From an optimization exercise on the open Yosys and OpenROAD flow, aimed at small area and a short achievable clock period; shortcuts taken in it are not production practice.
RTL that was checked went through simulation tests only; none was proved equivalent to the original.
Not every run is shown, and edits may drop behaviour that the tests do not exercise.
Function not checked in runs 2 and 8: the RTL went through the layout flow alone.
No run shown here takes its clock network from TritonCTS; it comes from the design's own scripts or RTL.
The clock input has no modelled driver; a real chip could not lean on it and would need a root buffer or a full tree.
Power and IR drop assume default switching activity.

==> flow/design.v, too long to show whole: its modules and the start of the top module <==
// module mac16: 1222 lines
// module mac16_fa: 4 lines
// module mac16_pp: 3 lines
// module mac16_ha: 4 lines
module mac16 (
    input             clk,
    input             rst_n,
    input      [15:0] a,
    input      [15:0] b,
    input      [31:0] acc,
    output reg [31:0] out
);
  // ...
==> flow/flow/run.sh <==
#!/bin/bash
# Own layout flow: the standard ORFS flow (standard.sh, synthesis included)
# with two hooks:
#  - flow/resize_hook.tcl, before the placement resizer: port buffer cells and
#    the drive strength of the operand flip-flops;
#  - flow/cts_hook3.tcl, at the start of CTS: a balanced clock tree of
#    inverter pairs (port -> 4 x clkinv_8 -> 4 x clkinv_16 -> flip-flops)
#    instead of TritonCTS's two-level H-tree of buffers.
set -euo pipefail
here=$(pwd)
export PRE_RESIZE_TCL=$here/flow/resize_hook.tcl
export PRE_CTS_TCL=$here/flow/cts_hook3.tcl
bash standard.sh > $here/standard_flow.log 2>&1
==> flow/flow/cts_hook3.tcl <==
# Clock tree of inverter pairs: the clock port drives four clkinv_8 clock
# inverters; each drives one clkinv_16, which drives the clock pins of one
# quarter of the flip-flops (halved at the median x, then at the median y).
# Every flip-flop sees the same two inverters between it and the port, so the
# clock keeps its polarity and the tree is balanced.
set db [ord::get_db]
set block [ord::get_db_block]
set clk_net [$block findNet clk]
set leaf_master [$db findMaster sky130_fd_sc_hd__clkinv_16]
set root_master [$db findMaster sky130_fd_sc_hd__clkinv_8]

set sinks {}
foreach it [$clk_net getITerms] {
  if {[$it isInputSignal]} {
    set loc [[$it getInst] getLocation]
    lappend sinks [list $it [lindex $loc 0] [lindex $loc 1]]
  }
}
proc bisect {items idx depth} {
  if {$depth == 0} { return [list $items] }
  set s [lsort -real -index $idx $items]
  set h [expr {[llength $s] / 2}]
  set nidx [expr {$idx == 1 ? 2 : 1}]
  return [concat [bisect [lrange $s 0 [expr {$h - 1}]] $nidx [expr {$depth - 1}]] \
                 [bisect [lrange $s $h end] $nidx [expr {$depth - 1}]]]
}
proc centre {items} {
  set sx 0; set sy 0
  foreach s $items { set sx [expr {$sx + [lindex $s 1]}]; set sy [expr {$sy + [lindex $s 2]}] }
  set n [llength $items]
  return [list [expr {int($sx / $n)}] [expr {int($sy / $n)}]]
}
set i 0
foreach g [bisect $sinks 1 2] {
  lassign [centre $g] cx cy
  set rinst [odb::dbInst_create $block $root_master "clkinv_r${i}"]
  set rnet [odb::dbNet_create $block "clknet_r${i}"]
  $rnet setSigType CLOCK
  [$rinst findITerm A] connect $clk_net
  [$rinst findITerm Y] connect $rnet
  $rinst setLocation $cx $cy
  $rinst setPlacementStatus PLACED
  set inst [odb::dbInst_create $block $leaf_master "clkinv_l${i}"]
  set net [odb::dbNet_create $block "clknet_l${i}"]
  $net setSigType CLOCK
  [$inst findITerm A] connect $rnet
  [$inst findITerm Y] connect $net
  foreach s $g {
    set it [lindex $s 0]
    $it disconnect
    $it connect $net
  }
  $inst setLocation $cx $cy
  $inst setPlacementStatus PLACED
  puts "cts_hook: clkinv_l${i} drives [llength $g] clock pins"
  incr i
}
$clk_net setSigType CLOCK

# cts.tcl calls repair_clock_inverters and clock_tree_synthesis next; the tree
# is already built (and its inverters must not be cloned per flip-flop).
rename repair_clock_inverters my_unused_repair_clock_inverters
proc repair_clock_inverters {args} { puts "cts_hook: clock inverters kept as built" }
rename clock_tree_synthesis my_unused_clock_tree_synthesis
proc clock_tree_synthesis {args} { puts "cts_hook: clock tree built by flow/cts_hook3.tcl" }
==> flow/flow/resize_hook.tcl <==
# Port buffers: a small buffer on inputs, a faster one on outputs (out[*] drives
# the 10 fF load and sits on the output timing path).
set n_in 0
set n_out 0
foreach inst [get_cells *] {
  set name [get_property $inst name]
  set ref [get_property $inst ref_name]
  if {[regexp {^input[0-9]+$} $name] && [string match "*buf*" $ref]
      && [get_property [get_nets -of_objects [get_pins $name/A]] name] ne "rst_n"} {
    replace_cell $inst sky130_fd_sc_hd__buf_1
    incr n_in
  } elseif {[regexp {^output[0-9]+$} $name] && [string match "*buf*" $ref]} {
    replace_cell $inst sky130_fd_sc_hd__buf_2
    incr n_out
  } elseif {[regexp {^[ab]_r\[[0-9]+\]} $name] && $ref eq "sky130_fd_sc_hd__dfxtp_1"} {
    replace_cell $inst sky130_fd_sc_hd__dfxtp_4
  }
}
puts "resize_hook: $n_in input and $n_out output buffers replaced"

# Logic cells that synthesis sized up (_2, _4, ...) go back to their smallest
# drive strength: the clock period leaves every such path far from critical.
set n_down 0
foreach inst [get_cells *] {
  set ref [get_property $inst ref_name]
  if {[regexp {^(sky130_fd_sc_hd__([a-z0-9]+))_([0-9]+)$} $ref -> base func drive]
      && $drive > 1
      && ![regexp {^(df|sdf|edf|dl|buf|clk|inv|bufinv|conb|tap|fill|decap|fa|ha)} $func]} {
    foreach small {1 0} {
      set lib_cell [get_lib_cells -quiet */${base}_${small}]
      if {$lib_cell ne ""} {
        replace_cell $inst [get_property $lib_cell name]
        incr n_down
        break
      }
    }
  }
}
puts "resize_hook: $n_down logic cells set to their smallest size"
==> flow/standard.sh <==
#!/bin/bash
# synth_recipe.tcl (not shown) runs the flow's synth.tcl, then flattens the netlist and writes it again
# the make line also repeats each setting of config.mk as NAME=value (left out here)
make -C /OpenROAD-flow-scripts/flow DESIGN_CONFIG=/design/flow/config.mk WORK_HOME=/design/flow/orfs CLKGATE_MAP_FILE= SYNTH_SCRIPT=/design/flow/synth_recipe.tcl "${@:-finish}"
==> flow/config.mk <==
export PLATFORM = sky130hd
export DESIGN_NAME = mac16
export DESIGN_NICKNAME = mac16
export VERILOG_FILES = /design/flow/design.v
export SDC_FILE = /design/flow/constraint.sdc
export NUM_CORES = 4
export LEC_CHECK = 0
export CAP_MARGIN = 20
export CORE_MARGIN = 2
export CORE_UTILIZATION = 65
export SLEW_MARGIN = 20
export SYNTH_HIERARCHICAL = 1
export SYNTH_MINIMUM_KEEP_SIZE = 0
==> flow/constraint.sdc <==
create_clock -name core_clock -period 15.0 [get_ports {clk}]
set_input_delay 3.0000 -clock core_clock [delete_from_list [all_inputs] [get_ports {clk}]]
set_output_delay 3.0000 -clock core_clock [all_outputs]
set_load 0.01 [all_outputs]
Figure 1. Signal metal coverage by tile (run 1).
(3 px per um) The die is cut into 26 by 26 equal tiles; dark blue is low, red is high, scaled to the fullest tile. Values are wire area over tile area, all layers added.
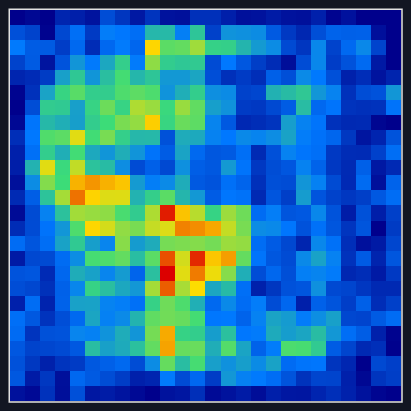
The mean over all tiles is 0.24. The fullest tile reaches 0.86. 3.8% of the tiles are nearly empty. 16% of the tiles are over half the peak.
Post-Route WL: 24.09 mm
total vias in the final route: 6,834
WL/cell: 20.58 um
global-route usage over all layers: 0.2997

Figure 2. Wires after detailed routing (run 1).
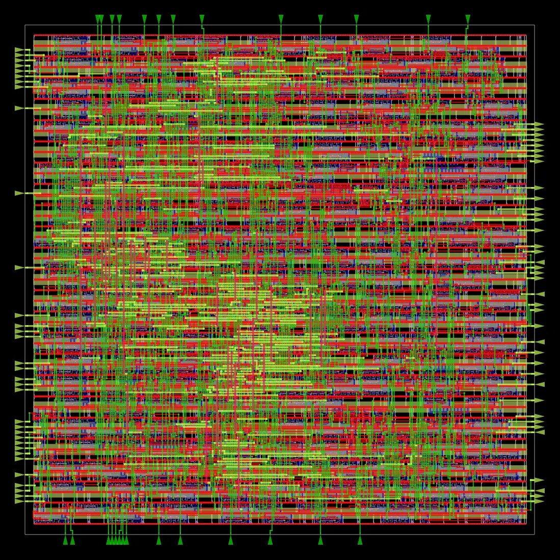
top routing layer in use: met4
total length of routed met3 wires: 2.693 mm
total length of routed met2 wires: 11.36 mm
Met1 Routed Length: 9.342 mm

Figure 3. Nets reached from selected ports (run 1).
(4 px per um)
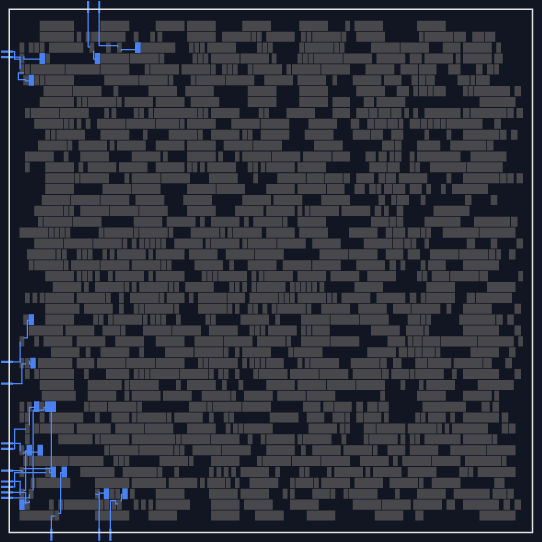
Key: blue = `b` [bits 16, direction input, end cells 16, wire 230 um]
I/O Buffers: 97
IO Pins: 98

Figure 4. Zoomed window (run 1).
Window x 83 to 113, y 83 to 113 um. Cells in grey, sequential cells in the stronger grey; small squares are vias.
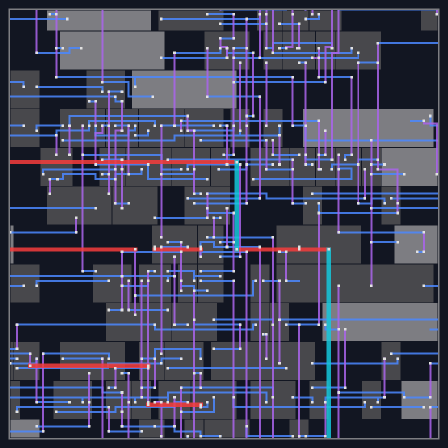
Key: purple = met2; red = met3; blue = met1; cyan = met4
Most frequent: nor2_1 (11), xor2_1 (6), ha_1 (4). 63 logic cells have their middle in the window. Sequential cells in the window: 5.

==> reports/qor.log, run 1 <==
[yosys] Primary FF master, synth sky130_fd_sc_hd__dfxtp_1
[final_layout] area taken by multi-input logic gates 0.006868 sq mm
[sta] final setup fails 0
[final_layout] layout inverter count without the clock tree 53
[sta] Setup Total Neg Slack 0 ns
[global_route] first-pass GRT wire length 38.52 mm
[routing] number of nets with antenna violations after routing 0
[setup_path] delay of the slowest cell on the worst path 0.37 ns
[global_route] met2 demand-to-capacity share in global routing 0.4854
[setup_path] count of buffer and inverter cells on the critical path 1
[sta] post-route fraction of the period consumed by the critical path 0.2431
[yosys] biggest area contributors in the synthesized netlist sky130_fd_sc_hd__fa_1, sky130_fd_sc_hd__dfxtp_1, sky130_fd_sc_hd__nor2_1, sky130_fd_sc_hd__dfrtp_1, sky130_fd_sc_hd__ha_1
[sta] hold_ws 0.3534 ns
[clock_network] post-CTS setup-driven buffer insertion count 0
[run_status] outcome finished clean
[setup_path] Worst path top cell family by delay flip-flops
[power] Cell Int Power 1.006 mW
[floorplan] Die Ht 130.5 um
[global_route] pin count of the biggest net entering global routing 40
[final_layout] # diodes 0
[sta] Final Hold Violating Endpoints 0
[routing] DRC violation total after the first TritonRoute iteration 549
[yosys] total number of yosys warnings 7
[routing] number of iterations in the first detailed-routing pass 5
[yosys] average size of a mapped cell 12.18 sq um
[final_layout] post-route cell area 0.01128 sq mm
[final_layout] multi-input gate share of total cell area 0.6086
[yosys] library cell with the highest instance count after synthesis sky130_fd_sc_hd__nor2_1
[yosys] fraction of the mapped netlist area in compound gates 0.03010
[yosys] post-synthesis cell area 0.01039 sq mm
[global_route] number of antenna violations at the first check in global routing 0
[sta] worst-margin pin slew 0.5782 ns
[final_layout] Nets 1,298
[floorplan] Chip Width 130.5 um
[yosys] post-synthesis share of cell area spent on xor and xnor gates 0.01685
[routing] average vias per placed instance 5.836
[sta] clock period minus worst slack 3.647 ns
[floorplan] placeable core region 0.01577 sq mm
[power] Clk pwr share 0.100
[final_layout] Filler cells 1,144
[power] pwr/cell area 153.0 mW/mm^2
[final_layout] Multi-In Gates 650
[sta] crit path setup slack, layout 11.35 ns
[flow_run] Max Cap Violations 0
[setup_path] reg2reg path depth 8
[placement] HPWL Detailed 17.77 mm
[worst_hold_path] class of the worst hold path reg -> reg
[yosys] asr flop ratio synth 0.2208
[power] power group with the highest consumption combinational logic
[sta] unrepaired setup endpoints after global routing no
## run 1: layout by cell type, fill, tap and decap left out, types with 2 or more instances in the layout
cell type,instances
sky130_fd_sc_hd__clkinv_16,4
sky130_fd_sc_hd__a31oi_1,2
sky130_fd_sc_hd__buf_1,64
sky130_fd_sc_hd__o21ai_1,5
sky130_fd_sc_hd__dfxtp_1,88
sky130_fd_sc_hd__dfxtp_4,32
sky130_fd_sc_hd__a21o_1,4
sky130_fd_sc_hd__clkinv_8,4
sky130_fd_sc_hd__ha_1,40
sky130_fd_sc_hd__inv_1,45
sky130_fd_sc_hd__nand3b_1,2
sky130_fd_sc_hd__nor3b_1,2
sky130_fd_sc_hd__a21oi_1,13
sky130_fd_sc_hd__fa_1,235
sky130_fd_sc_hd__nand2_1,8
sky130_fd_sc_hd__nor2b_1,9
sky130_fd_sc_hd__xnor2_1,6
sky130_fd_sc_hd__nor3_1,3
sky130_fd_sc_hd__xor2_1,14
sky130_fd_sc_hd__nor2_1,283
sky130_fd_sc_hd__dfrtp_1,33
sky130_fd_sc_hd__nand2b_1,2
sky130_fd_sc_hd__o21ai_0,5
sky130_fd_sc_hd__nand4_1,2
sky130_fd_sc_hd__buf_2,32
==> inputs of run 2 (changes only) <==
--- a/flow/design.v
+++ b/flow/design.v
@@ -1098,120 +1098,219 @@
     wire [31:7] y_v = {1'b0, 1'b0, y_r[29], y_r[28], y_r[27], y_r[26], y_r[25], y_r[24], y_r[23], y_r[22], y_r[21], y_r[20], y_r[19], y_r[18], y_r[17], y_r[16], y_r[15], y_r[14], y_r[13], y_r[12], y_r[11], y_r[10], y_r[9], y_r[8], y_r[7]};
-    wire [31:7] g = x_r & y_v;
-    wire [31:7] p = x_r ^ y_v;
-    wire pg1 = g[7] | (p[7] & z_r);
-    wire pg2 = g[9] | (p[9] & g[8]);
-    wire pp2 = p[9] & p[8];
-    wire pg3 = g[11] | (p[11] & g[10]);
-    wire pp3 = p[11] & p[10];
-    wire pg4 = g[13] | (p[13] & g[12]);
-    wire pp4 = p[13] & p[12];
-    wire pg5 = g[15] | (p[15] & g[14]);
-    wire pp5 = p[15] & p[14];
-    wire pg6 = g[17] | (p[17] & g[16]);
-    wire pp6 = p[17] & p[16];
-    wire pg7 = g[19] | (p[19] & g[18]);
-    wire pp7 = p[19] & p[18];
-    wire pg8 = g[21] | (p[21] & g[20]);
-    wire pp8 = p[21] & p[20];
-    wire pg9 = g[23] | (p[23] & g[22]);
-    wire pp9 = p[23] & p[22];
-    wire pg10 = g[25] | (p[25] & g[24]);
-    wire pp10 = p[25] & p[24];
-    wire pg11 = g[27] | (p[27] & g[26]);
-    wire pp11 = p[27] & p[26];
-    wire pg12 = g[29] | (p[29] & g[28]);
-    wire pp12 = p[29] & p[28];
-    wire pg13 = g[31] | (p[31] & g[30]);
-    wire pp13 = p[31] & p[30];
-    wire pg14 = g[8] | (p[8] & pg1);
-    wire pg15 = pg2 | (pp2 & pg1);
-    wire pg16 = g[12] | (p[12] & pg3);
-    wire pp16 = p[12] & pp3;
-    wire pg17 = pg4 | (pp4 & pg3);
-    wire pp17 = pp4 & pp3;
-    wire pg18 = g[16] | (p[16] & pg5);
-    wire pp18 = p[16] & pp5;
-    wire pg19 = pg6 | (pp6 & pg5);
-    wire pp19 = pp6 & pp5;
-    wire pg20 = g[20] | (p[20] & pg7);
-    wire pp20 = p[20] & pp7;
-    wire pg21 = pg8 | (pp8 & pg7);
-    wire pp21 = pp8 & pp7;
-    wire pg22 = g[24] | (p[24] & pg9);
-    wire pp22 = p[24] & pp9;
-    wire pg23 = pg10 | (pp10 & pg9);
-    wire pp23 = pp10 & pp9;
-    wire pg24 = g[28] | (p[28] & pg11);
-    wire pp24 = p[28] & pp11;
-    wire pg25 = pg12 | (pp12 & pg11);
-    wire pp25 = pp12 & pp11;
-    wire pg26 = g[10] | (p[10] & pg15);
-    wire pg27 = pg3 | (pp3 & pg15);
-    wire pg28 = pg16 | (pp16 & pg15);
-    wire pg29 = pg17 | (pp17 & pg15);
-    wire pg30 = g[18] | (p[18] & pg19);
-    wire pp30 = p[18] & pp19;
-    wire pg31 = pg7 | (pp7 & pg19);
-    wire pp31 = pp7 & pp19;
-    wire pg32 = pg20 | (pp20 & pg19);
-    wire pp32 = pp20 & pp19;
-    wire pg33 = pg21 | (pp21 & pg19);
-    wire pp33 = pp21 & pp19;
-    wire pg34 = g[26] | (p[26] & pg23);
-    wire pp34 = p[26] & pp23;
-    wire pg35 = pg11 | (pp11 & pg23);
-    wire pp35 = pp11 & pp23;
-    wire pg36 = pg24 | (pp24 & pg23);
-    wire pp36 = pp24 & pp23;
-    wire pg37 = pg25 | (pp25 & pg23);
-    wire pp37 = pp25 & pp23;
-    wire pg38 = g[14] | (p[14] & pg29);
-    wire pg39 = pg5 | (pp5 & pg29);
-    wire pg40 = pg18 | (pp18 & pg29);
-    wire pg41 = pg19 | (pp19 & pg29);
-    wire pg42 = pg30 | (pp30 & pg29);
-    wire pg43 = pg31 | (pp31 & pg29);
-    wire pg44 = pg32 | (pp32 & pg29);
-    wire pg45 = pg33 | (pp33 & pg29);
-    wire pg46 = g[30] | (p[30] & pg37);
-    wire pp46 = p[30] & pp37;
-    wire pg47 = pg13 | (pp13 & pg37);
-    wire pp47 = pp13 & pp37;
-    wire pg48 = g[22] | (p[22] & pg45);
-    wire pg49 = pg9 | (pp9 & pg45);
-    wire pg50 = pg22 | (pp22 & pg45);
-    wire pg51 = pg23 | (pp23 & pg45);
-    wire pg52 = pg34 | (pp34 & pg45);
-    wire pg53 = pg35 | (pp35 & pg45);
-    wire pg54 = pg36 | (pp36 & pg45);
-    wire pg55 = pg37 | (pp37 & pg45);
-    wire pg56 = pg46 | (pp46 & pg45);
-    wire pg57 = pg47 | (pp47 & pg45);
-    wire [31:7] hi;
-    assign hi[7] = p[7] ^ z_r;
-    assign hi[8] = p[8] ^ pg1;
-    assign hi[9] = p[9] ^ pg14;
-    assign hi[10] = p[10] ^ pg15;
-    assign hi[11] = p[11] ^ pg26;
-    assign hi[12] = p[12] ^ pg27;
-    assign hi[13] = p[13] ^ pg28;
-    assign hi[14] = p[14] ^ pg29;
-    assign hi[15] = p[15] ^ pg38;
-    assign hi[16] = p[16] ^ pg39;
-    assign hi[17] = p[17] ^ pg40;
-    assign hi[18] = p[18] ^ pg41;
-    assign hi[19] = p[19] ^ pg42;
-    assign hi[20] = p[20] ^ pg43;
-    assign hi[21] = p[21] ^ pg44;
-    assign hi[22] = p[22] ^ pg45;
-    assign hi[23] = p[23] ^ pg48;
-    assign hi[24] = p[24] ^ pg49;
-    assign hi[25] = p[25] ^ pg50;
-    assign hi[26] = p[26] ^ pg51;
-    assign hi[27] = p[27] ^ pg52;
-    assign hi[28] = p[28] ^ pg53;
-    assign hi[29] = p[29] ^ pg54;
-    assign hi[30] = p[30] ^ pg55;
-    assign hi[31] = p[31] ^ pg56;
-    wire [31:0] sum = {hi, lo_r};
+    wire g1, p2;
+    mac16_ha ug1 (.a(x_r[7]), .b(y_r[7]), .s(p2), .co(g1));
+    wire g3, p4;
+    mac16_ha ug3 (.a(x_r[8]), .b(y_r[8]), .s(p4), .co(g3));
+    wire g5, p6;
+    mac16_ha ug5 (.a(x_r[9]), .b(y_r[9]), .s(p6), .co(g5));
+    wire g7, p8;
+    mac16_ha ug7 (.a(x_r[10]), .b(y_r[10]), .s(p8), .co(g7));
+    wire g9, p10;
+    mac16_ha ug9 (.a(x_r[11]), .b(y_r[11]), .s(p10), .co(g9));
+    wire g11, p12;
+    mac16_ha ug11 (.a(x_r[12]), .b(y_r[12]), .s(p12), .co(g11));
+    wire g13, p14;
+    mac16_ha ug13 (.a(x_r[13]), .b(y_r[13]), .s(p14), .co(g13));
+    wire g15, p16;
+    mac16_ha ug15 (.a(x_r[14]), .b(y_r[14]), .s(p16), .co(g15));
+    wire g17, p18;
+    mac16_ha ug17 (.a(x_r[15]), .b(y_r[15]), .s(p18), .co(g17));
+    wire g19, p20;
+    mac16_ha ug19 (.a(x_r[16]), .b(y_r[16]), .s(p20), .co(g19));
+    wire g21, p22;
+    mac16_ha ug21 (.a(x_r[17]), .b(y_r[17]), .s(p22), .co(g21));
+    wire g23, p24;
+    mac16_ha ug23 (.a(x_r[18]), .b(y_r[18]), .s(p24), .co(g23));
+    wire g25, p26;
+    mac16_ha ug25 (.a(x_r[19]), .b(y_r[19]), .s(p26), .co(g25));
+    wire g27, p28;
+    mac16_ha ug27 (.a(x_r[20]), .b(y_r[20]), .s(p28), .co(g27));
+    wire g29, p30;
+    mac16_ha ug29 (.a(x_r[21]), .b(y_r[21]), .s(p30), .co(g29));
+    wire g31, p32;
+    mac16_ha ug31 (.a(x_r[22]), .b(y_r[22]), .s(p32), .co(g31));
+    wire g33, p34;
+    mac16_ha ug33 (.a(x_r[23]), .b(y_r[23]), .s(p34), .co(g33));
+    wire g35, p36;
+    mac16_ha ug35 (.a(x_r[24]), .b(y_r[24]), .s(p36), .co(g35));
+    wire g37, p38;
+    mac16_ha ug37 (.a(x_r[25]), .b(y_r[25]), .s(p38), .co(g37));
+    wire g39, p40;
+    mac16_ha ug39 (.a(x_r[26]), .b(y_r[26]), .s(p40), .co(g39));
+    wire g41, p42;
+    mac16_ha ug41 (.a(x_r[27]), .b(y_r[27]), .s(p42), .co(g41));
+    wire g43, p44;
+    mac16_ha ug43 (.a(x_r[28]), .b(y_r[28]), .s(p44), .co(g43));
+    wire g45, p46;
+    mac16_ha ug45 (.a(x_r[29]), .b(y_r[29]), .s(p46), .co(g45));
+    wire G47;
+    mac16_aoi uG47 (.a(g1), .b(p2), .c(z_r), .y(G47));
+    wire G48;
+    mac16_aoi uG48 (.a(g5), .b(p6), .c(g3), .y(G48));
+    wire P49;
+    mac16_nand uP49 (.a(p6), .b(p4), .y(P49));
+    wire G50;
+    mac16_aoi uG50 (.a(g9), .b(p10), .c(g7), .y(G50));
+    wire P51;
+    mac16_nand uP51 (.a(p10), .b(p8), .y(P51));
+    wire G52;
+    mac16_aoi uG52 (.a(g13), .b(p14), .c(g11), .y(G52));
+    wire P53;
+    mac16_nand uP53 (.a(p14), .b(p12), .y(P53));
+    wire G54;
+    mac16_aoi uG54 (.a(g17), .b(p18), .c(g15), .y(G54));
+    wire P55;
+    mac16_nand uP55 (.a(p18), .b(p16), .y(P55));
+    wire G56;
+    mac16_aoi uG56 (.a(g21), .b(p22), .c(g19), .y(G56));
+    wire P57;
+    mac16_nand uP57 (.a(p22), .b(p20), .y(P57));
+    wire G58;
+    mac16_aoi uG58 (.a(g25), .b(p26), .c(g23), .y(G58));
+    wire P59;
+    mac16_nand uP59 (.a(p26), .b(p24), .y(P59));
+    wire G60;
+    mac16_aoi uG60 (.a(g29), .b(p30), .c(g27), .y(G60));
+    wire P61;
+    mac16_nand uP61 (.a(p30), .b(p28), .y(P61));
+    wire G62;
+    mac16_aoi uG62 (.a(g33), .b(p34), .c(g31), .y(G62));
+    wire P63;
+    mac16_nand uP63 (.a(p34), .b(p32), .y(P63));
+    wire G64;
+    mac16_aoi uG64 (.a(g37), .b(p38), .c(g35), .y(G64));
+    wire P65;
+    mac16_nand uP65 (.a(p38), .b(p36), .y(P65));
+    wire G66;
+    mac16_aoi uG66 (.a(g41), .b(p42), .c(g39), .y(G66));
+    wire P67;
+    mac16_nand uP67 (.a(p42), .b(p40), .y(P67));
+    wire G68;
+    mac16_aoi uG68 (.a(g45), .b(p46), .c(g43), .y(G68));
+    wire P69;
+    mac16_nand uP69 (.a(p46), .b(p44), .y(P69));
+    wire G70;
+    mac16_aoi uG70 (.a(1'b0), .b(x_r[31]), .c(1'b0), .y(G70));
+    wire P71;
+    mac16_nand uP71 (.a(x_r[31]), .b(x_r[30]), .y(P71));
+    wire G72;
+    mac16_oai uG72 (.a(G48), .b(P49), .c(G47), .y(G72));
+    wire G73;
+    mac16_oai uG73 (.a(G52), .b(P53), .c(G50), .y(G73));
+    wire P74;
+    mac16_nor uP74 (.a(P53), .b(P51), .y(P74));
+    wire G75;
+    mac16_oai uG75 (.a(G56), .b(P57), .c(G54), .y(G75));
+    wire P76;
+    mac16_nor uP76 (.a(P57), .b(P55), .y(P76));
+    wire G77;
+    mac16_oai uG77 (.a(G60), .b(P61), .c(G58), .y(G77));
+    wire P78;
+    mac16_nor uP78 (.a(P61), .b(P59), .y(P78));
+    wire G79;
+    mac16_oai uG79 (.a(G64), .b(P65), .c(G62), .y(G79));
+    wire P80;
+    mac16_nor uP80 (.a(P65), .b(P63), .y(P80));
+    wire G81;
+    mac16_oai uG81 (.a(G68), .b(P69), .c(G66), .y(G81));
+    wire P82;
+    mac16_nor uP82 (.a(P69), .b(P67), .y(P82));
+    wire G83;
+    mac16_aoi uG83 (.a(G73), .b(P74), .c(G72), .y(G83));
+    wire G84;
+    mac16_aoi uG84 (.a(G77), .b(P78), .c(G75), .y(G84));
+    wire P85;
+    mac16_nand uP85 (.a(P78), .b(P76), .y(P85));
+    wire G86;
+    mac16_aoi uG86 (.a(G81), .b(P82), .c(G79), .y(G86));
+    wire P87;
+    mac16_nand uP87 (.a(P82), .b(P80), .y(P87));
+    wire G88;
+    mac16_oai uG88 (.a(G84), .b(P85), .c(G83), .y(G88));
+    wire n89;
+    mac16_inv un89 (.a(G88), .y(n89));
+    wire G90;
+    mac16_oai uG90 (.a(G86), .b(P87), .c(n89), .y(G90));
+    wire n91;
+    mac16_inv un91 (.a(G83), .y(n91));
+    wire G92;
+    mac16_aoi uG92 (.a(G75), .b(P76), .c(n91), .y(G92));
+    wire G93;
+    mac16_aoi uG93 (.a(G79), .b(P80), .c(G88), .y(G93));
+    wire n94;
+    mac16_inv un94 (.a(G72), .y(n94));
+    wire G95;
+    mac16_oai uG95 (.a(G50), .b(P51), .c(n94), .y(G95));
+    wire G96;
+    mac16_oai uG96 (.a(G54), .b(P55), .c(G83), .y(G96));
+    wire G97;
+    mac16_oai uG97 (.a(G58), .b(P59), .c(G92), .y(G97));
+    wire n98;
+    mac16_inv un98 (.a(G88), .y(n98));
+    wire G99;
+    mac16_oai uG99 (.a(G62), .b(P63), .c(n98), .y(G99));
+    wire G100;
+    mac16_oai uG100 (.a(G66), .b(P67), .c(G93), .y(G100));
+    wire n101;
+    mac16_inv un101 (.a(G90), .y(n101));
+    wire G102;
+    mac16_oai uG102 (.a(G70), .b(P71), .c(n101), .y(G102));
+    wire n103;
+    mac16_inv un103 (.a(G47), .y(n103));
+    wire G104;
+    mac16_aoi uG104 (.a(g3), .b(p4), .c(n103), .y(G104));
+    wire G105;
+    mac16_aoi uG105 (.a(g7), .b(p8), .c(G72), .y(G105));
+    wire G106;
+    mac16_aoi uG106 (.a(g11), .b(p12), .c(G95), .y(G106));
+    wire n107;
+    mac16_inv un107 (.a(G83), .y(n107));
+    wire G108;
+    mac16_aoi uG108 (.a(g15), .b(p16), .c(n107), .y(G108));
+    wire G109;
+    mac16_aoi uG109 (.a(g19), .b(p20), .c(G96), .y(G109));
+    wire n110;
+    mac16_inv un110 (.a(G92), .y(n110));
+    wire G111;
+    mac16_aoi uG111 (.a(g23), .b(p24), .c(n110), .y(G111));
+    wire G112;
+    mac16_aoi uG112 (.a(g27), .b(p28), .c(G97), .y(G112));
+    wire G113;
+    mac16_aoi uG113 (.a(g31), .b(p32), .c(G88), .y(G113));
+    wire G114;
+    mac16_aoi uG114 (.a(g35), .b(p36), .c(G99), .y(G114));
+    wire n115;
+    mac16_inv un115 (.a(G93), .y(n115));
+    wire G116;
+    mac16_aoi uG116 (.a(g39), .b(p40), .c(n115), .y(G116));
+    wire G117;
+    mac16_aoi uG117 (.a(g43), .b(p44), .c(G100), .y(G117));
+    wire G118;
+    mac16_aoi uG118 (.a(1'b0), .b(x_r[30]), .c(G90), .y(G118));
+    wire [31:7] sum_n;
+    mac16_xnor ux7 (.a(p2), .b(z_r), .y(sum_n[7]));
+    mac16_xor ux8 (.a(p4), .b(G47), .y(sum_n[8]));
+    mac16_xor ux9 (.a(p6), .b(G104), .y(sum_n[9]));
+    mac16_xnor ux10 (.a(p8), .b(G72), .y(sum_n[10]));
+    mac16_xor ux11 (.a(p10), .b(G105), .y(sum_n[11]));
+    mac16_xnor ux12 (.a(p12), .b(G95), .y(sum_n[12]));
+    mac16_xor ux13 (.a(p14), .b(G106), .y(sum_n[13]));
+    mac16_xor ux14 (.a(p16), .b(G83), .y(sum_n[14]));
+    mac16_xor ux15 (.a(p18), .b(G108), .y(sum_n[15]));
+    mac16_xnor ux16 (.a(p20), .b(G96), .y(sum_n[16]));
+    mac16_xor ux17 (.a(p22), .b(G109), .y(sum_n[17]));
+    mac16_xor ux18 (.a(p24), .b(G92), .y(sum_n[18]));
+    mac16_xor ux19 (.a(p26), .b(G111), .y(sum_n[19]));
+    mac16_xnor ux20 (.a(p28), .b(G97), .y(sum_n[20]));
+    mac16_xor ux21 (.a(p30), .b(G112), .y(sum_n[21]));
+    mac16_xnor ux22 (.a(p32), .b(G88), .y(sum_n[22]));
+    mac16_xor ux23 (.a(p34), .b(G113), .y(sum_n[23]));
+    mac16_xnor ux24 (.a(p36), .b(G99), .y(sum_n[24]));
+    mac16_xor ux25 (.a(p38), .b(G114), .y(sum_n[25]));
+    mac16_xor ux26 (.a(p40), .b(G93), .y(sum_n[26]));
+    mac16_xor ux27 (.a(p42), .b(G116), .y(sum_n[27]));
+    mac16_xnor ux28 (.a(p44), .b(G100), .y(sum_n[28]));
+    mac16_xor ux29 (.a(p46), .b(G117), .y(sum_n[29]));
+    mac16_xnor ux30 (.a(x_r[30]), .b(G90), .y(sum_n[30]));
+    mac16_xor ux31 (.a(x_r[31]), .b(G118), .y(sum_n[31]));
+    wire [31:0] sum = {~sum_n, lo_r};
     always @(posedge clk or negedge rst_n) begin
@@ -1230,2 +1329,23 @@
 endmodule
+module mac16_aoi (input a, input b, input c, output y);
+    assign y = ~(a | (b & c));
+endmodule
+module mac16_oai (input a, input b, input c, output y);
+    assign y = ~(a & (b | c));
+endmodule
+module mac16_nand (input a, input b, output y);
+    assign y = ~(a & b);
+endmodule
+module mac16_nor (input a, input b, output y);
+    assign y = ~(a | b);
+endmodule
+module mac16_xor (input a, input b, output y);
+    assign y = a ^ b;
+endmodule
+module mac16_xnor (input a, input b, output y);
+    assign y = ~(a ^ b);
+endmodule
+module mac16_inv (input a, output y);
+    assign y = ~a;
+endmodule
 module mac16_ha (input a, input b, output s, output co);
Figure 5. The worst timing path (run 2).
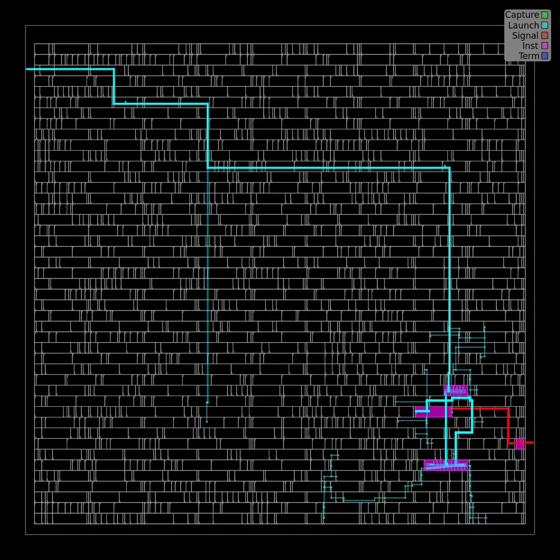
crit path setup slack, layout: 11.35 ns
Setup Total Neg Slack: 0 ns
clock period minus worst slack: 3.653 ns
final core occ: 0.7293

Figure 6. Zoomed window (run 2).
Window x 82 to 112, y 82 to 112 um. Cells in grey, sequential cells in the stronger grey; small squares are vias.
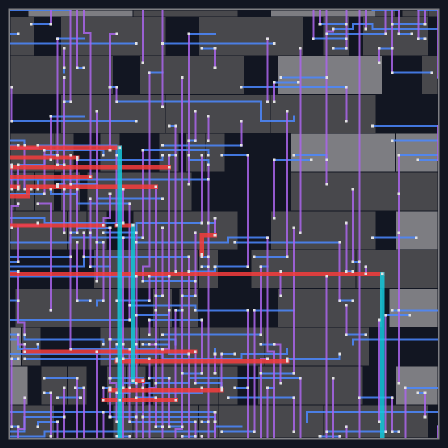
Key: red = met3; blue = met1; cyan = met4; purple = met2
Sequential cells in the window: 2. Most frequent: nor2_1 (22), fa_1 (20), ha_1 (4). 53 logic cells have their middle in the window.

Figure 7. Signal metal coverage by tile (run 2).
(3 px per um) The die is cut into 26 by 26 equal tiles; dark blue is low, red is high, scaled to the fullest tile. Values are wire area over tile area, all layers added.
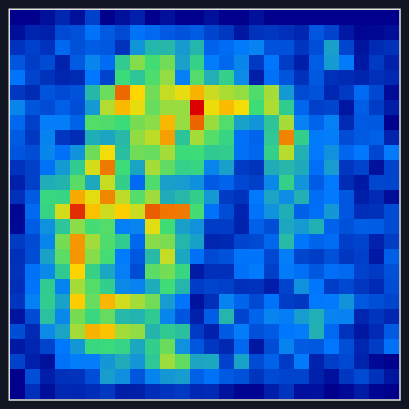
Post-Route WL: 23.20 mm
global-route usage over all layers: 0.2907
WL/cell: 19.95 um
total vias in the final route: 6,631

Figure 8. Routed clock nets over the placement (run 2).
(3 px per um)
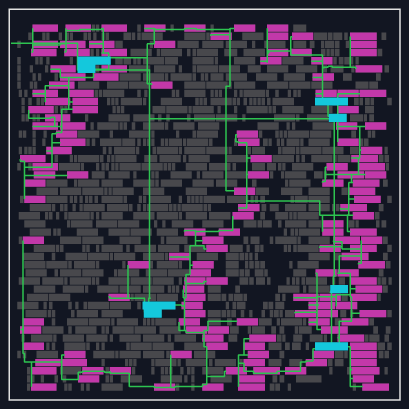
Key: cyan = cells driving clock nets [count 8]; green = clock wires [length 1,420 um]; magenta = flip-flops [count 154]
There are 9 routed clock nets.
power consumed by the clock network: 0.169 mW
Clk pwr share: 0.099
worst skew pair latency: 0.14 ns

==> run 2 against run 1 <==
  * Still clean
  * Routed wire length fell by 3.7%
  * Die area shrank 1.0%
  * Core utilization increased by 1.4 points
  * Critical path depth is the same
  * Sequential cell count unchanged
  * Total power decreased by 0.98%
  * Design area is 1.0% lower
  * Register-to-register slack worse by 0.02 ns
  * Clock skew is 0.0018 ns lower
  * Cell count down 0.68%
  * Highest routed layer unchanged
==> reports/qor.log, run 2 <==
[run_status] outcome finished clean [unchanged]
[routing] Met1 Routed Length 9.099 mm [was 9.342 mm]
[routing] number of nets with antenna violations after routing 0 [unchanged]
[yosys] post-synthesis share of cell area spent on xor and xnor gates 0.02360 [was 0.01685]
[routing] top routing layer in use met4 [unchanged]
[routing] average vias per placed instance 5.702 [was 5.836]
[yosys] Primary FF master, synth sky130_fd_sc_hd__dfxtp_1 [unchanged]
[placement] I/O Buffers 97 [unchanged]
[routing] number of iterations in the first detailed-routing pass 5 [unchanged]
[final_layout] post-route cell area 0.01117 sq mm [was 0.01128 sq mm]
[final_layout] area taken by multi-input logic gates 0.006744 sq mm [was 0.006868 sq mm]
[sta] Final Hold Violating Endpoints 0 [unchanged]
[yosys] post-synthesis cell area 0.01028 sq mm [was 0.01039 sq mm]
[placement] HPWL Detailed 17.34 mm [was 17.77 mm]
[global_route] number of antenna violations at the first check in global routing 0 [unchanged]
[yosys] library cell with the highest instance count after synthesis sky130_fd_sc_hd__nor2_1 [unchanged]
[floorplan] IO Pins 98 [unchanged]
[sta] final setup fails 0 [unchanged]
[flow_run] Max Cap Violations 0 [unchanged]
[final_layout] # diodes 0 [unchanged]
[global_route] met2 demand-to-capacity share in global routing 0.4848 [was 0.4854]
[routing] total length of routed met2 wires 11.16 mm [was 11.36 mm]
[worst_hold_path] class of the worst hold path reg -> reg [unchanged]
[power] pwr/cell area 153.0 mW/mm^2 [about the same]
[routing] DRC violation total after the first TritonRoute iteration 453 [was 549]
[setup_path] Worst path top cell family by delay flip-flops [unchanged]
[sta] unrepaired setup endpoints after global routing no [unchanged]
[floorplan] Die Ht 129.8 um [was 130.5 um]
[yosys] average size of a mapped cell 12.17 sq um [was 12.18 sq um]
[sta] hold_ws 0.3601 ns [was 0.3534 ns]
[final_layout] Nets 1,291 [was 1,298]
[yosys] total number of yosys warnings 7 [unchanged]
[routing] total length of routed met3 wires 2.046 mm [was 2.693 mm]
[floorplan] placeable core region 0.01531 sq mm [was 0.01577 sq mm]
[yosys] biggest area contributors in the synthesized netlist sky130_fd_sc_hd__fa_1, sky130_fd_sc_hd__dfxtp_1, sky130_fd_sc_hd__nor2_1, sky130_fd_sc_hd__dfrtp_1, sky130_fd_sc_hd__ha_1 [unchanged]
[setup_path] reg2reg path depth 8 [unchanged]
[floorplan] Chip Width 129.8 um [was 130.5 um]
[clock_network] post-CTS setup-driven buffer insertion count 0 [unchanged]
[final_layout] Filler cells 1,124 [was 1,144]
[final_layout] most common library cell in the layout ignoring fill and taps sky130_fd_sc_hd__nor2_1 [unchanged]
[yosys] asr flop ratio synth 0.2208 [unchanged]
[global_route] first-pass GRT wire length 37.15 mm [was 38.52 mm]
## run 2: changes by cell type after synthesis, sizes merged, moves of 3 or more
cell    change
a21oi      +16
fa          -5
nand2       +5
a21o        -4
inv         -4
clkbuf      -3
nor2        +3
nor3        -3
o21ai       +3
xnor2       +3
## run 2: cell families after synthesis
| logic type | after synthesis |
|---|---|
| AOI/OAI and AO/OA | 42 |
| xor gates and xnor gates | 26 |
| adders and majority gates | 271 |
| buffers and inverters | 44 |
| DFF | 154 |
| other | 2 |
| and+or+nand+nor | 306 |
## run 2: layout make-up
cell class                      instances  share of cell area
Multi-Input combinational cell        647              0.6038
Sequential cell                       154              0.3021
Timing Repair Buffer                  102             0.04010
Inverter                               49             0.03036
Tap cell                              211             0.02364
## run 2: worst register-to-register path: cells and delay by family, from the launching register on
| kind | cells | cell delay [ns] |
|---|---|---|
| buffers and inverters | 1 | 0.23 |
| adder cells (fa/ha/maj) | 6 | 2.87 |
| AND/OR/NAND/NOR | 1 | 0.11 |
| flip-flops | 1 | 0.34 |
## run 2: power breakdown
group	switching, mW	internal (mW)
registers	0.0590	0.538
logic	0.518	0.426
clock network	0.133	0.0360
==> inputs of run 3 (changes only) <==
--- a/flow/design.v
+++ b/flow/design.v
@@ -1031,9 +1031,7 @@
     wire s493, c494;
-    mac16_fa us493 (.a(c430), .b(s431), .c(c492), .s(s493), .co(c494));
-    wire s495, c496;
-    mac16_ha us495 (.a(s479), .b(c478), .s(s495), .co(c496));
-    wire s497 = acc_r[31] ^ c480 ^ c496;
-    reg [6:0] lo_r;
-    reg [31:7] x_r;
-    reg [29:7] y_r;
+    mac16_ha us493 (.a(s479), .b(c478), .s(s493), .co(c494));
+    wire s495 = acc_r[31] ^ c480 ^ c494;
+    reg [5:0] lo_r;
+    reg [31:6] x_r;
+    reg [29:6] y_r;
     reg z_r;
@@ -1046,4 +1044,4 @@
         lo_r[5] <= s491;
-        lo_r[6] <= s493;
-        x_r[7] <= c432;
+        x_r[6] <= c430;
+        x_r[7] <= s433;
         x_r[8] <= s435;
@@ -1070,5 +1068,6 @@
         x_r[29] <= s477;
-        x_r[30] <= s495;
-        x_r[31] <= s497;
-        y_r[7] <= s433;
+        x_r[30] <= s493;
+        x_r[31] <= s495;
+        y_r[6] <= s431;
+        y_r[7] <= c432;
         y_r[8] <= c434;
@@ -1095,221 +1094,226 @@
         y_r[29] <= c476;
-        z_r <= c494;
+        z_r <= c492;
     end
-    wire [31:7] y_v = {1'b0, 1'b0, y_r[29], y_r[28], y_r[27], y_r[26], y_r[25], y_r[24], y_r[23], y_r[22], y_r[21], y_r[20], y_r[19], y_r[18], y_r[17], y_r[16], y_r[15], y_r[14], y_r[13], y_r[12], y_r[11], y_r[10], y_r[9], y_r[8], y_r[7]};
+    wire [31:6] y_v = {1'b0, 1'b0, y_r[29], y_r[28], y_r[27], y_r[26], y_r[25], y_r[24], y_r[23], y_r[22], y_r[21], y_r[20], y_r[19], y_r[18], y_r[17], y_r[16], y_r[15], y_r[14], y_r[13], y_r[12], y_r[11], y_r[10], y_r[9], y_r[8], y_r[7], y_r[6]};
     wire g1, p2;
-    mac16_ha ug1 (.a(x_r[7]), .b(y_r[7]), .s(p2), .co(g1));
+    mac16_ha ug1 (.a(x_r[6]), .b(y_r[6]), .s(p2), .co(g1));
     wire g3, p4;
-    mac16_ha ug3 (.a(x_r[8]), .b(y_r[8]), .s(p4), .co(g3));
+    mac16_ha ug3 (.a(x_r[7]), .b(y_r[7]), .s(p4), .co(g3));
     wire g5, p6;
-    mac16_ha ug5 (.a(x_r[9]), .b(y_r[9]), .s(p6), .co(g5));
+    mac16_ha ug5 (.a(x_r[8]), .b(y_r[8]), .s(p6), .co(g5));
     wire g7, p8;
-    mac16_ha ug7 (.a(x_r[10]), .b(y_r[10]), .s(p8), .co(g7));
+    mac16_ha ug7 (.a(x_r[9]), .b(y_r[9]), .s(p8), .co(g7));
     wire g9, p10;
-    mac16_ha ug9 (.a(x_r[11]), .b(y_r[11]), .s(p10), .co(g9));
+    mac16_ha ug9 (.a(x_r[10]), .b(y_r[10]), .s(p10), .co(g9));
     wire g11, p12;
-    mac16_ha ug11 (.a(x_r[12]), .b(y_r[12]), .s(p12), .co(g11));
+    mac16_ha ug11 (.a(x_r[11]), .b(y_r[11]), .s(p12), .co(g11));
     wire g13, p14;
-    mac16_ha ug13 (.a(x_r[13]), .b(y_r[13]), .s(p14), .co(g13));
+    mac16_ha ug13 (.a(x_r[12]), .b(y_r[12]), .s(p14), .co(g13));
     wire g15, p16;
-    mac16_ha ug15 (.a(x_r[14]), .b(y_r[14]), .s(p16), .co(g15));
+    mac16_ha ug15 (.a(x_r[13]), .b(y_r[13]), .s(p16), .co(g15));
     wire g17, p18;
-    mac16_ha ug17 (.a(x_r[15]), .b(y_r[15]), .s(p18), .co(g17));
+    mac16_ha ug17 (.a(x_r[14]), .b(y_r[14]), .s(p18), .co(g17));
     wire g19, p20;
-    mac16_ha ug19 (.a(x_r[16]), .b(y_r[16]), .s(p20), .co(g19));
+    mac16_ha ug19 (.a(x_r[15]), .b(y_r[15]), .s(p20), .co(g19));
     wire g21, p22;
-    mac16_ha ug21 (.a(x_r[17]), .b(y_r[17]), .s(p22), .co(g21));
+    mac16_ha ug21 (.a(x_r[16]), .b(y_r[16]), .s(p22), .co(g21));
     wire g23, p24;
-    mac16_ha ug23 (.a(x_r[18]), .b(y_r[18]), .s(p24), .co(g23));
+    mac16_ha ug23 (.a(x_r[17]), .b(y_r[17]), .s(p24), .co(g23));
     wire g25, p26;
-    mac16_ha ug25 (.a(x_r[19]), .b(y_r[19]), .s(p26), .co(g25));
+    mac16_ha ug25 (.a(x_r[18]), .b(y_r[18]), .s(p26), .co(g25));
     wire g27, p28;
-    mac16_ha ug27 (.a(x_r[20]), .b(y_r[20]), .s(p28), .co(g27));
+    mac16_ha ug27 (.a(x_r[19]), .b(y_r[19]), .s(p28), .co(g27));
     wire g29, p30;
-    mac16_ha ug29 (.a(x_r[21]), .b(y_r[21]), .s(p30), .co(g29));
+    mac16_ha ug29 (.a(x_r[20]), .b(y_r[20]), .s(p30), .co(g29));
     wire g31, p32;
-    mac16_ha ug31 (.a(x_r[22]), .b(y_r[22]), .s(p32), .co(g31));
+    mac16_ha ug31 (.a(x_r[21]), .b(y_r[21]), .s(p32), .co(g31));
     wire g33, p34;
-    mac16_ha ug33 (.a(x_r[23]), .b(y_r[23]), .s(p34), .co(g33));
+    mac16_ha ug33 (.a(x_r[22]), .b(y_r[22]), .s(p34), .co(g33));
     wire g35, p36;
-    mac16_ha ug35 (.a(x_r[24]), .b(y_r[24]), .s(p36), .co(g35));
+    mac16_ha ug35 (.a(x_r[23]), .b(y_r[23]), .s(p36), .co(g35));
     wire g37, p38;
-    mac16_ha ug37 (.a(x_r[25]), .b(y_r[25]), .s(p38), .co(g37));
+    mac16_ha ug37 (.a(x_r[24]), .b(y_r[24]), .s(p38), .co(g37));
     wire g39, p40;
-    mac16_ha ug39 (.a(x_r[26]), .b(y_r[26]), .s(p40), .co(g39));
+    mac16_ha ug39 (.a(x_r[25]), .b(y_r[25]), .s(p40), .co(g39));
     wire g41, p42;
-    mac16_ha ug41 (.a(x_r[27]), .b(y_r[27]), .s(p42), .co(g41));
+    mac16_ha ug41 (.a(x_r[26]), .b(y_r[26]), .s(p42), .co(g41));
     wire g43, p44;
-    mac16_ha ug43 (.a(x_r[28]), .b(y_r[28]), .s(p44), .co(g43));
+    mac16_ha ug43 (.a(x_r[27]), .b(y_r[27]), .s(p44), .co(g43));
     wire g45, p46;
-    mac16_ha ug45 (.a(x_r[29]), .b(y_r[29]), .s(p46), .co(g45));
-    wire G47;
-    mac16_aoi uG47 (.a(g1), .b(p2), .c(z_r), .y(G47));
-    wire G48;
-    mac16_aoi uG48 (.a(g5), .b(p6), .c(g3), .y(G48));
-    wire P49;
-    mac16_nand uP49 (.a(p6), .b(p4), .y(P49));
+    mac16_ha ug45 (.a(x_r[28]), .b(y_r[28]), .s(p46), .co(g45));
+    wire g47, p48;
+    mac16_ha ug47 (.a(x_r[29]), .b(y_r[29]), .s(p48), .co(g47));
+    wire G49;
+    mac16_aoi uG49 (.a(g1), .b(p2), .c(z_r), .y(G49));
     wire G50;
-    mac16_aoi uG50 (.a(g9), .b(p10), .c(g7), .y(G50));
+    mac16_aoi uG50 (.a(g5), .b(p6), .c(g3), .y(G50));
     wire P51;
-    mac16_nand uP51 (.a(p10), .b(p8), .y(P51));
+    mac16_nand uP51 (.a(p6), .b(p4), .y(P51));
     wire G52;
-    mac16_aoi uG52 (.a(g13), .b(p14), .c(g11), .y(G52));
+    mac16_aoi uG52 (.a(g9), .b(p10), .c(g7), .y(G52));
     wire P53;
-    mac16_nand uP53 (.a(p14), .b(p12), .y(P53));
+    mac16_nand uP53 (.a(p10), .b(p8), .y(P53));
     wire G54;
-    mac16_aoi uG54 (.a(g17), .b(p18), .c(g15), .y(G54));
+    mac16_aoi uG54 (.a(g13), .b(p14), .c(g11), .y(G54));
     wire P55;
-    mac16_nand uP55 (.a(p18), .b(p16), .y(P55));
+    mac16_nand uP55 (.a(p14), .b(p12), .y(P55));
     wire G56;
-    mac16_aoi uG56 (.a(g21), .b(p22), .c(g19), .y(G56));
+    mac16_aoi uG56 (.a(g17), .b(p18), .c(g15), .y(G56));
     wire P57;
-    mac16_nand uP57 (.a(p22), .b(p20), .y(P57));
+    mac16_nand uP57 (.a(p18), .b(p16), .y(P57));
     wire G58;
-    mac16_aoi uG58 (.a(g25), .b(p26), .c(g23), .y(G58));
+    mac16_aoi uG58 (.a(g21), .b(p22), .c(g19), .y(G58));
     wire P59;
-    mac16_nand uP59 (.a(p26), .b(p24), .y(P59));
+    mac16_nand uP59 (.a(p22), .b(p20), .y(P59));
     wire G60;
-    mac16_aoi uG60 (.a(g29), .b(p30), .c(g27), .y(G60));
+    mac16_aoi uG60 (.a(g25), .b(p26), .c(g23), .y(G60));
     wire P61;
-    mac16_nand uP61 (.a(p30), .b(p28), .y(P61));
+    mac16_nand uP61 (.a(p26), .b(p24), .y(P61));
     wire G62;
-    mac16_aoi uG62 (.a(g33), .b(p34), .c(g31), .y(G62));
+    mac16_aoi uG62 (.a(g29), .b(p30), .c(g27), .y(G62));
     wire P63;
-    mac16_nand uP63 (.a(p34), .b(p32), .y(P63));
+    mac16_nand uP63 (.a(p30), .b(p28), .y(P63));
     wire G64;
-    mac16_aoi uG64 (.a(g37), .b(p38), .c(g35), .y(G64));
+    mac16_aoi uG64 (.a(g33), .b(p34), .c(g31), .y(G64));
     wire P65;
-    mac16_nand uP65 (.a(p38), .b(p36), .y(P65));
+    mac16_nand uP65 (.a(p34), .b(p32), .y(P65));
     wire G66;
-    mac16_aoi uG66 (.a(g41), .b(p42), .c(g39), .y(G66));
+    mac16_aoi uG66 (.a(g37), .b(p38), .c(g35), .y(G66));
     wire P67;
-    mac16_nand uP67 (.a(p42), .b(p40), .y(P67));
+    mac16_nand uP67 (.a(p38), .b(p36), .y(P67));
     wire G68;
-    mac16_aoi uG68 (.a(g45), .b(p46), .c(g43), .y(G68));
+    mac16_aoi uG68 (.a(g41), .b(p42), .c(g39), .y(G68));
     wire P69;
-    mac16_nand uP69 (.a(p46), .b(p44), .y(P69));
+    mac16_nand uP69 (.a(p42), .b(p40), .y(P69));
     wire G70;
-    mac16_aoi uG70 (.a(1'b0), .b(x_r[31]), .c(1'b0), .y(G70));
+    mac16_aoi uG70 (.a(g45), .b(p46), .c(g43), .y(G70));
     wire P71;
-    mac16_nand uP71 (.a(x_r[31]), .b(x_r[30]), .y(P71));
+    mac16_nand uP71 (.a(p46), .b(p44), .y(P71));
     wire G72;
-    mac16_oai uG72 (.a(G48), .b(P49), .c(G47), .y(G72));
-    wire G73;
-    mac16_oai uG73 (.a(G52), .b(P53), .c(G50), .y(G73));
-    wire P74;
-    mac16_nor uP74 (.a(P53), .b(P51), .y(P74));
+    mac16_aoi uG72 (.a(1'b0), .b(x_r[30]), .c(g47), .y(G72));
+    wire P73;
+    mac16_nand uP73 (.a(x_r[30]), .b(p48), .y(P73));
+    wire G74;
+    mac16_oai uG74 (.a(G50), .b(P51), .c(G49), .y(G74));
     wire G75;
-    mac16_oai uG75 (.a(G56), .b(P57), .c(G54), .y(G75));
+    mac16_oai uG75 (.a(G54), .b(P55), .c(G52), .y(G75));
     wire P76;
-    mac16_nor uP76 (.a(P57), .b(P55), .y(P76));
+    mac16_nor uP76 (.a(P55), .b(P53), .y(P76));
     wire G77;
-    mac16_oai uG77 (.a(G60), .b(P61), .c(G58), .y(G77));
+    mac16_oai uG77 (.a(G58), .b(P59), .c(G56), .y(G77));
     wire P78;
-    mac16_nor uP78 (.a(P61), .b(P59), .y(P78));
+    mac16_nor uP78 (.a(P59), .b(P57), .y(P78));
     wire G79;
-    mac16_oai uG79 (.a(G64), .b(P65), .c(G62), .y(G79));
+    mac16_oai uG79 (.a(G62), .b(P63), .c(G60), .y(G79));
     wire P80;
-    mac16_nor uP80 (.a(P65), .b(P63), .y(P80));
+    mac16_nor uP80 (.a(P63), .b(P61), .y(P80));
     wire G81;
-    mac16_oai uG81 (.a(G68), .b(P69), .c(G66), .y(G81));
+    mac16_oai uG81 (.a(G66), .b(P67), .c(G64), .y(G81));
     wire P82;
-    mac16_nor uP82 (.a(P69), .b(P67), .y(P82));
+    mac16_nor uP82 (.a(P67), .b(P65), .y(P82));
     wire G83;
-    mac16_aoi uG83 (.a(G73), .b(P74), .c(G72), .y(G83));
-    wire G84;
-    mac16_aoi uG84 (.a(G77), .b(P78), .c(G75), .y(G84));
-    wire P85;
-    mac16_nand uP85 (.a(P78), .b(P76), .y(P85));
+    mac16_oai uG83 (.a(G70), .b(P71), .c(G68), .y(G83));
+    wire P84;
+    mac16_nor uP84 (.a(P71), .b(P69), .y(P84));
+    wire G85;
+    mac16_aoi uG85 (.a(G75), .b(P76), .c(G74), .y(G85));
     wire G86;
-    mac16_aoi uG86 (.a(G81), .b(P82), .c(G79), .y(G86));
+    mac16_aoi uG86 (.a(G79), .b(P80), .c(G77), .y(G86));
     wire P87;
-    mac16_nand uP87 (.a(P82), .b(P80), .y(P87));
+    mac16_nand uP87 (.a(P80), .b(P78), .y(P87));
     wire G88;
-    mac16_oai uG88 (.a(G84), .b(P85), .c(G83), .y(G88));
-    wire n89;
-    mac16_inv un89 (.a(G88), .y(n89));
+    mac16_aoi uG88 (.a(G83), .b(P84), .c(G81), .y(G88));
+    wire P89;
+    mac16_nand uP89 (.a(P84), .b(P82), .y(P89));
     wire G90;
-    mac16_oai uG90 (.a(G86), .b(P87), .c(n89), .y(G90));
+    mac16_oai uG90 (.a(G86), .b(P87), .c(G85), .y(G90));
     wire n91;
-    mac16_inv un91 (.a(G83), .y(n91));
+    mac16_inv un91 (.a(G90), .y(n91));
     wire G92;
-    mac16_aoi uG92 (.a(G75), .b(P76), .c(n91), .y(G92));
-    wire G93;
-    mac16_aoi uG93 (.a(G79), .b(P80), .c(G88), .y(G93));
-    wire n94;
-    mac16_inv un94 (.a(G72), .y(n94));
+    mac16_oai uG92 (.a(G88), .b(P89), .c(n91), .y(G92));
+    wire n93;
+    mac16_inv un93 (.a(G85), .y(n93));
+    wire G94;
+    mac16_aoi uG94 (.a(G77), .b(P78), .c(n93), .y(G94));
     wire G95;
-    mac16_oai uG95 (.a(G50), .b(P51), .c(n94), .y(G95));
-    wire G96;
-    mac16_oai uG96 (.a(G54), .b(P55), .c(G83), .y(G96));
+    mac16_aoi uG95 (.a(G81), .b(P82), .c(G90), .y(G95));
+    wire n96;
+    mac16_inv un96 (.a(G74), .y(n96));
     wire G97;
-    mac16_oai uG97 (.a(G58), .b(P59), .c(G92), .y(G97));
-    wire n98;
-    mac16_inv un98 (.a(G88), .y(n98));
+    mac16_oai uG97 (.a(G52), .b(P53), .c(n96), .y(G97));
+    wire G98;
+    mac16_oai uG98 (.a(G56), .b(P57), .c(G85), .y(G98));
     wire G99;
-    mac16_oai uG99 (.a(G62), .b(P63), .c(n98), .y(G99));
-    wire G100;
-    mac16_oai uG100 (.a(G66), .b(P67), .c(G93), .y(G100));
-    wire n101;
-    mac16_inv un101 (.a(G90), .y(n101));
+    mac16_oai uG99 (.a(G60), .b(P61), .c(G94), .y(G99));
+    wire n100;
+    mac16_inv un100 (.a(G90), .y(n100));
+    wire G101;
+    mac16_oai uG101 (.a(G64), .b(P65), .c(n100), .y(G101));
     wire G102;
-    mac16_oai uG102 (.a(G70), .b(P71), .c(n101), .y(G102));
+    mac16_oai uG102 (.a(G68), .b(P69), .c(G95), .y(G102));
     wire n103;
-    mac16_inv un103 (.a(G47), .y(n103));
+    mac16_inv un103 (.a(G92), .y(n103));
     wire G104;
-    mac16_aoi uG104 (.a(g3), .b(p4), .c(n103), .y(G104));
-    wire G105;
-    mac16_aoi uG105 (.a(g7), .b(p8), .c(G72), .y(G105));
+    mac16_oai uG104 (.a(G72), .b(P73), .c(n103), .y(G104));
+    wire n105;
+    mac16_inv un105 (.a(G49), .y(n105));
     wire G106;
-    mac16_aoi uG106 (.a(g11), .b(p12), .c(G95), .y(G106));
-    wire n107;
-    mac16_inv un107 (.a(G83), .y(n107));
+    mac16_aoi uG106 (.a(g3), .b(p4), .c(n105), .y(G106));
+    wire G107;
+    mac16_aoi uG107 (.a(g7), .b(p8), .c(G74), .y(G107));
     wire G108;
-    mac16_aoi uG108 (.a(g15), .b(p16), .c(n107), .y(G108));
-    wire G109;
-    mac16_aoi uG109 (.a(g19), .b(p20), .c(G96), .y(G109));
-    wire n110;
-    mac16_inv un110 (.a(G92), .y(n110));
+    mac16_aoi uG108 (.a(g11), .b(p12), .c(G97), .y(G108));
+    wire n109;
+    mac16_inv un109 (.a(G85), .y(n109));
+    wire G110;
+    mac16_aoi uG110 (.a(g15), .b(p16), .c(n109), .y(G110));
     wire G111;
-    mac16_aoi uG111 (.a(g23), .b(p24), .c(n110), .y(G111));
-    wire G112;
-    mac16_aoi uG112 (.a(g27), .b(p28), .c(G97), .y(G112));
+    mac16_aoi uG111 (.a(g19), .b(p20), .c(G98), .y(G111));
+    wire n112;
+    mac16_inv un112 (.a(G94), .y(n112));
     wire G113;
-    mac16_aoi uG113 (.a(g31), .b(p32), .c(G88), .y(G113));
+    mac16_aoi uG113 (.a(g23), .b(p24), .c(n112), .y(G113));
     wire G114;
-    mac16_aoi uG114 (.a(g35), .b(p36), .c(G99), .y(G114));
-    wire n115;
-    mac16_inv un115 (.a(G93), .y(n115));
+    mac16_aoi uG114 (.a(g27), .b(p28), .c(G99), .y(G114));
+    wire G115;
+    mac16_aoi uG115 (.a(g31), .b(p32), .c(G90), .y(G115));
     wire G116;
-    mac16_aoi uG116 (.a(g39), .b(p40), .c(n115), .y(G116));
-    wire G117;
-    mac16_aoi uG117 (.a(g43), .b(p44), .c(G100), .y(G117));
+    mac16_aoi uG116 (.a(g35), .b(p36), .c(G101), .y(G116));
+    wire n117;
+    mac16_inv un117 (.a(G95), .y(n117));
     wire G118;
-    mac16_aoi uG118 (.a(1'b0), .b(x_r[30]), .c(G90), .y(G118));
-    wire [31:7] sum_n;
-    mac16_xnor ux7 (.a(p2), .b(z_r), .y(sum_n[7]));
-    mac16_xor ux8 (.a(p4), .b(G47), .y(sum_n[8]));
-    mac16_xor ux9 (.a(p6), .b(G104), .y(sum_n[9]));
-    mac16_xnor ux10 (.a(p8), .b(G72), .y(sum_n[10]));
-    mac16_xor ux11 (.a(p10), .b(G105), .y(sum_n[11]));
-    mac16_xnor ux12 (.a(p12), .b(G95), .y(sum_n[12]));
-    mac16_xor ux13 (.a(p14), .b(G106), .y(sum_n[13]));
-    mac16_xor ux14 (.a(p16), .b(G83), .y(sum_n[14]));
-    mac16_xor ux15 (.a(p18), .b(G108), .y(sum_n[15]));
-    mac16_xnor ux16 (.a(p20), .b(G96), .y(sum_n[16]));
-    mac16_xor ux17 (.a(p22), .b(G109), .y(sum_n[17]));
-    mac16_xor ux18 (.a(p24), .b(G92), .y(sum_n[18]));
-    mac16_xor ux19 (.a(p26), .b(G111), .y(sum_n[19]));
-    mac16_xnor ux20 (.a(p28), .b(G97), .y(sum_n[20]));
-    mac16_xor ux21 (.a(p30), .b(G112), .y(sum_n[21]));
-    mac16_xnor ux22 (.a(p32), .b(G88), .y(sum_n[22]));
-    mac16_xor ux23 (.a(p34), .b(G113), .y(sum_n[23]));
-    mac16_xnor ux24 (.a(p36), .b(G99), .y(sum_n[24]));
-    mac16_xor ux25 (.a(p38), .b(G114), .y(sum_n[25]));
-    mac16_xor ux26 (.a(p40), .b(G93), .y(sum_n[26]));
-    mac16_xor ux27 (.a(p42), .b(G116), .y(sum_n[27]));
-    mac16_xnor ux28 (.a(p44), .b(G100), .y(sum_n[28]));
-    mac16_xor ux29 (.a(p46), .b(G117), .y(sum_n[29]));
-    mac16_xnor ux30 (.a(x_r[30]), .b(G90), .y(sum_n[30]));
-    mac16_xor ux31 (.a(x_r[31]), .b(G118), .y(sum_n[31]));
+    mac16_aoi uG118 (.a(g39), .b(p40), .c(n117), .y(G118));
+    wire G119;
+    mac16_aoi uG119 (.a(g43), .b(p44), .c(G102), .y(G119));
+    wire G120;
+    mac16_aoi uG120 (.a(g47), .b(p48), .c(G92), .y(G120));
+    wire G121;
+    mac16_aoi uG121 (.a(1'b0), .b(x_r[31]), .c(G104), .y(G121));
+    wire [31:6] sum_n;
+    mac16_xnor ux6 (.a(p2), .b(z_r), .y(sum_n[6]));
+    mac16_xor ux7 (.a(p4), .b(G49), .y(sum_n[7]));
+    mac16_xor ux8 (.a(p6), .b(G106), .y(sum_n[8]));
+    mac16_xnor ux9 (.a(p8), .b(G74), .y(sum_n[9]));
+    mac16_xor ux10 (.a(p10), .b(G107), .y(sum_n[10]));
+    mac16_xnor ux11 (.a(p12), .b(G97), .y(sum_n[11]));
+    mac16_xor ux12 (.a(p14), .b(G108), .y(sum_n[12]));
+    mac16_xor ux13 (.a(p16), .b(G85), .y(sum_n[13]));
+    mac16_xor ux14 (.a(p18), .b(G110), .y(sum_n[14]));
+    mac16_xnor ux15 (.a(p20), .b(G98), .y(sum_n[15]));
+    mac16_xor ux16 (.a(p22), .b(G111), .y(sum_n[16]));
+    mac16_xor ux17 (.a(p24), .b(G94), .y(sum_n[17]));
+    mac16_xor ux18 (.a(p26), .b(G113), .y(sum_n[18]));
+    mac16_xnor ux19 (.a(p28), .b(G99), .y(sum_n[19]));
+    mac16_xor ux20 (.a(p30), .b(G114), .y(sum_n[20]));
+    mac16_xnor ux21 (.a(p32), .b(G90), .y(sum_n[21]));
+    mac16_xor ux22 (.a(p34), .b(G115), .y(sum_n[22]));
+    mac16_xnor ux23 (.a(p36), .b(G101), .y(sum_n[23]));
+    mac16_xor ux24 (.a(p38), .b(G116), .y(sum_n[24]));
+    mac16_xor ux25 (.a(p40), .b(G95), .y(sum_n[25]));
+    mac16_xor ux26 (.a(p42), .b(G118), .y(sum_n[26]));
+    mac16_xnor ux27 (.a(p44), .b(G102), .y(sum_n[27]));
+    mac16_xor ux28 (.a(p46), .b(G119), .y(sum_n[28]));
+    mac16_xnor ux29 (.a(p48), .b(G92), .y(sum_n[29]));
+    mac16_xor ux30 (.a(x_r[30]), .b(G120), .y(sum_n[30]));
+    mac16_xnor ux31 (.a(x_r[31]), .b(G104), .y(sum_n[31]));
     wire [31:0] sum = {~sum_n, lo_r};
Figure 9. Wires after detailed routing (run 3).
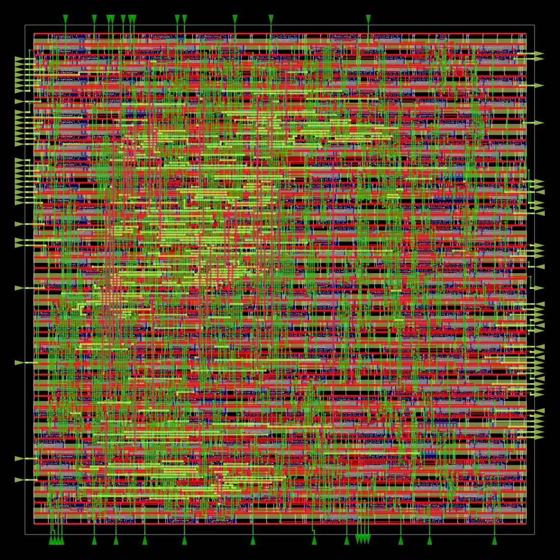
total vias in the final route: 6,724
total length of routed met2 wires: 11.44 mm

Figure 10. The worst timing path (run 3).
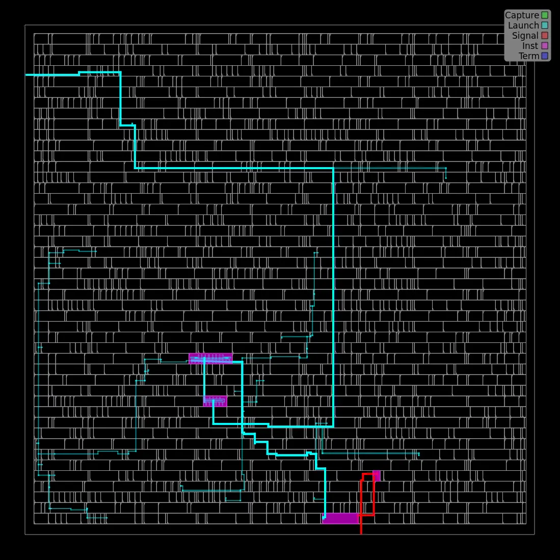
crit path setup slack, layout: 11.34 ns
number of cells in the finished layout apart from fillers: 1,172
final core occ: 0.7126
clock period minus worst slack: 3.658 ns

Figure 11. Signal metal coverage by tile (run 3).
(3 px per um) The die is cut into 26 by 26 equal tiles; dark blue is low, red is high, scaled to the fullest tile. Values are wire area over tile area, all layers added.
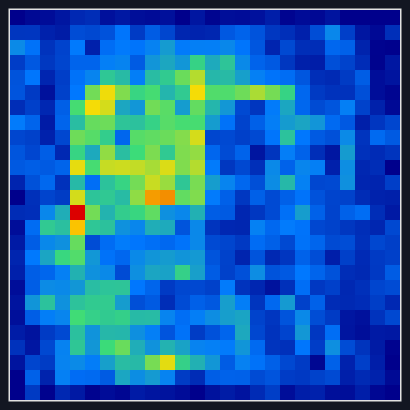
Post-Route WL: 23.90 mm
global-route usage over all layers: 0.2960
WL/cell: 20.39 um

Figure 12. Routed clock nets over the placement (run 3).
(3 px per um)
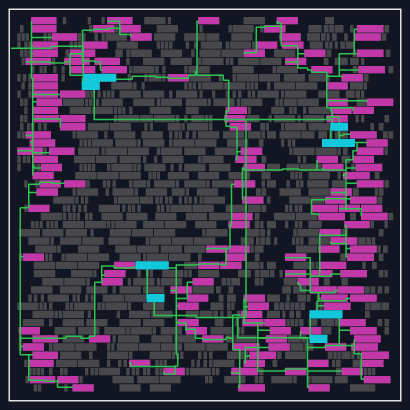
Key: magenta = flip-flops [count 155]; cyan = cells driving clock nets [count 8]; green = clock wires [length 1,490 um]
Position of the flops: widely spread. There are 9 routed clock nets.
power consumed by the clock network: 0.173 mW
Clk pwr share: 0.100

==> run 3 against run 2 <==
  * Worst setup slack got worse by 0.0047 ns
  * Clock power up 2%
  * Critical path depth unchanged
  * Core utilization decreased by 1.7 points
  * Area after synthesis grew 0.39%
  * Sequential power grew 1%
  * Still clean
  * Hold slack better by 0.0025 ns
  * Cell count grew 0.77%
==> reports/qor.log, run 3 <==
[run_status] outcome finished clean [unchanged]
[worst_hold_path] class of the worst hold path reg -> reg [unchanged]
[final_layout] # diodes 0 [unchanged]
[sta] Setup Total Neg Slack 0 ns [unchanged]
[setup_path] Critical Path End Type primary output [unchanged]
[yosys] asr flop ratio synth 0.2194 [was 0.2208]
[floorplan] Chip Width 130.0 um [was 129.8 um]
[setup_path] delay of the slowest cell on the worst path 0.37 ns [was 0.38 ns]
[sta] Final Hold Violating Endpoints 0 [unchanged]
[routing] number of iterations in the first detailed-routing pass 8 [was 5]
[floorplan] placeable core region 0.01571 sq mm [was 0.01531 sq mm]
[power] pwr/cell area 153.8 mW/mm^2 [was 153.0 mW/mm^2]
[sta] post-route fraction of the period consumed by the critical path 0.2439 [was 0.2435]
[yosys] total number of yosys warnings 7 [unchanged]
[setup_path] reg2reg path depth 8 [unchanged]
[setup_path] count of buffer and inverter cells on the critical path 1 [unchanged]
[routing] average vias per placed instance 5.737 [was 5.702]
[routing] DRC violation total after the first TritonRoute iteration 635 [was 453]
[routing] number of nets with antenna violations after routing 0 [unchanged]
[global_route] number of antenna violations at the first check in global routing 0 [unchanged]
[yosys] post-synthesis cell area 0.01032 sq mm [was 0.01028 sq mm]
[final_layout] most common library cell in the layout ignoring fill and taps sky130_fd_sc_hd__nor2_1 [unchanged]
[yosys] biggest area contributors in the synthesized netlist sky130_fd_sc_hd__fa_1, sky130_fd_sc_hd__dfxtp_1, sky130_fd_sc_hd__nor2_1, sky130_fd_sc_hd__dfrtp_1, sky130_fd_sc_hd__ha_1 [unchanged]
[final_layout] Nets 1,295 [was 1,291]
[yosys] library cell with the highest instance count after synthesis sky130_fd_sc_hd__nor2_1 [unchanged]
[floorplan] Die Ht 130.0 um [was 129.8 um]
[final_layout] commonest cells after routing, fill and taps aside sky130_fd_sc_hd__nor2_1, sky130_fd_sc_hd__fa_1, sky130_fd_sc_hd__dfxtp_1, sky130_fd_sc_hd__buf_1 [unchanged]
[floorplan] IO Pins 98 [unchanged]
[clock_network] post-CTS setup-driven buffer insertion count 0 [unchanged]
[clock_network] worst skew pair latency 0.15 ns [was 0.14 ns]
[yosys] average size of a mapped cell 12.13 sq um [was 12.17 sq um]
[setup_path] Worst path top cell family by delay flip-flops [unchanged]
[global_route] first-pass GRT wire length 37.78 mm [was 37.15 mm]
[sta] final setup fails 0 [unchanged]
[global_route] pin count of the biggest net entering global routing 40 [unchanged]
-- run 3: through the flow --
step                      utilization  instance area (sq um)
after floorplan                     -                  10320
after global placement         0.7360                  11560
after CTS                      0.7126                  11200
final                          0.7126                  11200
after global routing           0.7126                  11200
after detailed placement       0.7008                  11010
-- run 3: cell type report --
cell class              instances  area [sq um]
inverters                      50         342.8
flip-flops and latches        155          3395
fillers                      1125          4516
repair buffers                100         432.9
well taps                     216         270.3
multi-input cells             651          6756
-- run 3: per-layer routing --
layer,up-vias,global-route usage,routed length [um]
li1,2806,-,-
met1,3349,0.4117,9203
met4,0,0.09994,928
met3,94,0.04182,2323
met5,-,0,0
met2,475,0.4903,11440
-- run 3: kinds of logic after synthesis --
kind of cell,Yosys count,share of synthesized area
compound gates,44,0.03224
flops,155,0.3172
simple gates,307,0.1131
other cells,2,0.0007275
fa+ha+maj,271,0.4950
buf+inv,45,0.01745
xor+xnor,27,0.02436
-- run 3: power by group --
part | leakage (nW) | switching (mW) | internal [mW]
logic | 3.59 | 0.519 | 0.425
registers | 1.47 | 0.0629 | 0.541
clock network | 0.0732 | 0.137 | 0.0361
total | 5.13 | 0.719 | 1.00
==> inputs of run 4 (changes only) <==
--- a/flow/flow/run.sh
+++ b/flow/flow/run.sh
@@ -3,4 +3,5 @@
 # with two hooks:
-#  - flow/resize_hook.tcl, before the placement resizer: port buffer cells and
-#    the drive strength of the operand flip-flops;
+#  - flow/resize_hook.tcl, before the placement resizer: port buffer cells,
+#    the drive strength of the operand flip-flops, and logic cells that
+#    synthesis sized up set back to their smallest drive strength;
 #  - flow/cts_hook3.tcl, at the start of CTS: a balanced clock tree of
--- a/flow/config.mk
+++ b/flow/config.mk
@@ -10,2 +10,3 @@
 export CORE_UTILIZATION = 65
+export PLACE_DENSITY = 0.8
 export SLEW_MARGIN = 20
Figure 13. Wires after detailed routing (run 4).
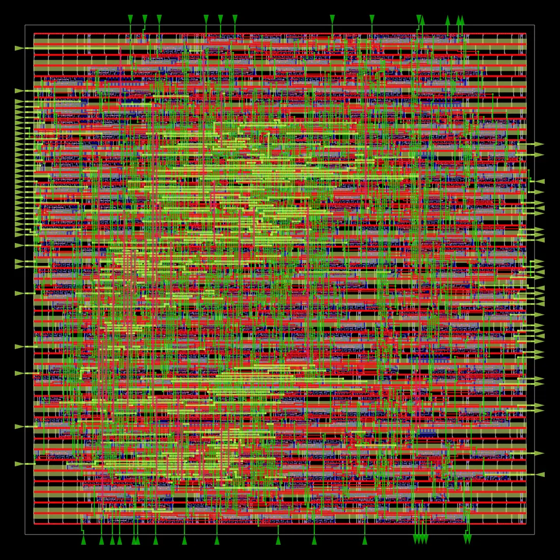
global-route usage over all layers: 0.2751
total vias in the final route: 6,484
total length of routed met3 wires: 2.591 mm
total length of routed met2 wires: 10.06 mm
Met1 Routed Length: 8.580 mm

Figure 14. Nets reached from selected ports (run 4).
(4 px per um)
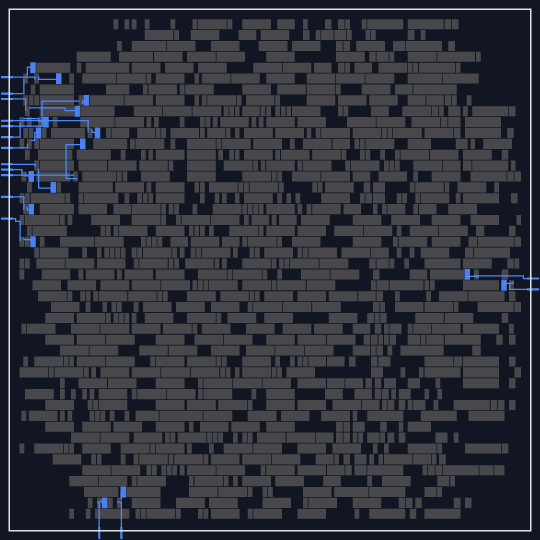
Key: blue = `b` [bits 16, direction input, end cells 16, wire 222 um]

Figure 15. Zoomed window (run 4).
Window x 83 to 113, y 83 to 113 um. Cells in grey, sequential cells in the stronger grey; small squares are vias.
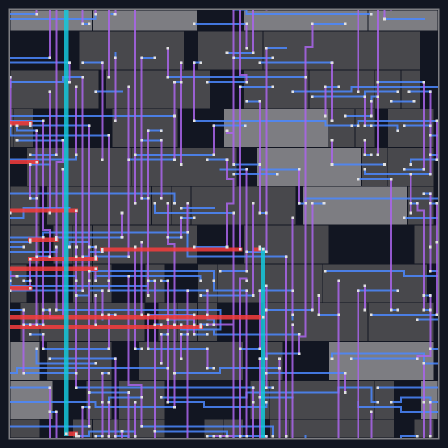

Figure 16. Signal metal coverage by tile (run 4).
(3 px per um) The die is cut into 26 by 26 equal tiles; dark blue is low, red is high, scaled to the fullest tile. Values are wire area over tile area, all layers added.
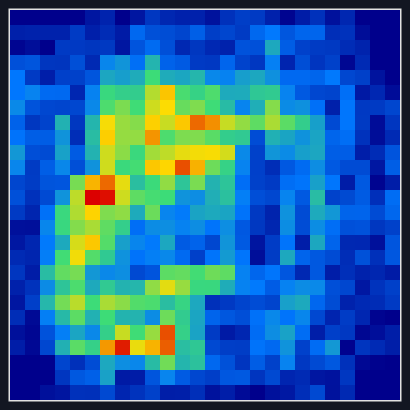
The emptiest ninth of the die: south-east. 16% of the tiles are over half the peak. The fullest tile reaches 0.85.

==> run 4 against run 3 <==
  * Clock power hardly changed
  * Area after synthesis did not move
  * Critical path depth unchanged
  * Critical endpoint is now out[28]
  * Core utilization is 0.096 points lower
  * Still clean on timing, DRC and antenna
  * Critical path type unchanged
==> reports/qor.log, run 4 <==
[global_route] met2 demand-to-capacity share in global routing 0.4256 [was 0.4903]
[routing] number of iterations in the first detailed-routing pass 5 [was 8]
[final_layout] Filler cells 1,102 [was 1,125]
[routing] WL/cell 18.84 um [was 20.39 um]
[sta] hold_ws 0.3598 ns [was 0.3626 ns]
[routing] number of nets with antenna violations after routing 0 [unchanged]
[yosys] post-synthesis cell area 0.01032 sq mm [unchanged]
[sta] clock period minus worst slack 3.658 ns [about the same]
[worst_hold_path] class of the worst hold path reg -> reg [unchanged]
[setup_path] count of buffer and inverter cells on the critical path 1 [unchanged]
[run_status] outcome finished clean [unchanged]
[routing] average vias per placed instance 5.542 [was 5.737]
[yosys] library cell with the highest instance count after synthesis sky130_fd_sc_hd__nor2_1 [unchanged]
[yosys] average size of a mapped cell 12.13 sq um [unchanged]
[global_route] pin count of the biggest net entering global routing 40 [unchanged]
[sta] Final Hold Violating Endpoints 0 [unchanged]
[sta] final setup fails 0 [unchanged]
[routing] Post-Route WL 22.04 mm [was 23.90 mm]
[placement] I/O Buffers 97 [unchanged]
[yosys] biggest area contributors in the synthesized netlist sky130_fd_sc_hd__fa_1, sky130_fd_sc_hd__dfxtp_1, sky130_fd_sc_hd__nor2_1, sky130_fd_sc_hd__dfrtp_1, sky130_fd_sc_hd__ha_1 [unchanged]
[yosys] Primary FF master, synth sky130_fd_sc_hd__dfxtp_1 [unchanged]
[yosys] asr flop ratio synth 0.2194 [unchanged]
[global_route] met1 routing resource usage after global routing 0.3975 [was 0.4117]
[global_route] most congested layer reported by global routing met2 [unchanged]
[floorplan] IO Pins 98 [unchanged]
[final_layout] number of cells in the finished layout apart from fillers 1,170 [was 1,172]
[setup_path] Worst path top cell family by delay flip-flops [unchanged]
[floorplan] placeable core region 0.01571 sq mm [unchanged]
[flow_run] Max Cap Violations 0 [unchanged]
-- run 4: changes by cell type in the layout (fill, tap and decap cells not counted), sizes merged --
cell | previous run | this run
buf | 99 | 97
-- run 4: routing by layer --
metal | up-vias | wire length (um)
met4 | 0 | 811
li1 | 2801 | -
met2 | 452 | 10060
met5 | - | 0
met3 | 76 | 2591
met1 | 3155 | 8580
-- run 4: power by group --
group,internal [mW],switching (mW)
clock,0.0360,0.135
combinational,0.416,0.492
sequential,0.541,0.0671
-- run 4: layout make-up --
type / instances / area [sq um] / area share
Tap cell: 216 / 270.3 / 0.02417
Inverter: 50 / 342.8 / 0.03066
Multi-Input combinational cell: 651 / 6756 / 0.6042
Sequential cell: 155 / 3395 / 0.3036
Timing Repair Buffer: 98 / 417.9 / 0.03737
-- run 4: cells by family after synthesis --
family                     after synthesis  synth area share
AOI/OAI and AO/OA                       44           0.03224
other                                    2         0.0007275
and+or+nand+nor                        307            0.1131
xor gates and xnor gates                27           0.02436
DFF                                    155            0.3172
adders and majority gates              271            0.4950
buffers and inverters                   45           0.01745
==> inputs of run 5 (changes only) <==
--- a/flow/config.mk
+++ b/flow/config.mk
@@ -10,3 +10,2 @@
 export CORE_UTILIZATION = 65
-export PLACE_DENSITY = 0.8
 export SLEW_MARGIN = 20
Figure 17. Zoomed window (run 5).
Window x 83 to 113, y 83 to 113 um. Cells in grey, sequential cells in the stronger grey; small squares are vias.
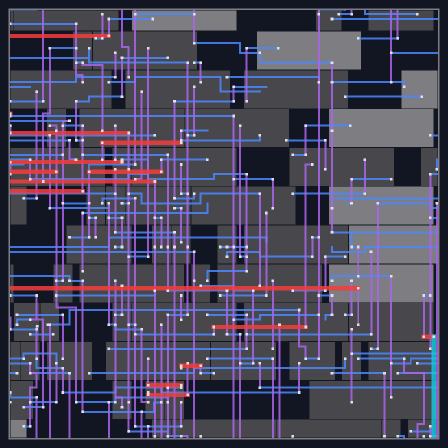
Key: red = met3; purple = met2; blue = met1; cyan = met4
Most frequent: fa_1 (17), nor2_1 (15), dfxtp_1 (6). Sequential cells in the window: 6. 52 logic cells have their middle in the window.

Figure 18. Nets reached from selected ports (run 5).
(4 px per um)
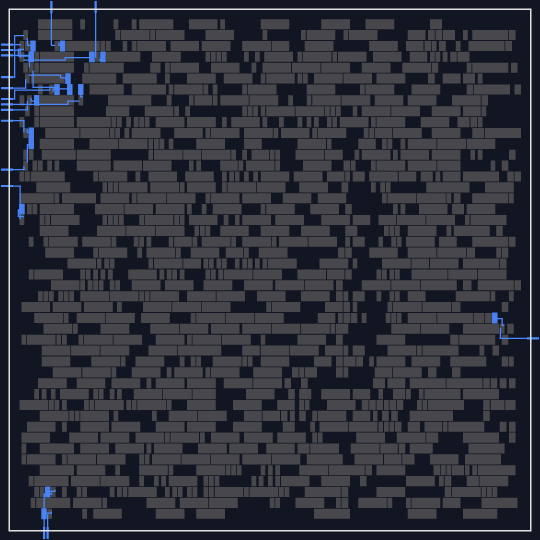
Key: blue = `b` [bits 16, direction input, end cells 16, wire 211 um]

==> run 5 against run 4 <==
  * Highest routed layer unchanged
  * Worst setup slack is essentially flat
  * Critical path type unchanged
  * Via count rose by 3.7%
  * Critical path depth is the same
==> reports/qor.log, run 5 <==
[run_status] outcome finished clean [unchanged]
[routing] Post-Route WL 23.90 mm [was 22.04 mm]
[sta] unrepaired setup endpoints after global routing no [unchanged]
[sta] post-route fraction of the period consumed by the critical path 0.2439 [about the same]
[floorplan] placeable core region 0.01571 sq mm [unchanged]
[placement] placed standard-cell area 0.01101 sq mm [was 0.01100 sq mm]
[global_route] number of antenna violations at the first check in global routing 0 [unchanged]
[setup_path] reg2reg path depth 8 [was 7]
[final_layout] final core occ 0.7126 [was 0.7117]
[power] power group with the highest consumption combinational logic [unchanged]
[yosys] post-synthesis cell area 0.01032 sq mm [unchanged]
[routing] average vias per placed instance 5.737 [was 5.542]
[power] worst voltage drop across the vdd grid 0.08613 mV [was 0.08195 mV]
[sta] worst-margin pin slew 0.6013 ns [was 0.5975 ns]
[sta] crit path setup slack, layout 11.34 ns [about the same]
[setup_path] delay of the slowest cell on the worst path 0.37 ns [was 0.38 ns]
[global_route] first-pass GRT wire length 37.78 mm [was 35.45 mm]
[power] Comb power 0.945 mW [was 0.908 mW]
[final_layout] post-route cell area 0.01120 sq mm [was 0.01118 sq mm]
[final_layout] # diodes 0 [unchanged]
[final_layout] commonest cells after routing, fill and taps aside sky130_fd_sc_hd__nor2_1, sky130_fd_sc_hd__fa_1, sky130_fd_sc_hd__dfxtp_1, sky130_fd_sc_hd__buf_1 [unchanged]
[global_route] global-route usage over all layers 0.2960 [was 0.2751]
[final_layout] most common library cell in the layout ignoring fill and taps sky130_fd_sc_hd__nor2_1 [unchanged]
[yosys] asr flop ratio synth 0.2194 [unchanged]
[sta] Final Hold Violating Endpoints 0 [unchanged]
[power] pwr/cell area 153.8 mW/mm^2 [was 150.9 mW/mm^2]
[yosys] average size of a mapped cell 12.13 sq um [unchanged]
[power] power consumed by the clock network 0.173 mW [was 0.171 mW]
[yosys] biggest area contributors in the synthesized netlist sky130_fd_sc_hd__fa_1, sky130_fd_sc_hd__dfxtp_1, sky130_fd_sc_hd__nor2_1, sky130_fd_sc_hd__dfrtp_1, sky130_fd_sc_hd__ha_1 [unchanged]
[setup_path] Critical Path End Type primary output [unchanged]
[sta] clock period minus worst slack 3.658 ns [about the same]
[clock_network] Clk pin slew, worst setup/hold paths 0.09 ns [was 0.08 ns]
[clock_network] worst skew pair latency 0.15 ns [was 0.14 ns]
[global_route] pin count of the biggest net entering global routing 40 [unchanged]
[placement] HPWL Detailed 17.66 mm [was 16.30 mm]
[routing] total vias in the final route 6,724 [was 6,484]
[routing] number of iterations in the first detailed-routing pass 8 [was 5]
[worst_hold_path] class of the worst hold path reg -> reg [unchanged]
[sta] final setup fails 0 [unchanged]
[yosys] sequential element share of the synthesized area 0.3172 [unchanged]
[flow_run] Max Cap Violations 0 [unchanged]
[routing] DRC violation total after the first TritonRoute iteration 635 [was 534]
[power] Power Sequential 0.604 mW [was 0.609 mW]
[yosys] Primary FF master, synth sky130_fd_sc_hd__dfxtp_1 [unchanged]
[final_layout] Nets 1,295 [was 1,293]
[yosys] total number of yosys warnings 7 [unchanged]
[yosys] count of different cell masters after synthesis 16 [unchanged]
[sta] Setup Total Neg Slack 0 ns [unchanged]
[power] part of the total power dissipated in sequential elements 0.351 [was 0.361]
[floorplan] IO Pins 98 [unchanged]
[power] switching part of the total 0.4175 [was 0.4116]
[power] part of the total power dissipated in combinational logic 0.549 [was 0.538]
[routing] WL/cell 20.39 um [was 18.84 um]
[power] Cell Int Power 1.003 mW [was 0.9930 mW]
[yosys] library cell with the highest instance count after synthesis sky130_fd_sc_hd__nor2_1 [unchanged]
[final_layout] Filler cells 1,125 [was 1,102]
[power] power spent charging and discharging nets 0.7187 mW [was 0.6947 mW]
run 5: cell families after synthesis:
family / share of synthesized area
AND/OR/NAND/NOR: 0.1131
adder cells (fa/ha/maj): 0.4950
flip-flops: 0.3172
buffers and inverters: 0.01745
AO/OA/AOI/OAI: 0.03224
XOR/XNOR: 0.02436
other: 0.0007275
run 5: final cells by class:
| type | instances | area, sq um | share of cell area |
|---|---|---|---|
| Multi-Input combinational cell | 651 | 6756 | 0.6034 |
| Tap cell | 216 | 270.3 | 0.02414 |
| Timing Repair Buffer | 100 | 432.9 | 0.03866 |
| Inverter | 50 | 342.8 | 0.03062 |
| Sequential cell | 155 | 3395 | 0.3032 |
run 5: through the flow:
stage | cells | total power [mW] | hold slack, ns
CTS | 1172 | 1.698 | 0.3589
detailed placement | 1164 | 1.550 | 0.3593
finish | 1172 | 1.722 | 0.3626
global route | 1172 | 1.893 | 0.3882
floorplan | 851 | 1.328 | 0.3367
global placement | 1164 | 1.589 | 0.3518
run 5: metal layers:
metal,part of all wire,up-vias,wire length [um],track usage
li1,-,2806,-,-
met1,0.39,3349,9203,0.4117
met5,0,-,0,0
met3,0.097,94,2323,0.04182
met2,0.48,475,11440,0.4903
met4,0.039,0,928,0.09994
==> inputs of run 6 (changes only) <==
--- a/flow/config.mk
+++ b/flow/config.mk
@@ -10,2 +10,3 @@
 export CORE_UTILIZATION = 65
+export PLACE_DENSITY = 0.92
 export SLEW_MARGIN = 20
Figure 19. Wires after detailed routing (run 6).
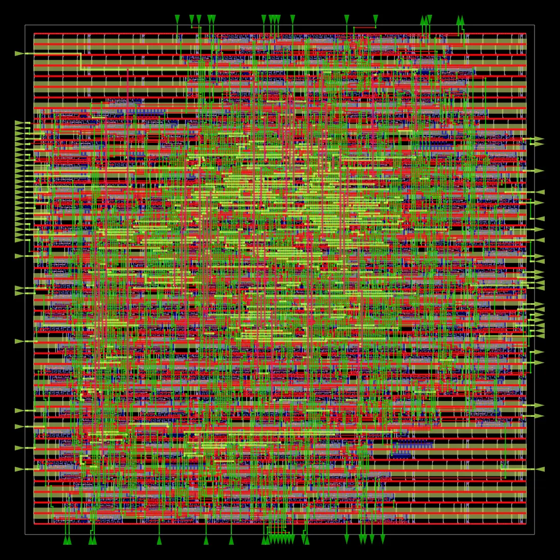
global-route usage over all layers: 0.2796
total length of routed met2 wires: 11.35 mm
total vias in the final route: 6,785

Figure 20. Zoomed window (run 6).
Window x 83 to 113, y 83 to 113 um. Cells in grey, sequential cells in the stronger grey; small squares are vias.
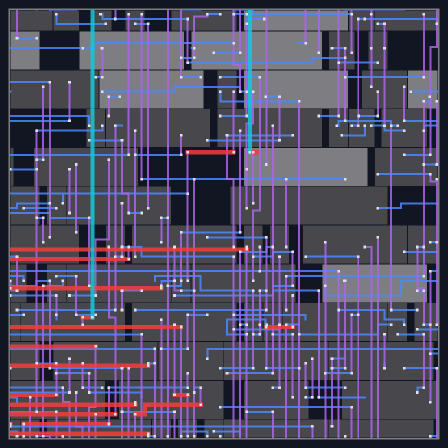

Figure 21. The worst timing path (run 6).
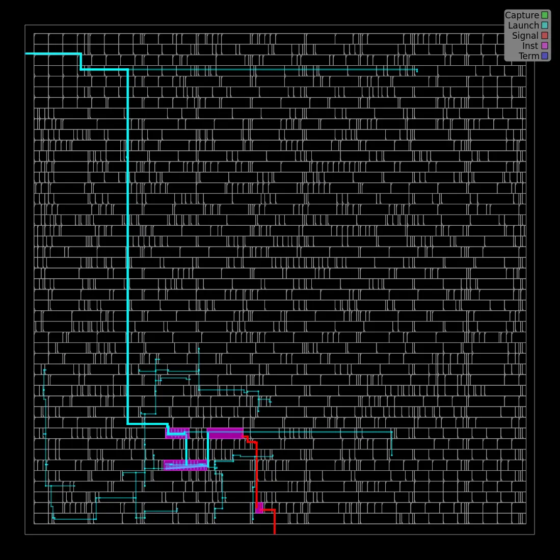
crit path setup slack, layout: 11.35 ns
final core occ: 0.7109
clock period minus worst slack: 3.652 ns
number of cells in the finished layout apart from fillers: 1,169

Figure 22. Routed clock nets over the placement (run 6).
(3 px per um)
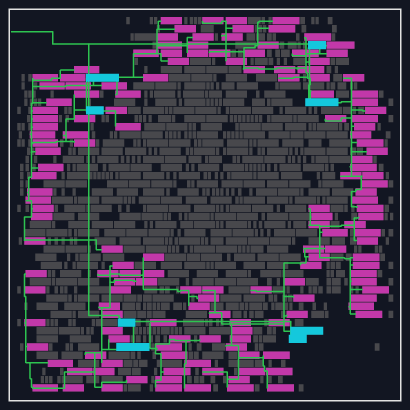
Key: cyan = cells driving clock nets [count 8]; magenta = flip-flops [count 155]; green = clock wires [length 1,330 um]
Position of the flops: widely spread.

==> run 6 against run 5 <==
  * Still clean
  * Sequential share of layout area grew 0.075 points
  * First-iteration DRC count is 6.1% higher
  * Clock skew fell by 0.0053 ns
  * Sequential cell count unchanged
  * Clock power is 4% lower
  * Total power fell by 0.99%
  * Design area shrank 0.25%
  * Worst setup slack better by 0.0062 ns
  * Largest cell class unchanged
  * Highest routed layer unchanged
==> reports/qor.log, run 6 <==
[run_status] outcome finished clean [unchanged]
[power] Power, Total 1.705 mW [was 1.722 mW]
[yosys] average size of a mapped cell 12.13 sq um [unchanged]
[power] pwr/cell area 152.6 mW/mm^2 [was 153.8 mW/mm^2]
[yosys] Primary FF master, synth sky130_fd_sc_hd__dfxtp_1 [unchanged]
[floorplan] inserted tap cell count 216 [unchanged]
[sta] Final Hold Violating Endpoints 0 [unchanged]
[final_layout] Seq cells 155 [unchanged]
[final_layout] area taken by multi-input logic gates 0.006756 sq mm [unchanged]
[sta] post-route fraction of the period consumed by the critical path 0.2434 [was 0.2439]
[final_layout] biggest area consumer among cell classes multi-input combinational cells [unchanged]
[flow_run] Max Cap Violations 0 [unchanged]
[final_layout] multi-input gate share of total cell area 0.6049 [was 0.6034]
[final_layout] Nets 1,292 [was 1,295]
[yosys] adder and majority cell fraction of the synthesized area 0.4950 [unchanged]
[final_layout] # diodes 0 [unchanged]
[final_layout] commonest cells after routing, fill and taps aside sky130_fd_sc_hd__nor2_1, sky130_fd_sc_hd__fa_1, sky130_fd_sc_hd__dfxtp_1, sky130_fd_sc_hd__buf_1 [unchanged]
[worst_hold_path] class of the worst hold path reg -> reg [unchanged]
[final_layout] Filler cells 1,068 [was 1,125]
[placement] I/O Buffers 97 [unchanged]
[global_route] first-pass GRT wire length 36.19 mm [was 37.78 mm]
[floorplan] Die Ht 130.0 um [unchanged]
[floorplan] placeable core region 0.01571 sq mm [unchanged]
[yosys] biggest area contributors in the synthesized netlist sky130_fd_sc_hd__fa_1, sky130_fd_sc_hd__dfxtp_1, sky130_fd_sc_hd__nor2_1, sky130_fd_sc_hd__dfrtp_1, sky130_fd_sc_hd__ha_1 [unchanged]
[final_layout] most common library cell in the layout ignoring fill and taps sky130_fd_sc_hd__nor2_1 [unchanged]
[final_layout] total area of sequential cells 0.003395 sq mm [unchanged]
[yosys] total number of yosys warnings 7 [unchanged]
[routing] number of iterations in the first detailed-routing pass 8 [unchanged]
[routing] average vias per placed instance 5.804 [was 5.737]
[yosys] fraction of the mapped netlist area in compound gates 0.03224 [unchanged]
[clock_network] Clk pin slew, worst setup/hold paths 0.08 ns [was 0.09 ns]
[sta] worst-margin pin slew 0.7356 ns [was 0.6013 ns]
[yosys] dominant combinational cell family by area after synthesis adder cells [unchanged]
[routing] DRC violation total after the first TritonRoute iteration 674 [was 635]
[setup_path] count of buffer and inverter cells on the critical path 1 [unchanged]
[final_layout] fraction of area in registers 0.3039 [was 0.3032]
[floorplan] Chip Width 130.0 um [unchanged]
[sta] final setup fails 0 [unchanged]
[floorplan] IO Pins 98 [unchanged]
[setup_path] reg2reg path depth 7 [was 8]
[clock_network] worst skew pair latency 0.14 ns [was 0.15 ns]
[yosys] post-synthesis share of cell area spent on xor and xnor gates 0.02436 [unchanged]
[routing] Post-Route WL 22.77 mm [was 23.90 mm]
[sta] Setup Total Neg Slack 0 ns [unchanged]
[yosys] count of different cell masters after synthesis 16 [unchanged]
[routing] WL/cell 19.48 um [was 20.39 um]
[yosys] post-synthesis cell area 0.01032 sq mm [unchanged]
[yosys] sequential element share of the synthesized area 0.3172 [unchanged]
==> run 6: stage by stage <==
| step | std cells | hold WS, ns | cell area [sq um] | setup WS (ns) | util |
|---|---|---|---|---|---|
| 2_1_floorplan | 851 | 0.3367 | 10320 | 11.52 | - |
| 3_3_place_gp | 1161 | 0.3369 | 11540 | 11.16 | 0.7343 |
| 3_5_place_dp | 1161 | 0.3595 | 10980 | 11.37 | 0.6991 |
| 4_1_cts | 1169 | 0.3580 | 11170 | 11.37 | 0.7109 |
| 5_1_grt | 1169 | 0.3828 | 11170 | 11.32 | 0.7109 |
| 6_report | 1169 | 0.3662 | 11170 | 11.35 | 0.7109 |
==> run 6: report_power, final <==
group | internal (mW) | switching (mW)
sequential | 0.542 | 0.0661
combinational | 0.419 | 0.511
clock | 0.0358 | 0.131
==> run 6: layer usage <==
layer | up-vias | track usage | routed length (um)
met5 | - | 0 | 0
met4 | 0 | 0.1202 | 1057
met3 | 107 | 0.04920 | 2213
met2 | 499 | 0.4743 | 11350
met1 | 3375 | 0.3602 | 8149
li1 | 2804 | - | -
==> inputs of run 7 (changes only) <==
--- a/flow/flow/resize_hook.tcl
+++ b/flow/flow/resize_hook.tcl
@@ -12,3 +12,3 @@
   } elseif {[regexp {^output[0-9]+$} $name] && [string match "*buf*" $ref]} {
-    replace_cell $inst sky130_fd_sc_hd__buf_2
+    replace_cell $inst sky130_fd_sc_hd__clkbuf_2
     incr n_out
Figure 23. Zoomed window (run 7).
Window x 83 to 113, y 83 to 113 um. Cells in grey, sequential cells in the stronger grey; small squares are vias.
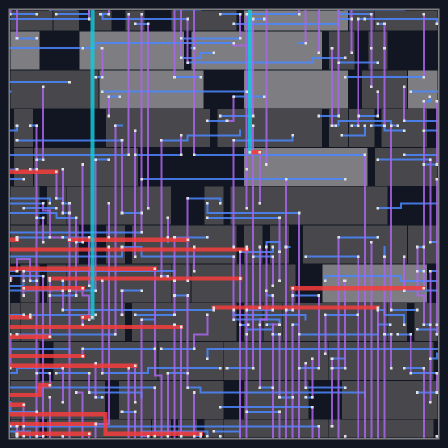

Figure 24. Routed clock nets over the placement (run 7).
(3 px per um)
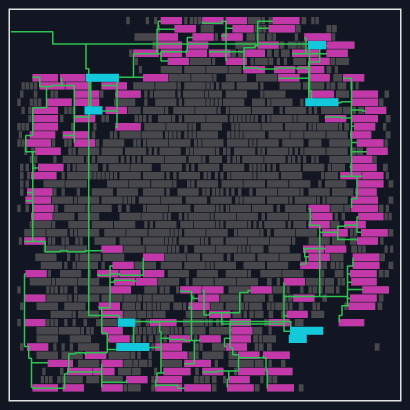
Key: magenta = flip-flops [count 155]; cyan = cells driving clock nets [count 8]; green = clock wires [length 1,340 um]
Position of the flops: widely spread. There are 9 routed clock nets.

Figure 25. Wires after detailed routing (run 7).
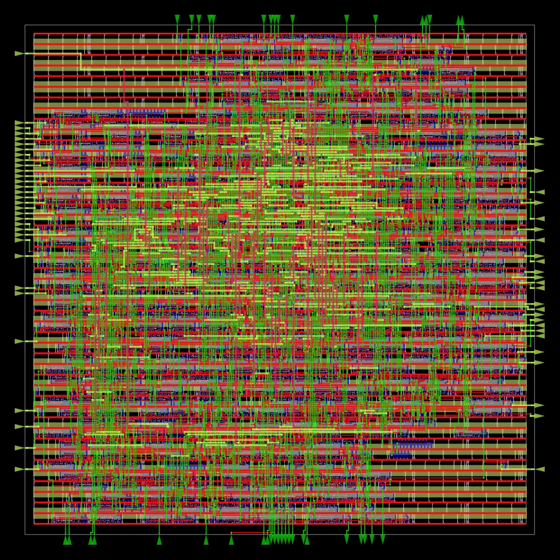
Met1 Routed Length: 7.813 mm
total length of routed met3 wires: 2.419 mm
WL/cell: 19.30 um
total length of routed met2 wires: 11.23 mm
total vias in the final route: 6,783

Figure 26. Nets reached from selected ports (run 7).
(4 px per um)
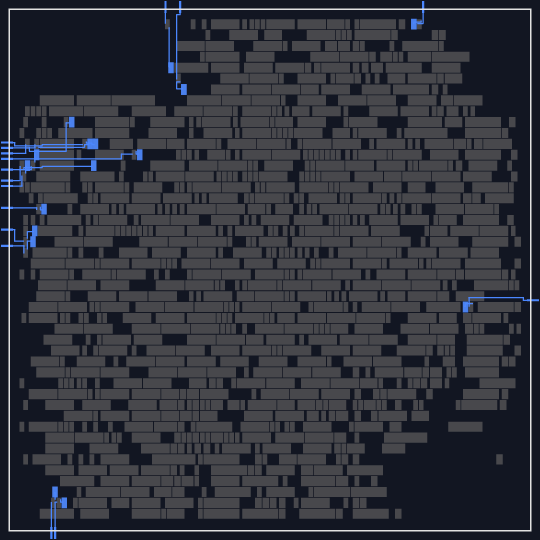
Key: blue = `b` [bits 16, direction input, end cells 16, wire 241 um]

==> run 7 against run 6 <==
  * Synthesized cell count unchanged
  * Hold slack about the same
  * Via count is essentially flat
  * Routed wire length down 0.91%
  * Sequential share of layout area is the same
  * Sequential cell count unchanged
  * Global-route usage decreased by 0.067 points
  * Area after synthesis did not move
  * Maximum frequency about the same
  * Design area stayed put
  * Combinational power down 0.8%
==> reports/qor.log, run 7 <==
[yosys] post-synthesis cell area 0.01032 sq mm [unchanged]
[power] part of the total power dissipated in combinational logic 0.543 [was 0.546]
[final_layout] Nets 1,292 [unchanged]
[power] power spent charging and discharging nets 0.7044 mW [was 0.7080 mW]
[placement] I/O Buffers 97 [unchanged]
[power] part of the total power dissipated in sequential elements 0.359 [was 0.357]
[yosys] total number of yosys warnings 7 [unchanged]
[power] Clk pwr share 0.098 [about the same]
[routing] Post-Route WL 22.57 mm [was 22.77 mm]
[yosys] asr flop ratio synth 0.2194 [unchanged]
[sta] worst-margin pin slew 0.7413 ns [was 0.7356 ns]
[global_route] pin count of the biggest net entering global routing 40 [unchanged]
[routing] number of nets with antenna violations after routing 0 [unchanged]
[placement] placed standard-cell area 0.01098 sq mm [unchanged]
[final_layout] number of cells in the finished layout apart from fillers 1,169 [unchanged]
[placement] HPWL Detailed 16.97 mm [was 16.96 mm]
[routing] number of iterations in the first detailed-routing pass 7 [was 8]
[power] Comb power 0.923 mW [was 0.930 mW]
[power] power group with the highest consumption combinational logic [unchanged]
[yosys] sequential element share of the synthesized area 0.3172 [unchanged]
[power] worst voltage drop across the vdd grid 0.08239 mV [was 0.08172 mV]
[run_status] outcome finished clean [unchanged]
[setup_path] delay of the slowest cell on the worst path 0.39 ns [was 0.38 ns]
[sta] crit path setup slack, layout 11.35 ns [about the same]
[power] pwr/cell area 152.1 mW/mm^2 [was 152.6 mW/mm^2]
[yosys] average size of a mapped cell 12.13 sq um [unchanged]
[sta] unrepaired setup endpoints after global routing no [unchanged]
[yosys] count of different cell masters after synthesis 16 [unchanged]
[sta] post-route fraction of the period consumed by the critical path 0.2434 [about the same]
[final_layout] most common library cell in the layout ignoring fill and taps sky130_fd_sc_hd__nor2_1 [unchanged]
[sta] final setup fails 0 [unchanged]
[routing] DRC violation total after the first TritonRoute iteration 566 [was 674]
[global_route] global-route usage over all layers 0.2789 [was 0.2796]
[floorplan] Chip Width 130.0 um [unchanged]
[routing] average vias per placed instance 5.802 [was 5.804]
[power] Power Sequential 0.609 mW [was 0.608 mW]
[clock_network] worst skew pair latency 0.14 ns [about the same]
[power] Cell Int Power 0.9945 mW [was 0.9966 mW]
[floorplan] Die Ht 130.0 um [unchanged]
[sta] Final Hold Violating Endpoints 0 [unchanged]
[clock_network] post-CTS setup-driven buffer insertion count 0 [unchanged]
[global_route] number of antenna violations at the first check in global routing 0 [was 1]
[power] power consumed by the clock network 0.167 mW [was 0.166 mW]
[floorplan] placeable core region 0.01571 sq mm [unchanged]
[placement] cell count after placement 1,161 [unchanged]
[final_layout] commonest cells after routing, fill and taps aside sky130_fd_sc_hd__nor2_1, sky130_fd_sc_hd__fa_1, sky130_fd_sc_hd__dfxtp_1, sky130_fd_sc_hd__buf_1 [unchanged]
[clock_network] Clk pin slew, worst setup/hold paths 0.08 ns [about the same]
[power] switching part of the total 0.4146 [was 0.4153]
[yosys] library cell with the highest instance count after synthesis sky130_fd_sc_hd__nor2_1 [unchanged]
[placement] Post-Place Setup Slack 11.37 ns [about the same]
[final_layout] post-route cell area 0.01117 sq mm [unchanged]
[floorplan] row count 46 [unchanged]
[floorplan] IO Pins 98 [unchanged]
run 7: cell counts after synthesis:
No cell type changed its count.
run 7: per-stage QoR:
stage	utilization	total power [mW]
after CTS	0.7109	1.686
after floorplan	-	1.328
after global placement	0.7343	1.571
after global routing	0.7109	1.851
after detailed placement	0.6991	1.543
final	0.7109	1.699
run 7: area by class of cell:
type / instances / area, sq um / area share
multi-input combinational: 651 / 6756 / 0.6049
sequential: 155 / 3395 / 0.3039
timing repair buffer: 97 / 405.4 / 0.03629
inverter: 50 / 342.8 / 0.03069
tap: 216 / 270.3 / 0.02420
run 7: logic make-up after synthesis:
kind of cell,synth area share
XOR/XNOR,0.02436
other,0.0007275
AND/OR/NAND/NOR,0.1131
adder cells (fa/ha/maj),0.4950
AO/OA/AOI/OAI,0.03224
buffers and inverters,0.01745
flip-flops,0.3172
run 7: metal layers:
| layer | track usage | wire length (um) | up-vias |
|---|---|---|---|
| li1 | - | - | 2804 |
| met1 | 0.3458 | 7813 | 3330 |
| met2 | 0.4749 | 11230 | 518 |
| met3 | 0.05781 | 2419 | 131 |
| met4 | 0.1322 | 1103 | 0 |
| met5 | 0 | 0 | - |
## Run 8: large edit since run 7, in outline
flow/design.v: 1358 -> 1356 lines; modules unchanged: 10
  mac16: edited, 1325 -> 1323 lines
--- a/flow/flow/resize_hook.tcl
+++ b/flow/flow/resize_hook.tcl
@@ -11,5 +11,5 @@
     incr n_in
   } elseif {[regexp {^output[0-9]+$} $name] && [string match "*buf*" $ref]} {
-    replace_cell $inst sky130_fd_sc_hd__clkbuf_2
+    replace_cell $inst sky130_fd_sc_hd__buf_2
     incr n_out
   } elseif {[regexp {^[ab]_r\[[0-9]+\]} $name] && $ref eq "sky130_fd_sc_hd__dfxtp_1"} {
Figure 27. The worst timing path (run 8).
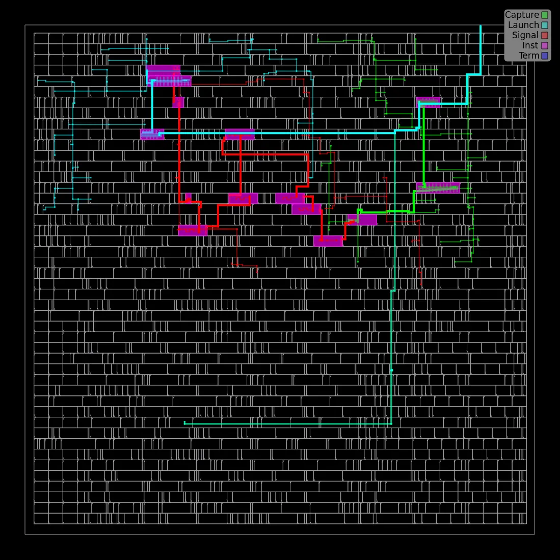
clock period minus worst slack: 3.650 ns
crit path setup slack, layout: 11.35 ns

Figure 28. Zoomed window (run 8).
Window x 82 to 112, y 82 to 112 um. Cells in grey, sequential cells in the stronger grey; small squares are vias.
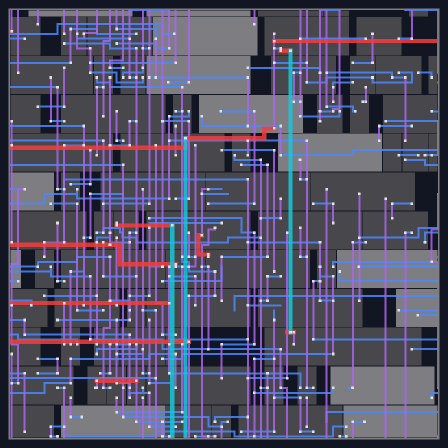
Key: blue = met1; red = met3; purple = met2; cyan = met4
64 logic cells have their middle in the window. Sequential cells in the window: 8. Most frequent: nor2_1 (16), fa_1 (16), dfxtp_1 (8).

Figure 29. Routed clock nets over the placement (run 8).
(3 px per um)
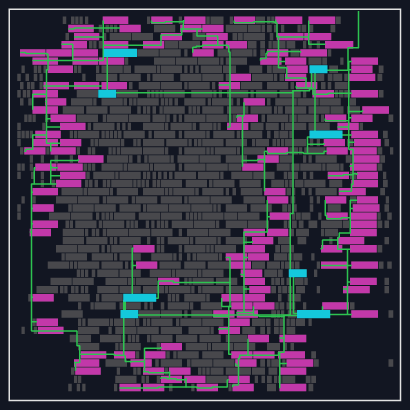
clock skew after layout: 0.01089 ns
Clk pwr share: 0.099
power consumed by the clock network: 0.171 mW
worst skew pair latency: 0.15 ns

Figure 30. Wires after detailed routing (run 8).
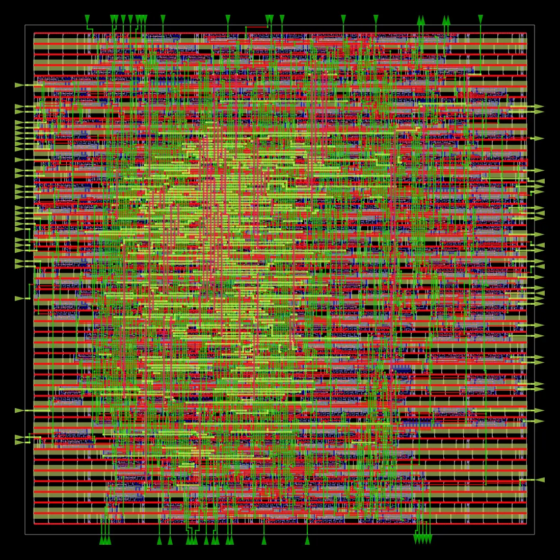
total length of routed met3 wires: 2.851 mm
total length of routed met2 wires: 11.01 mm
global-route usage over all layers: 0.2815
total vias in the final route: 6,723
Met1 Routed Length: 8.084 mm

==> run 8 against run 7 <==
  * Routed wire length rose by 1.7%
  * Critical endpoint is now x_r[15]$_DFF_P_
  * Critical path type is now reg -> reg
  * Maximum frequency barely moved
  * Sequential share of layout area fell by 0.16 points
  * Design area barely moved
  * Global-route usage rose by 0.26 points
  * Cell count did not move
==> reports/qor.log, run 8 <==
[global_route] first-pass GRT wire length 36.34 mm [was 36.09 mm]
[power] pwr/cell area 155.2 mW/mm^2 [was 152.1 mW/mm^2]
[routing] number of nets with antenna violations after routing 0 [unchanged]
[clock_network] post-CTS setup-driven buffer insertion count 0 [unchanged]
[setup_path] Worst path top cell family by delay adder cells [was flip-flops]
[sta] Setup Total Neg Slack 0 ns [unchanged]
[yosys] biggest area contributors in the synthesized netlist sky130_fd_sc_hd__fa_1, sky130_fd_sc_hd__dfxtp_1, sky130_fd_sc_hd__nor2_1, sky130_fd_sc_hd__dfrtp_1, sky130_fd_sc_hd__ha_1 [unchanged]
[global_route] number of antenna violations at the first check in global routing 0 [unchanged]
[setup_path] Critical Path End Type flop [was primary output]
[routing] WL/cell 19.63 um [was 19.30 um]
[placement] HPWL Detailed 17.24 mm [was 16.97 mm]
[sta] post-route fraction of the period consumed by the critical path 0.2433 [was 0.2434]
[sta] worst-margin pin slew 0.7070 ns [was 0.7413 ns]
[floorplan] Die Ht 129.9 um [was 130.0 um]
[final_layout] most common library cell in the layout ignoring fill and taps sky130_fd_sc_hd__nor2_1 [unchanged]
[floorplan] placeable core region 0.01571 sq mm [unchanged]
[routing] Post-Route WL 22.95 mm [was 22.57 mm]
[final_layout] post-route cell area 0.01116 sq mm [was 0.01117 sq mm]
[yosys] adder and majority cell fraction of the synthesized area 0.4966 [was 0.4950]
[worst_hold_path] class of the worst hold path reg -> reg [unchanged]
[final_layout] number of cells in the finished layout apart from fillers 1,169 [unchanged]
[yosys] Primary FF master, synth sky130_fd_sc_hd__dfxtp_1 [unchanged]
[sta] unrepaired setup endpoints after global routing no [unchanged]
[floorplan] IO Pins 98 [unchanged]
[power] part of the total power dissipated in combinational logic 0.555 [was 0.543]
[global_route] pin count of the biggest net entering global routing 40 [unchanged]
[power] Power Sequential 0.600 mW [was 0.609 mW]
[run_status] outcome finished clean [unchanged]
[sta] final setup fails 0 [unchanged]
[yosys] dominant combinational cell family by area after synthesis adder cells [unchanged]
[setup_path] count of buffer and inverter cells on the critical path 1 [unchanged]
[power] worst voltage drop across the vdd grid 0.08138 mV [was 0.08239 mV]
[placement] Post-Place Setup Slack 11.41 ns [was 11.37 ns]
[placement] cell count after placement 1,161 [unchanged]
[yosys] count of different cell masters after synthesis 16 [unchanged]
[power] power spent charging and discharging nets 0.7233 mW [was 0.7044 mW]
[floorplan] Chip Width 129.9 um [was 130.0 um]
[yosys] asr flop ratio synth 0.2208 [was 0.2194]
[yosys] mux cell area share after synthesis 0 [unchanged]
[power] part of the total power dissipated in sequential elements 0.347 [was 0.359]
[setup_path] delay of the slowest cell on the worst path 0.52 ns [was 0.39 ns]
[setup_path] reg2reg path depth 8 [was 7]
[yosys] sequential element share of the synthesized area 0.3158 [was 0.3172]
[power] power group with the highest consumption combinational logic [unchanged]
[yosys] fraction of the mapped netlist area in compound gates 0.03230 [was 0.03224]
[flow_run] Max Cap Violations 0 [unchanged]
[routing] number of iterations in the first detailed-routing pass 7 [unchanged]
[power] Comb power 0.961 mW [was 0.923 mW]
[final_layout] # diodes 0 [unchanged]
## run 8: per-layer routing
metal / track usage / wire, um / vias up
met5: 0 / 0 / -
met4: 0.09804 / 1003 / 0
met3: 0.07667 / 2851 / 129
met2: 0.4694 / 11010 / 548
met1: 0.3616 / 8084 / 3248
li1: - / - / 2798
## run 8: final cells by class
cell class | count | area, sq um | share of cell area
well taps | 216 | 270.3 | 0.02421
repair buffers | 98 | 412.9 | 0.03699
inverters | 50 | 342.8 | 0.03071
multi-input cells | 651 | 6761 | 0.6058
flip-flops and latches | 154 | 3374 | 0.3023
## run 8: cells by family after synthesis
group | after synthesis
adders and majority gates | 271
buffers and inverters | 45
AOI/OAI and AO/OA | 44
DFF | 154
other | 2
xor gates and xnor gates | 26
and+or+nand+nor | 307
## run 8: through the flow
step / util / total power [mW] / hold WS (ns)
floorplan: - / 1.324 / 0.3367
global placement: 0.7338 / 1.563 / 0.3376
detailed placement: 0.6986 / 1.555 / 0.3398
CTS: 0.7104 / 1.697 / 0.3398
global route: 0.7104 / 1.883 / 0.3700
finish: 0.7104 / 1.732 / 0.3510

static timing again, ports no longer ideal:
Ports are ideal in the flow. The routed layouts listed here were re-timed in OpenROAD.
Step 1, drivers: a clkbuf_16 drives clk and a buf_2 each remaining input, both assumed.
Step 2, shift: input delay + t, output delay - t, t = (earliest + latest rising clock arrival at the registers) / 2. This alone moves slack from input paths to output paths.
Three values: ideal ports, drivers, drivers and shift; two values: the first two.
run | t, ns | slack for setup (ns) | worst setup path after step 2
run 1 | 0.288 | 11.353 / 11.205 / 11.266 | input, reset recovery
run 2 | 0.289 | 11.347 / 11.195 / 11.252 | input, reset recovery
run 3 | 0.291 | 11.342 / 11.191 / 11.250 | input, reset recovery
run 4 | 0.297 | 11.342 / 11.184 / 11.246 | input, reset recovery
run 5 | 0.291 | 11.342 / 11.191 / 11.250 | input, reset recovery
run 6 | 0.284 | 11.348 / 11.199 / 11.394 | register to register
run 7 | 0.286 | 11.349 / 11.198 / 11.405 | register to register
run 8 | 0.289 | 11.350 / 11.208 / 11.350 | register to register
After both steps every run listed still meets setup and hold. The setup slack of run 4, which loses most, moves by -0.158 ns with the drivers and by -0.096 ns with both steps. The worst setup slack also covers recovery checks on asynchronous resets.
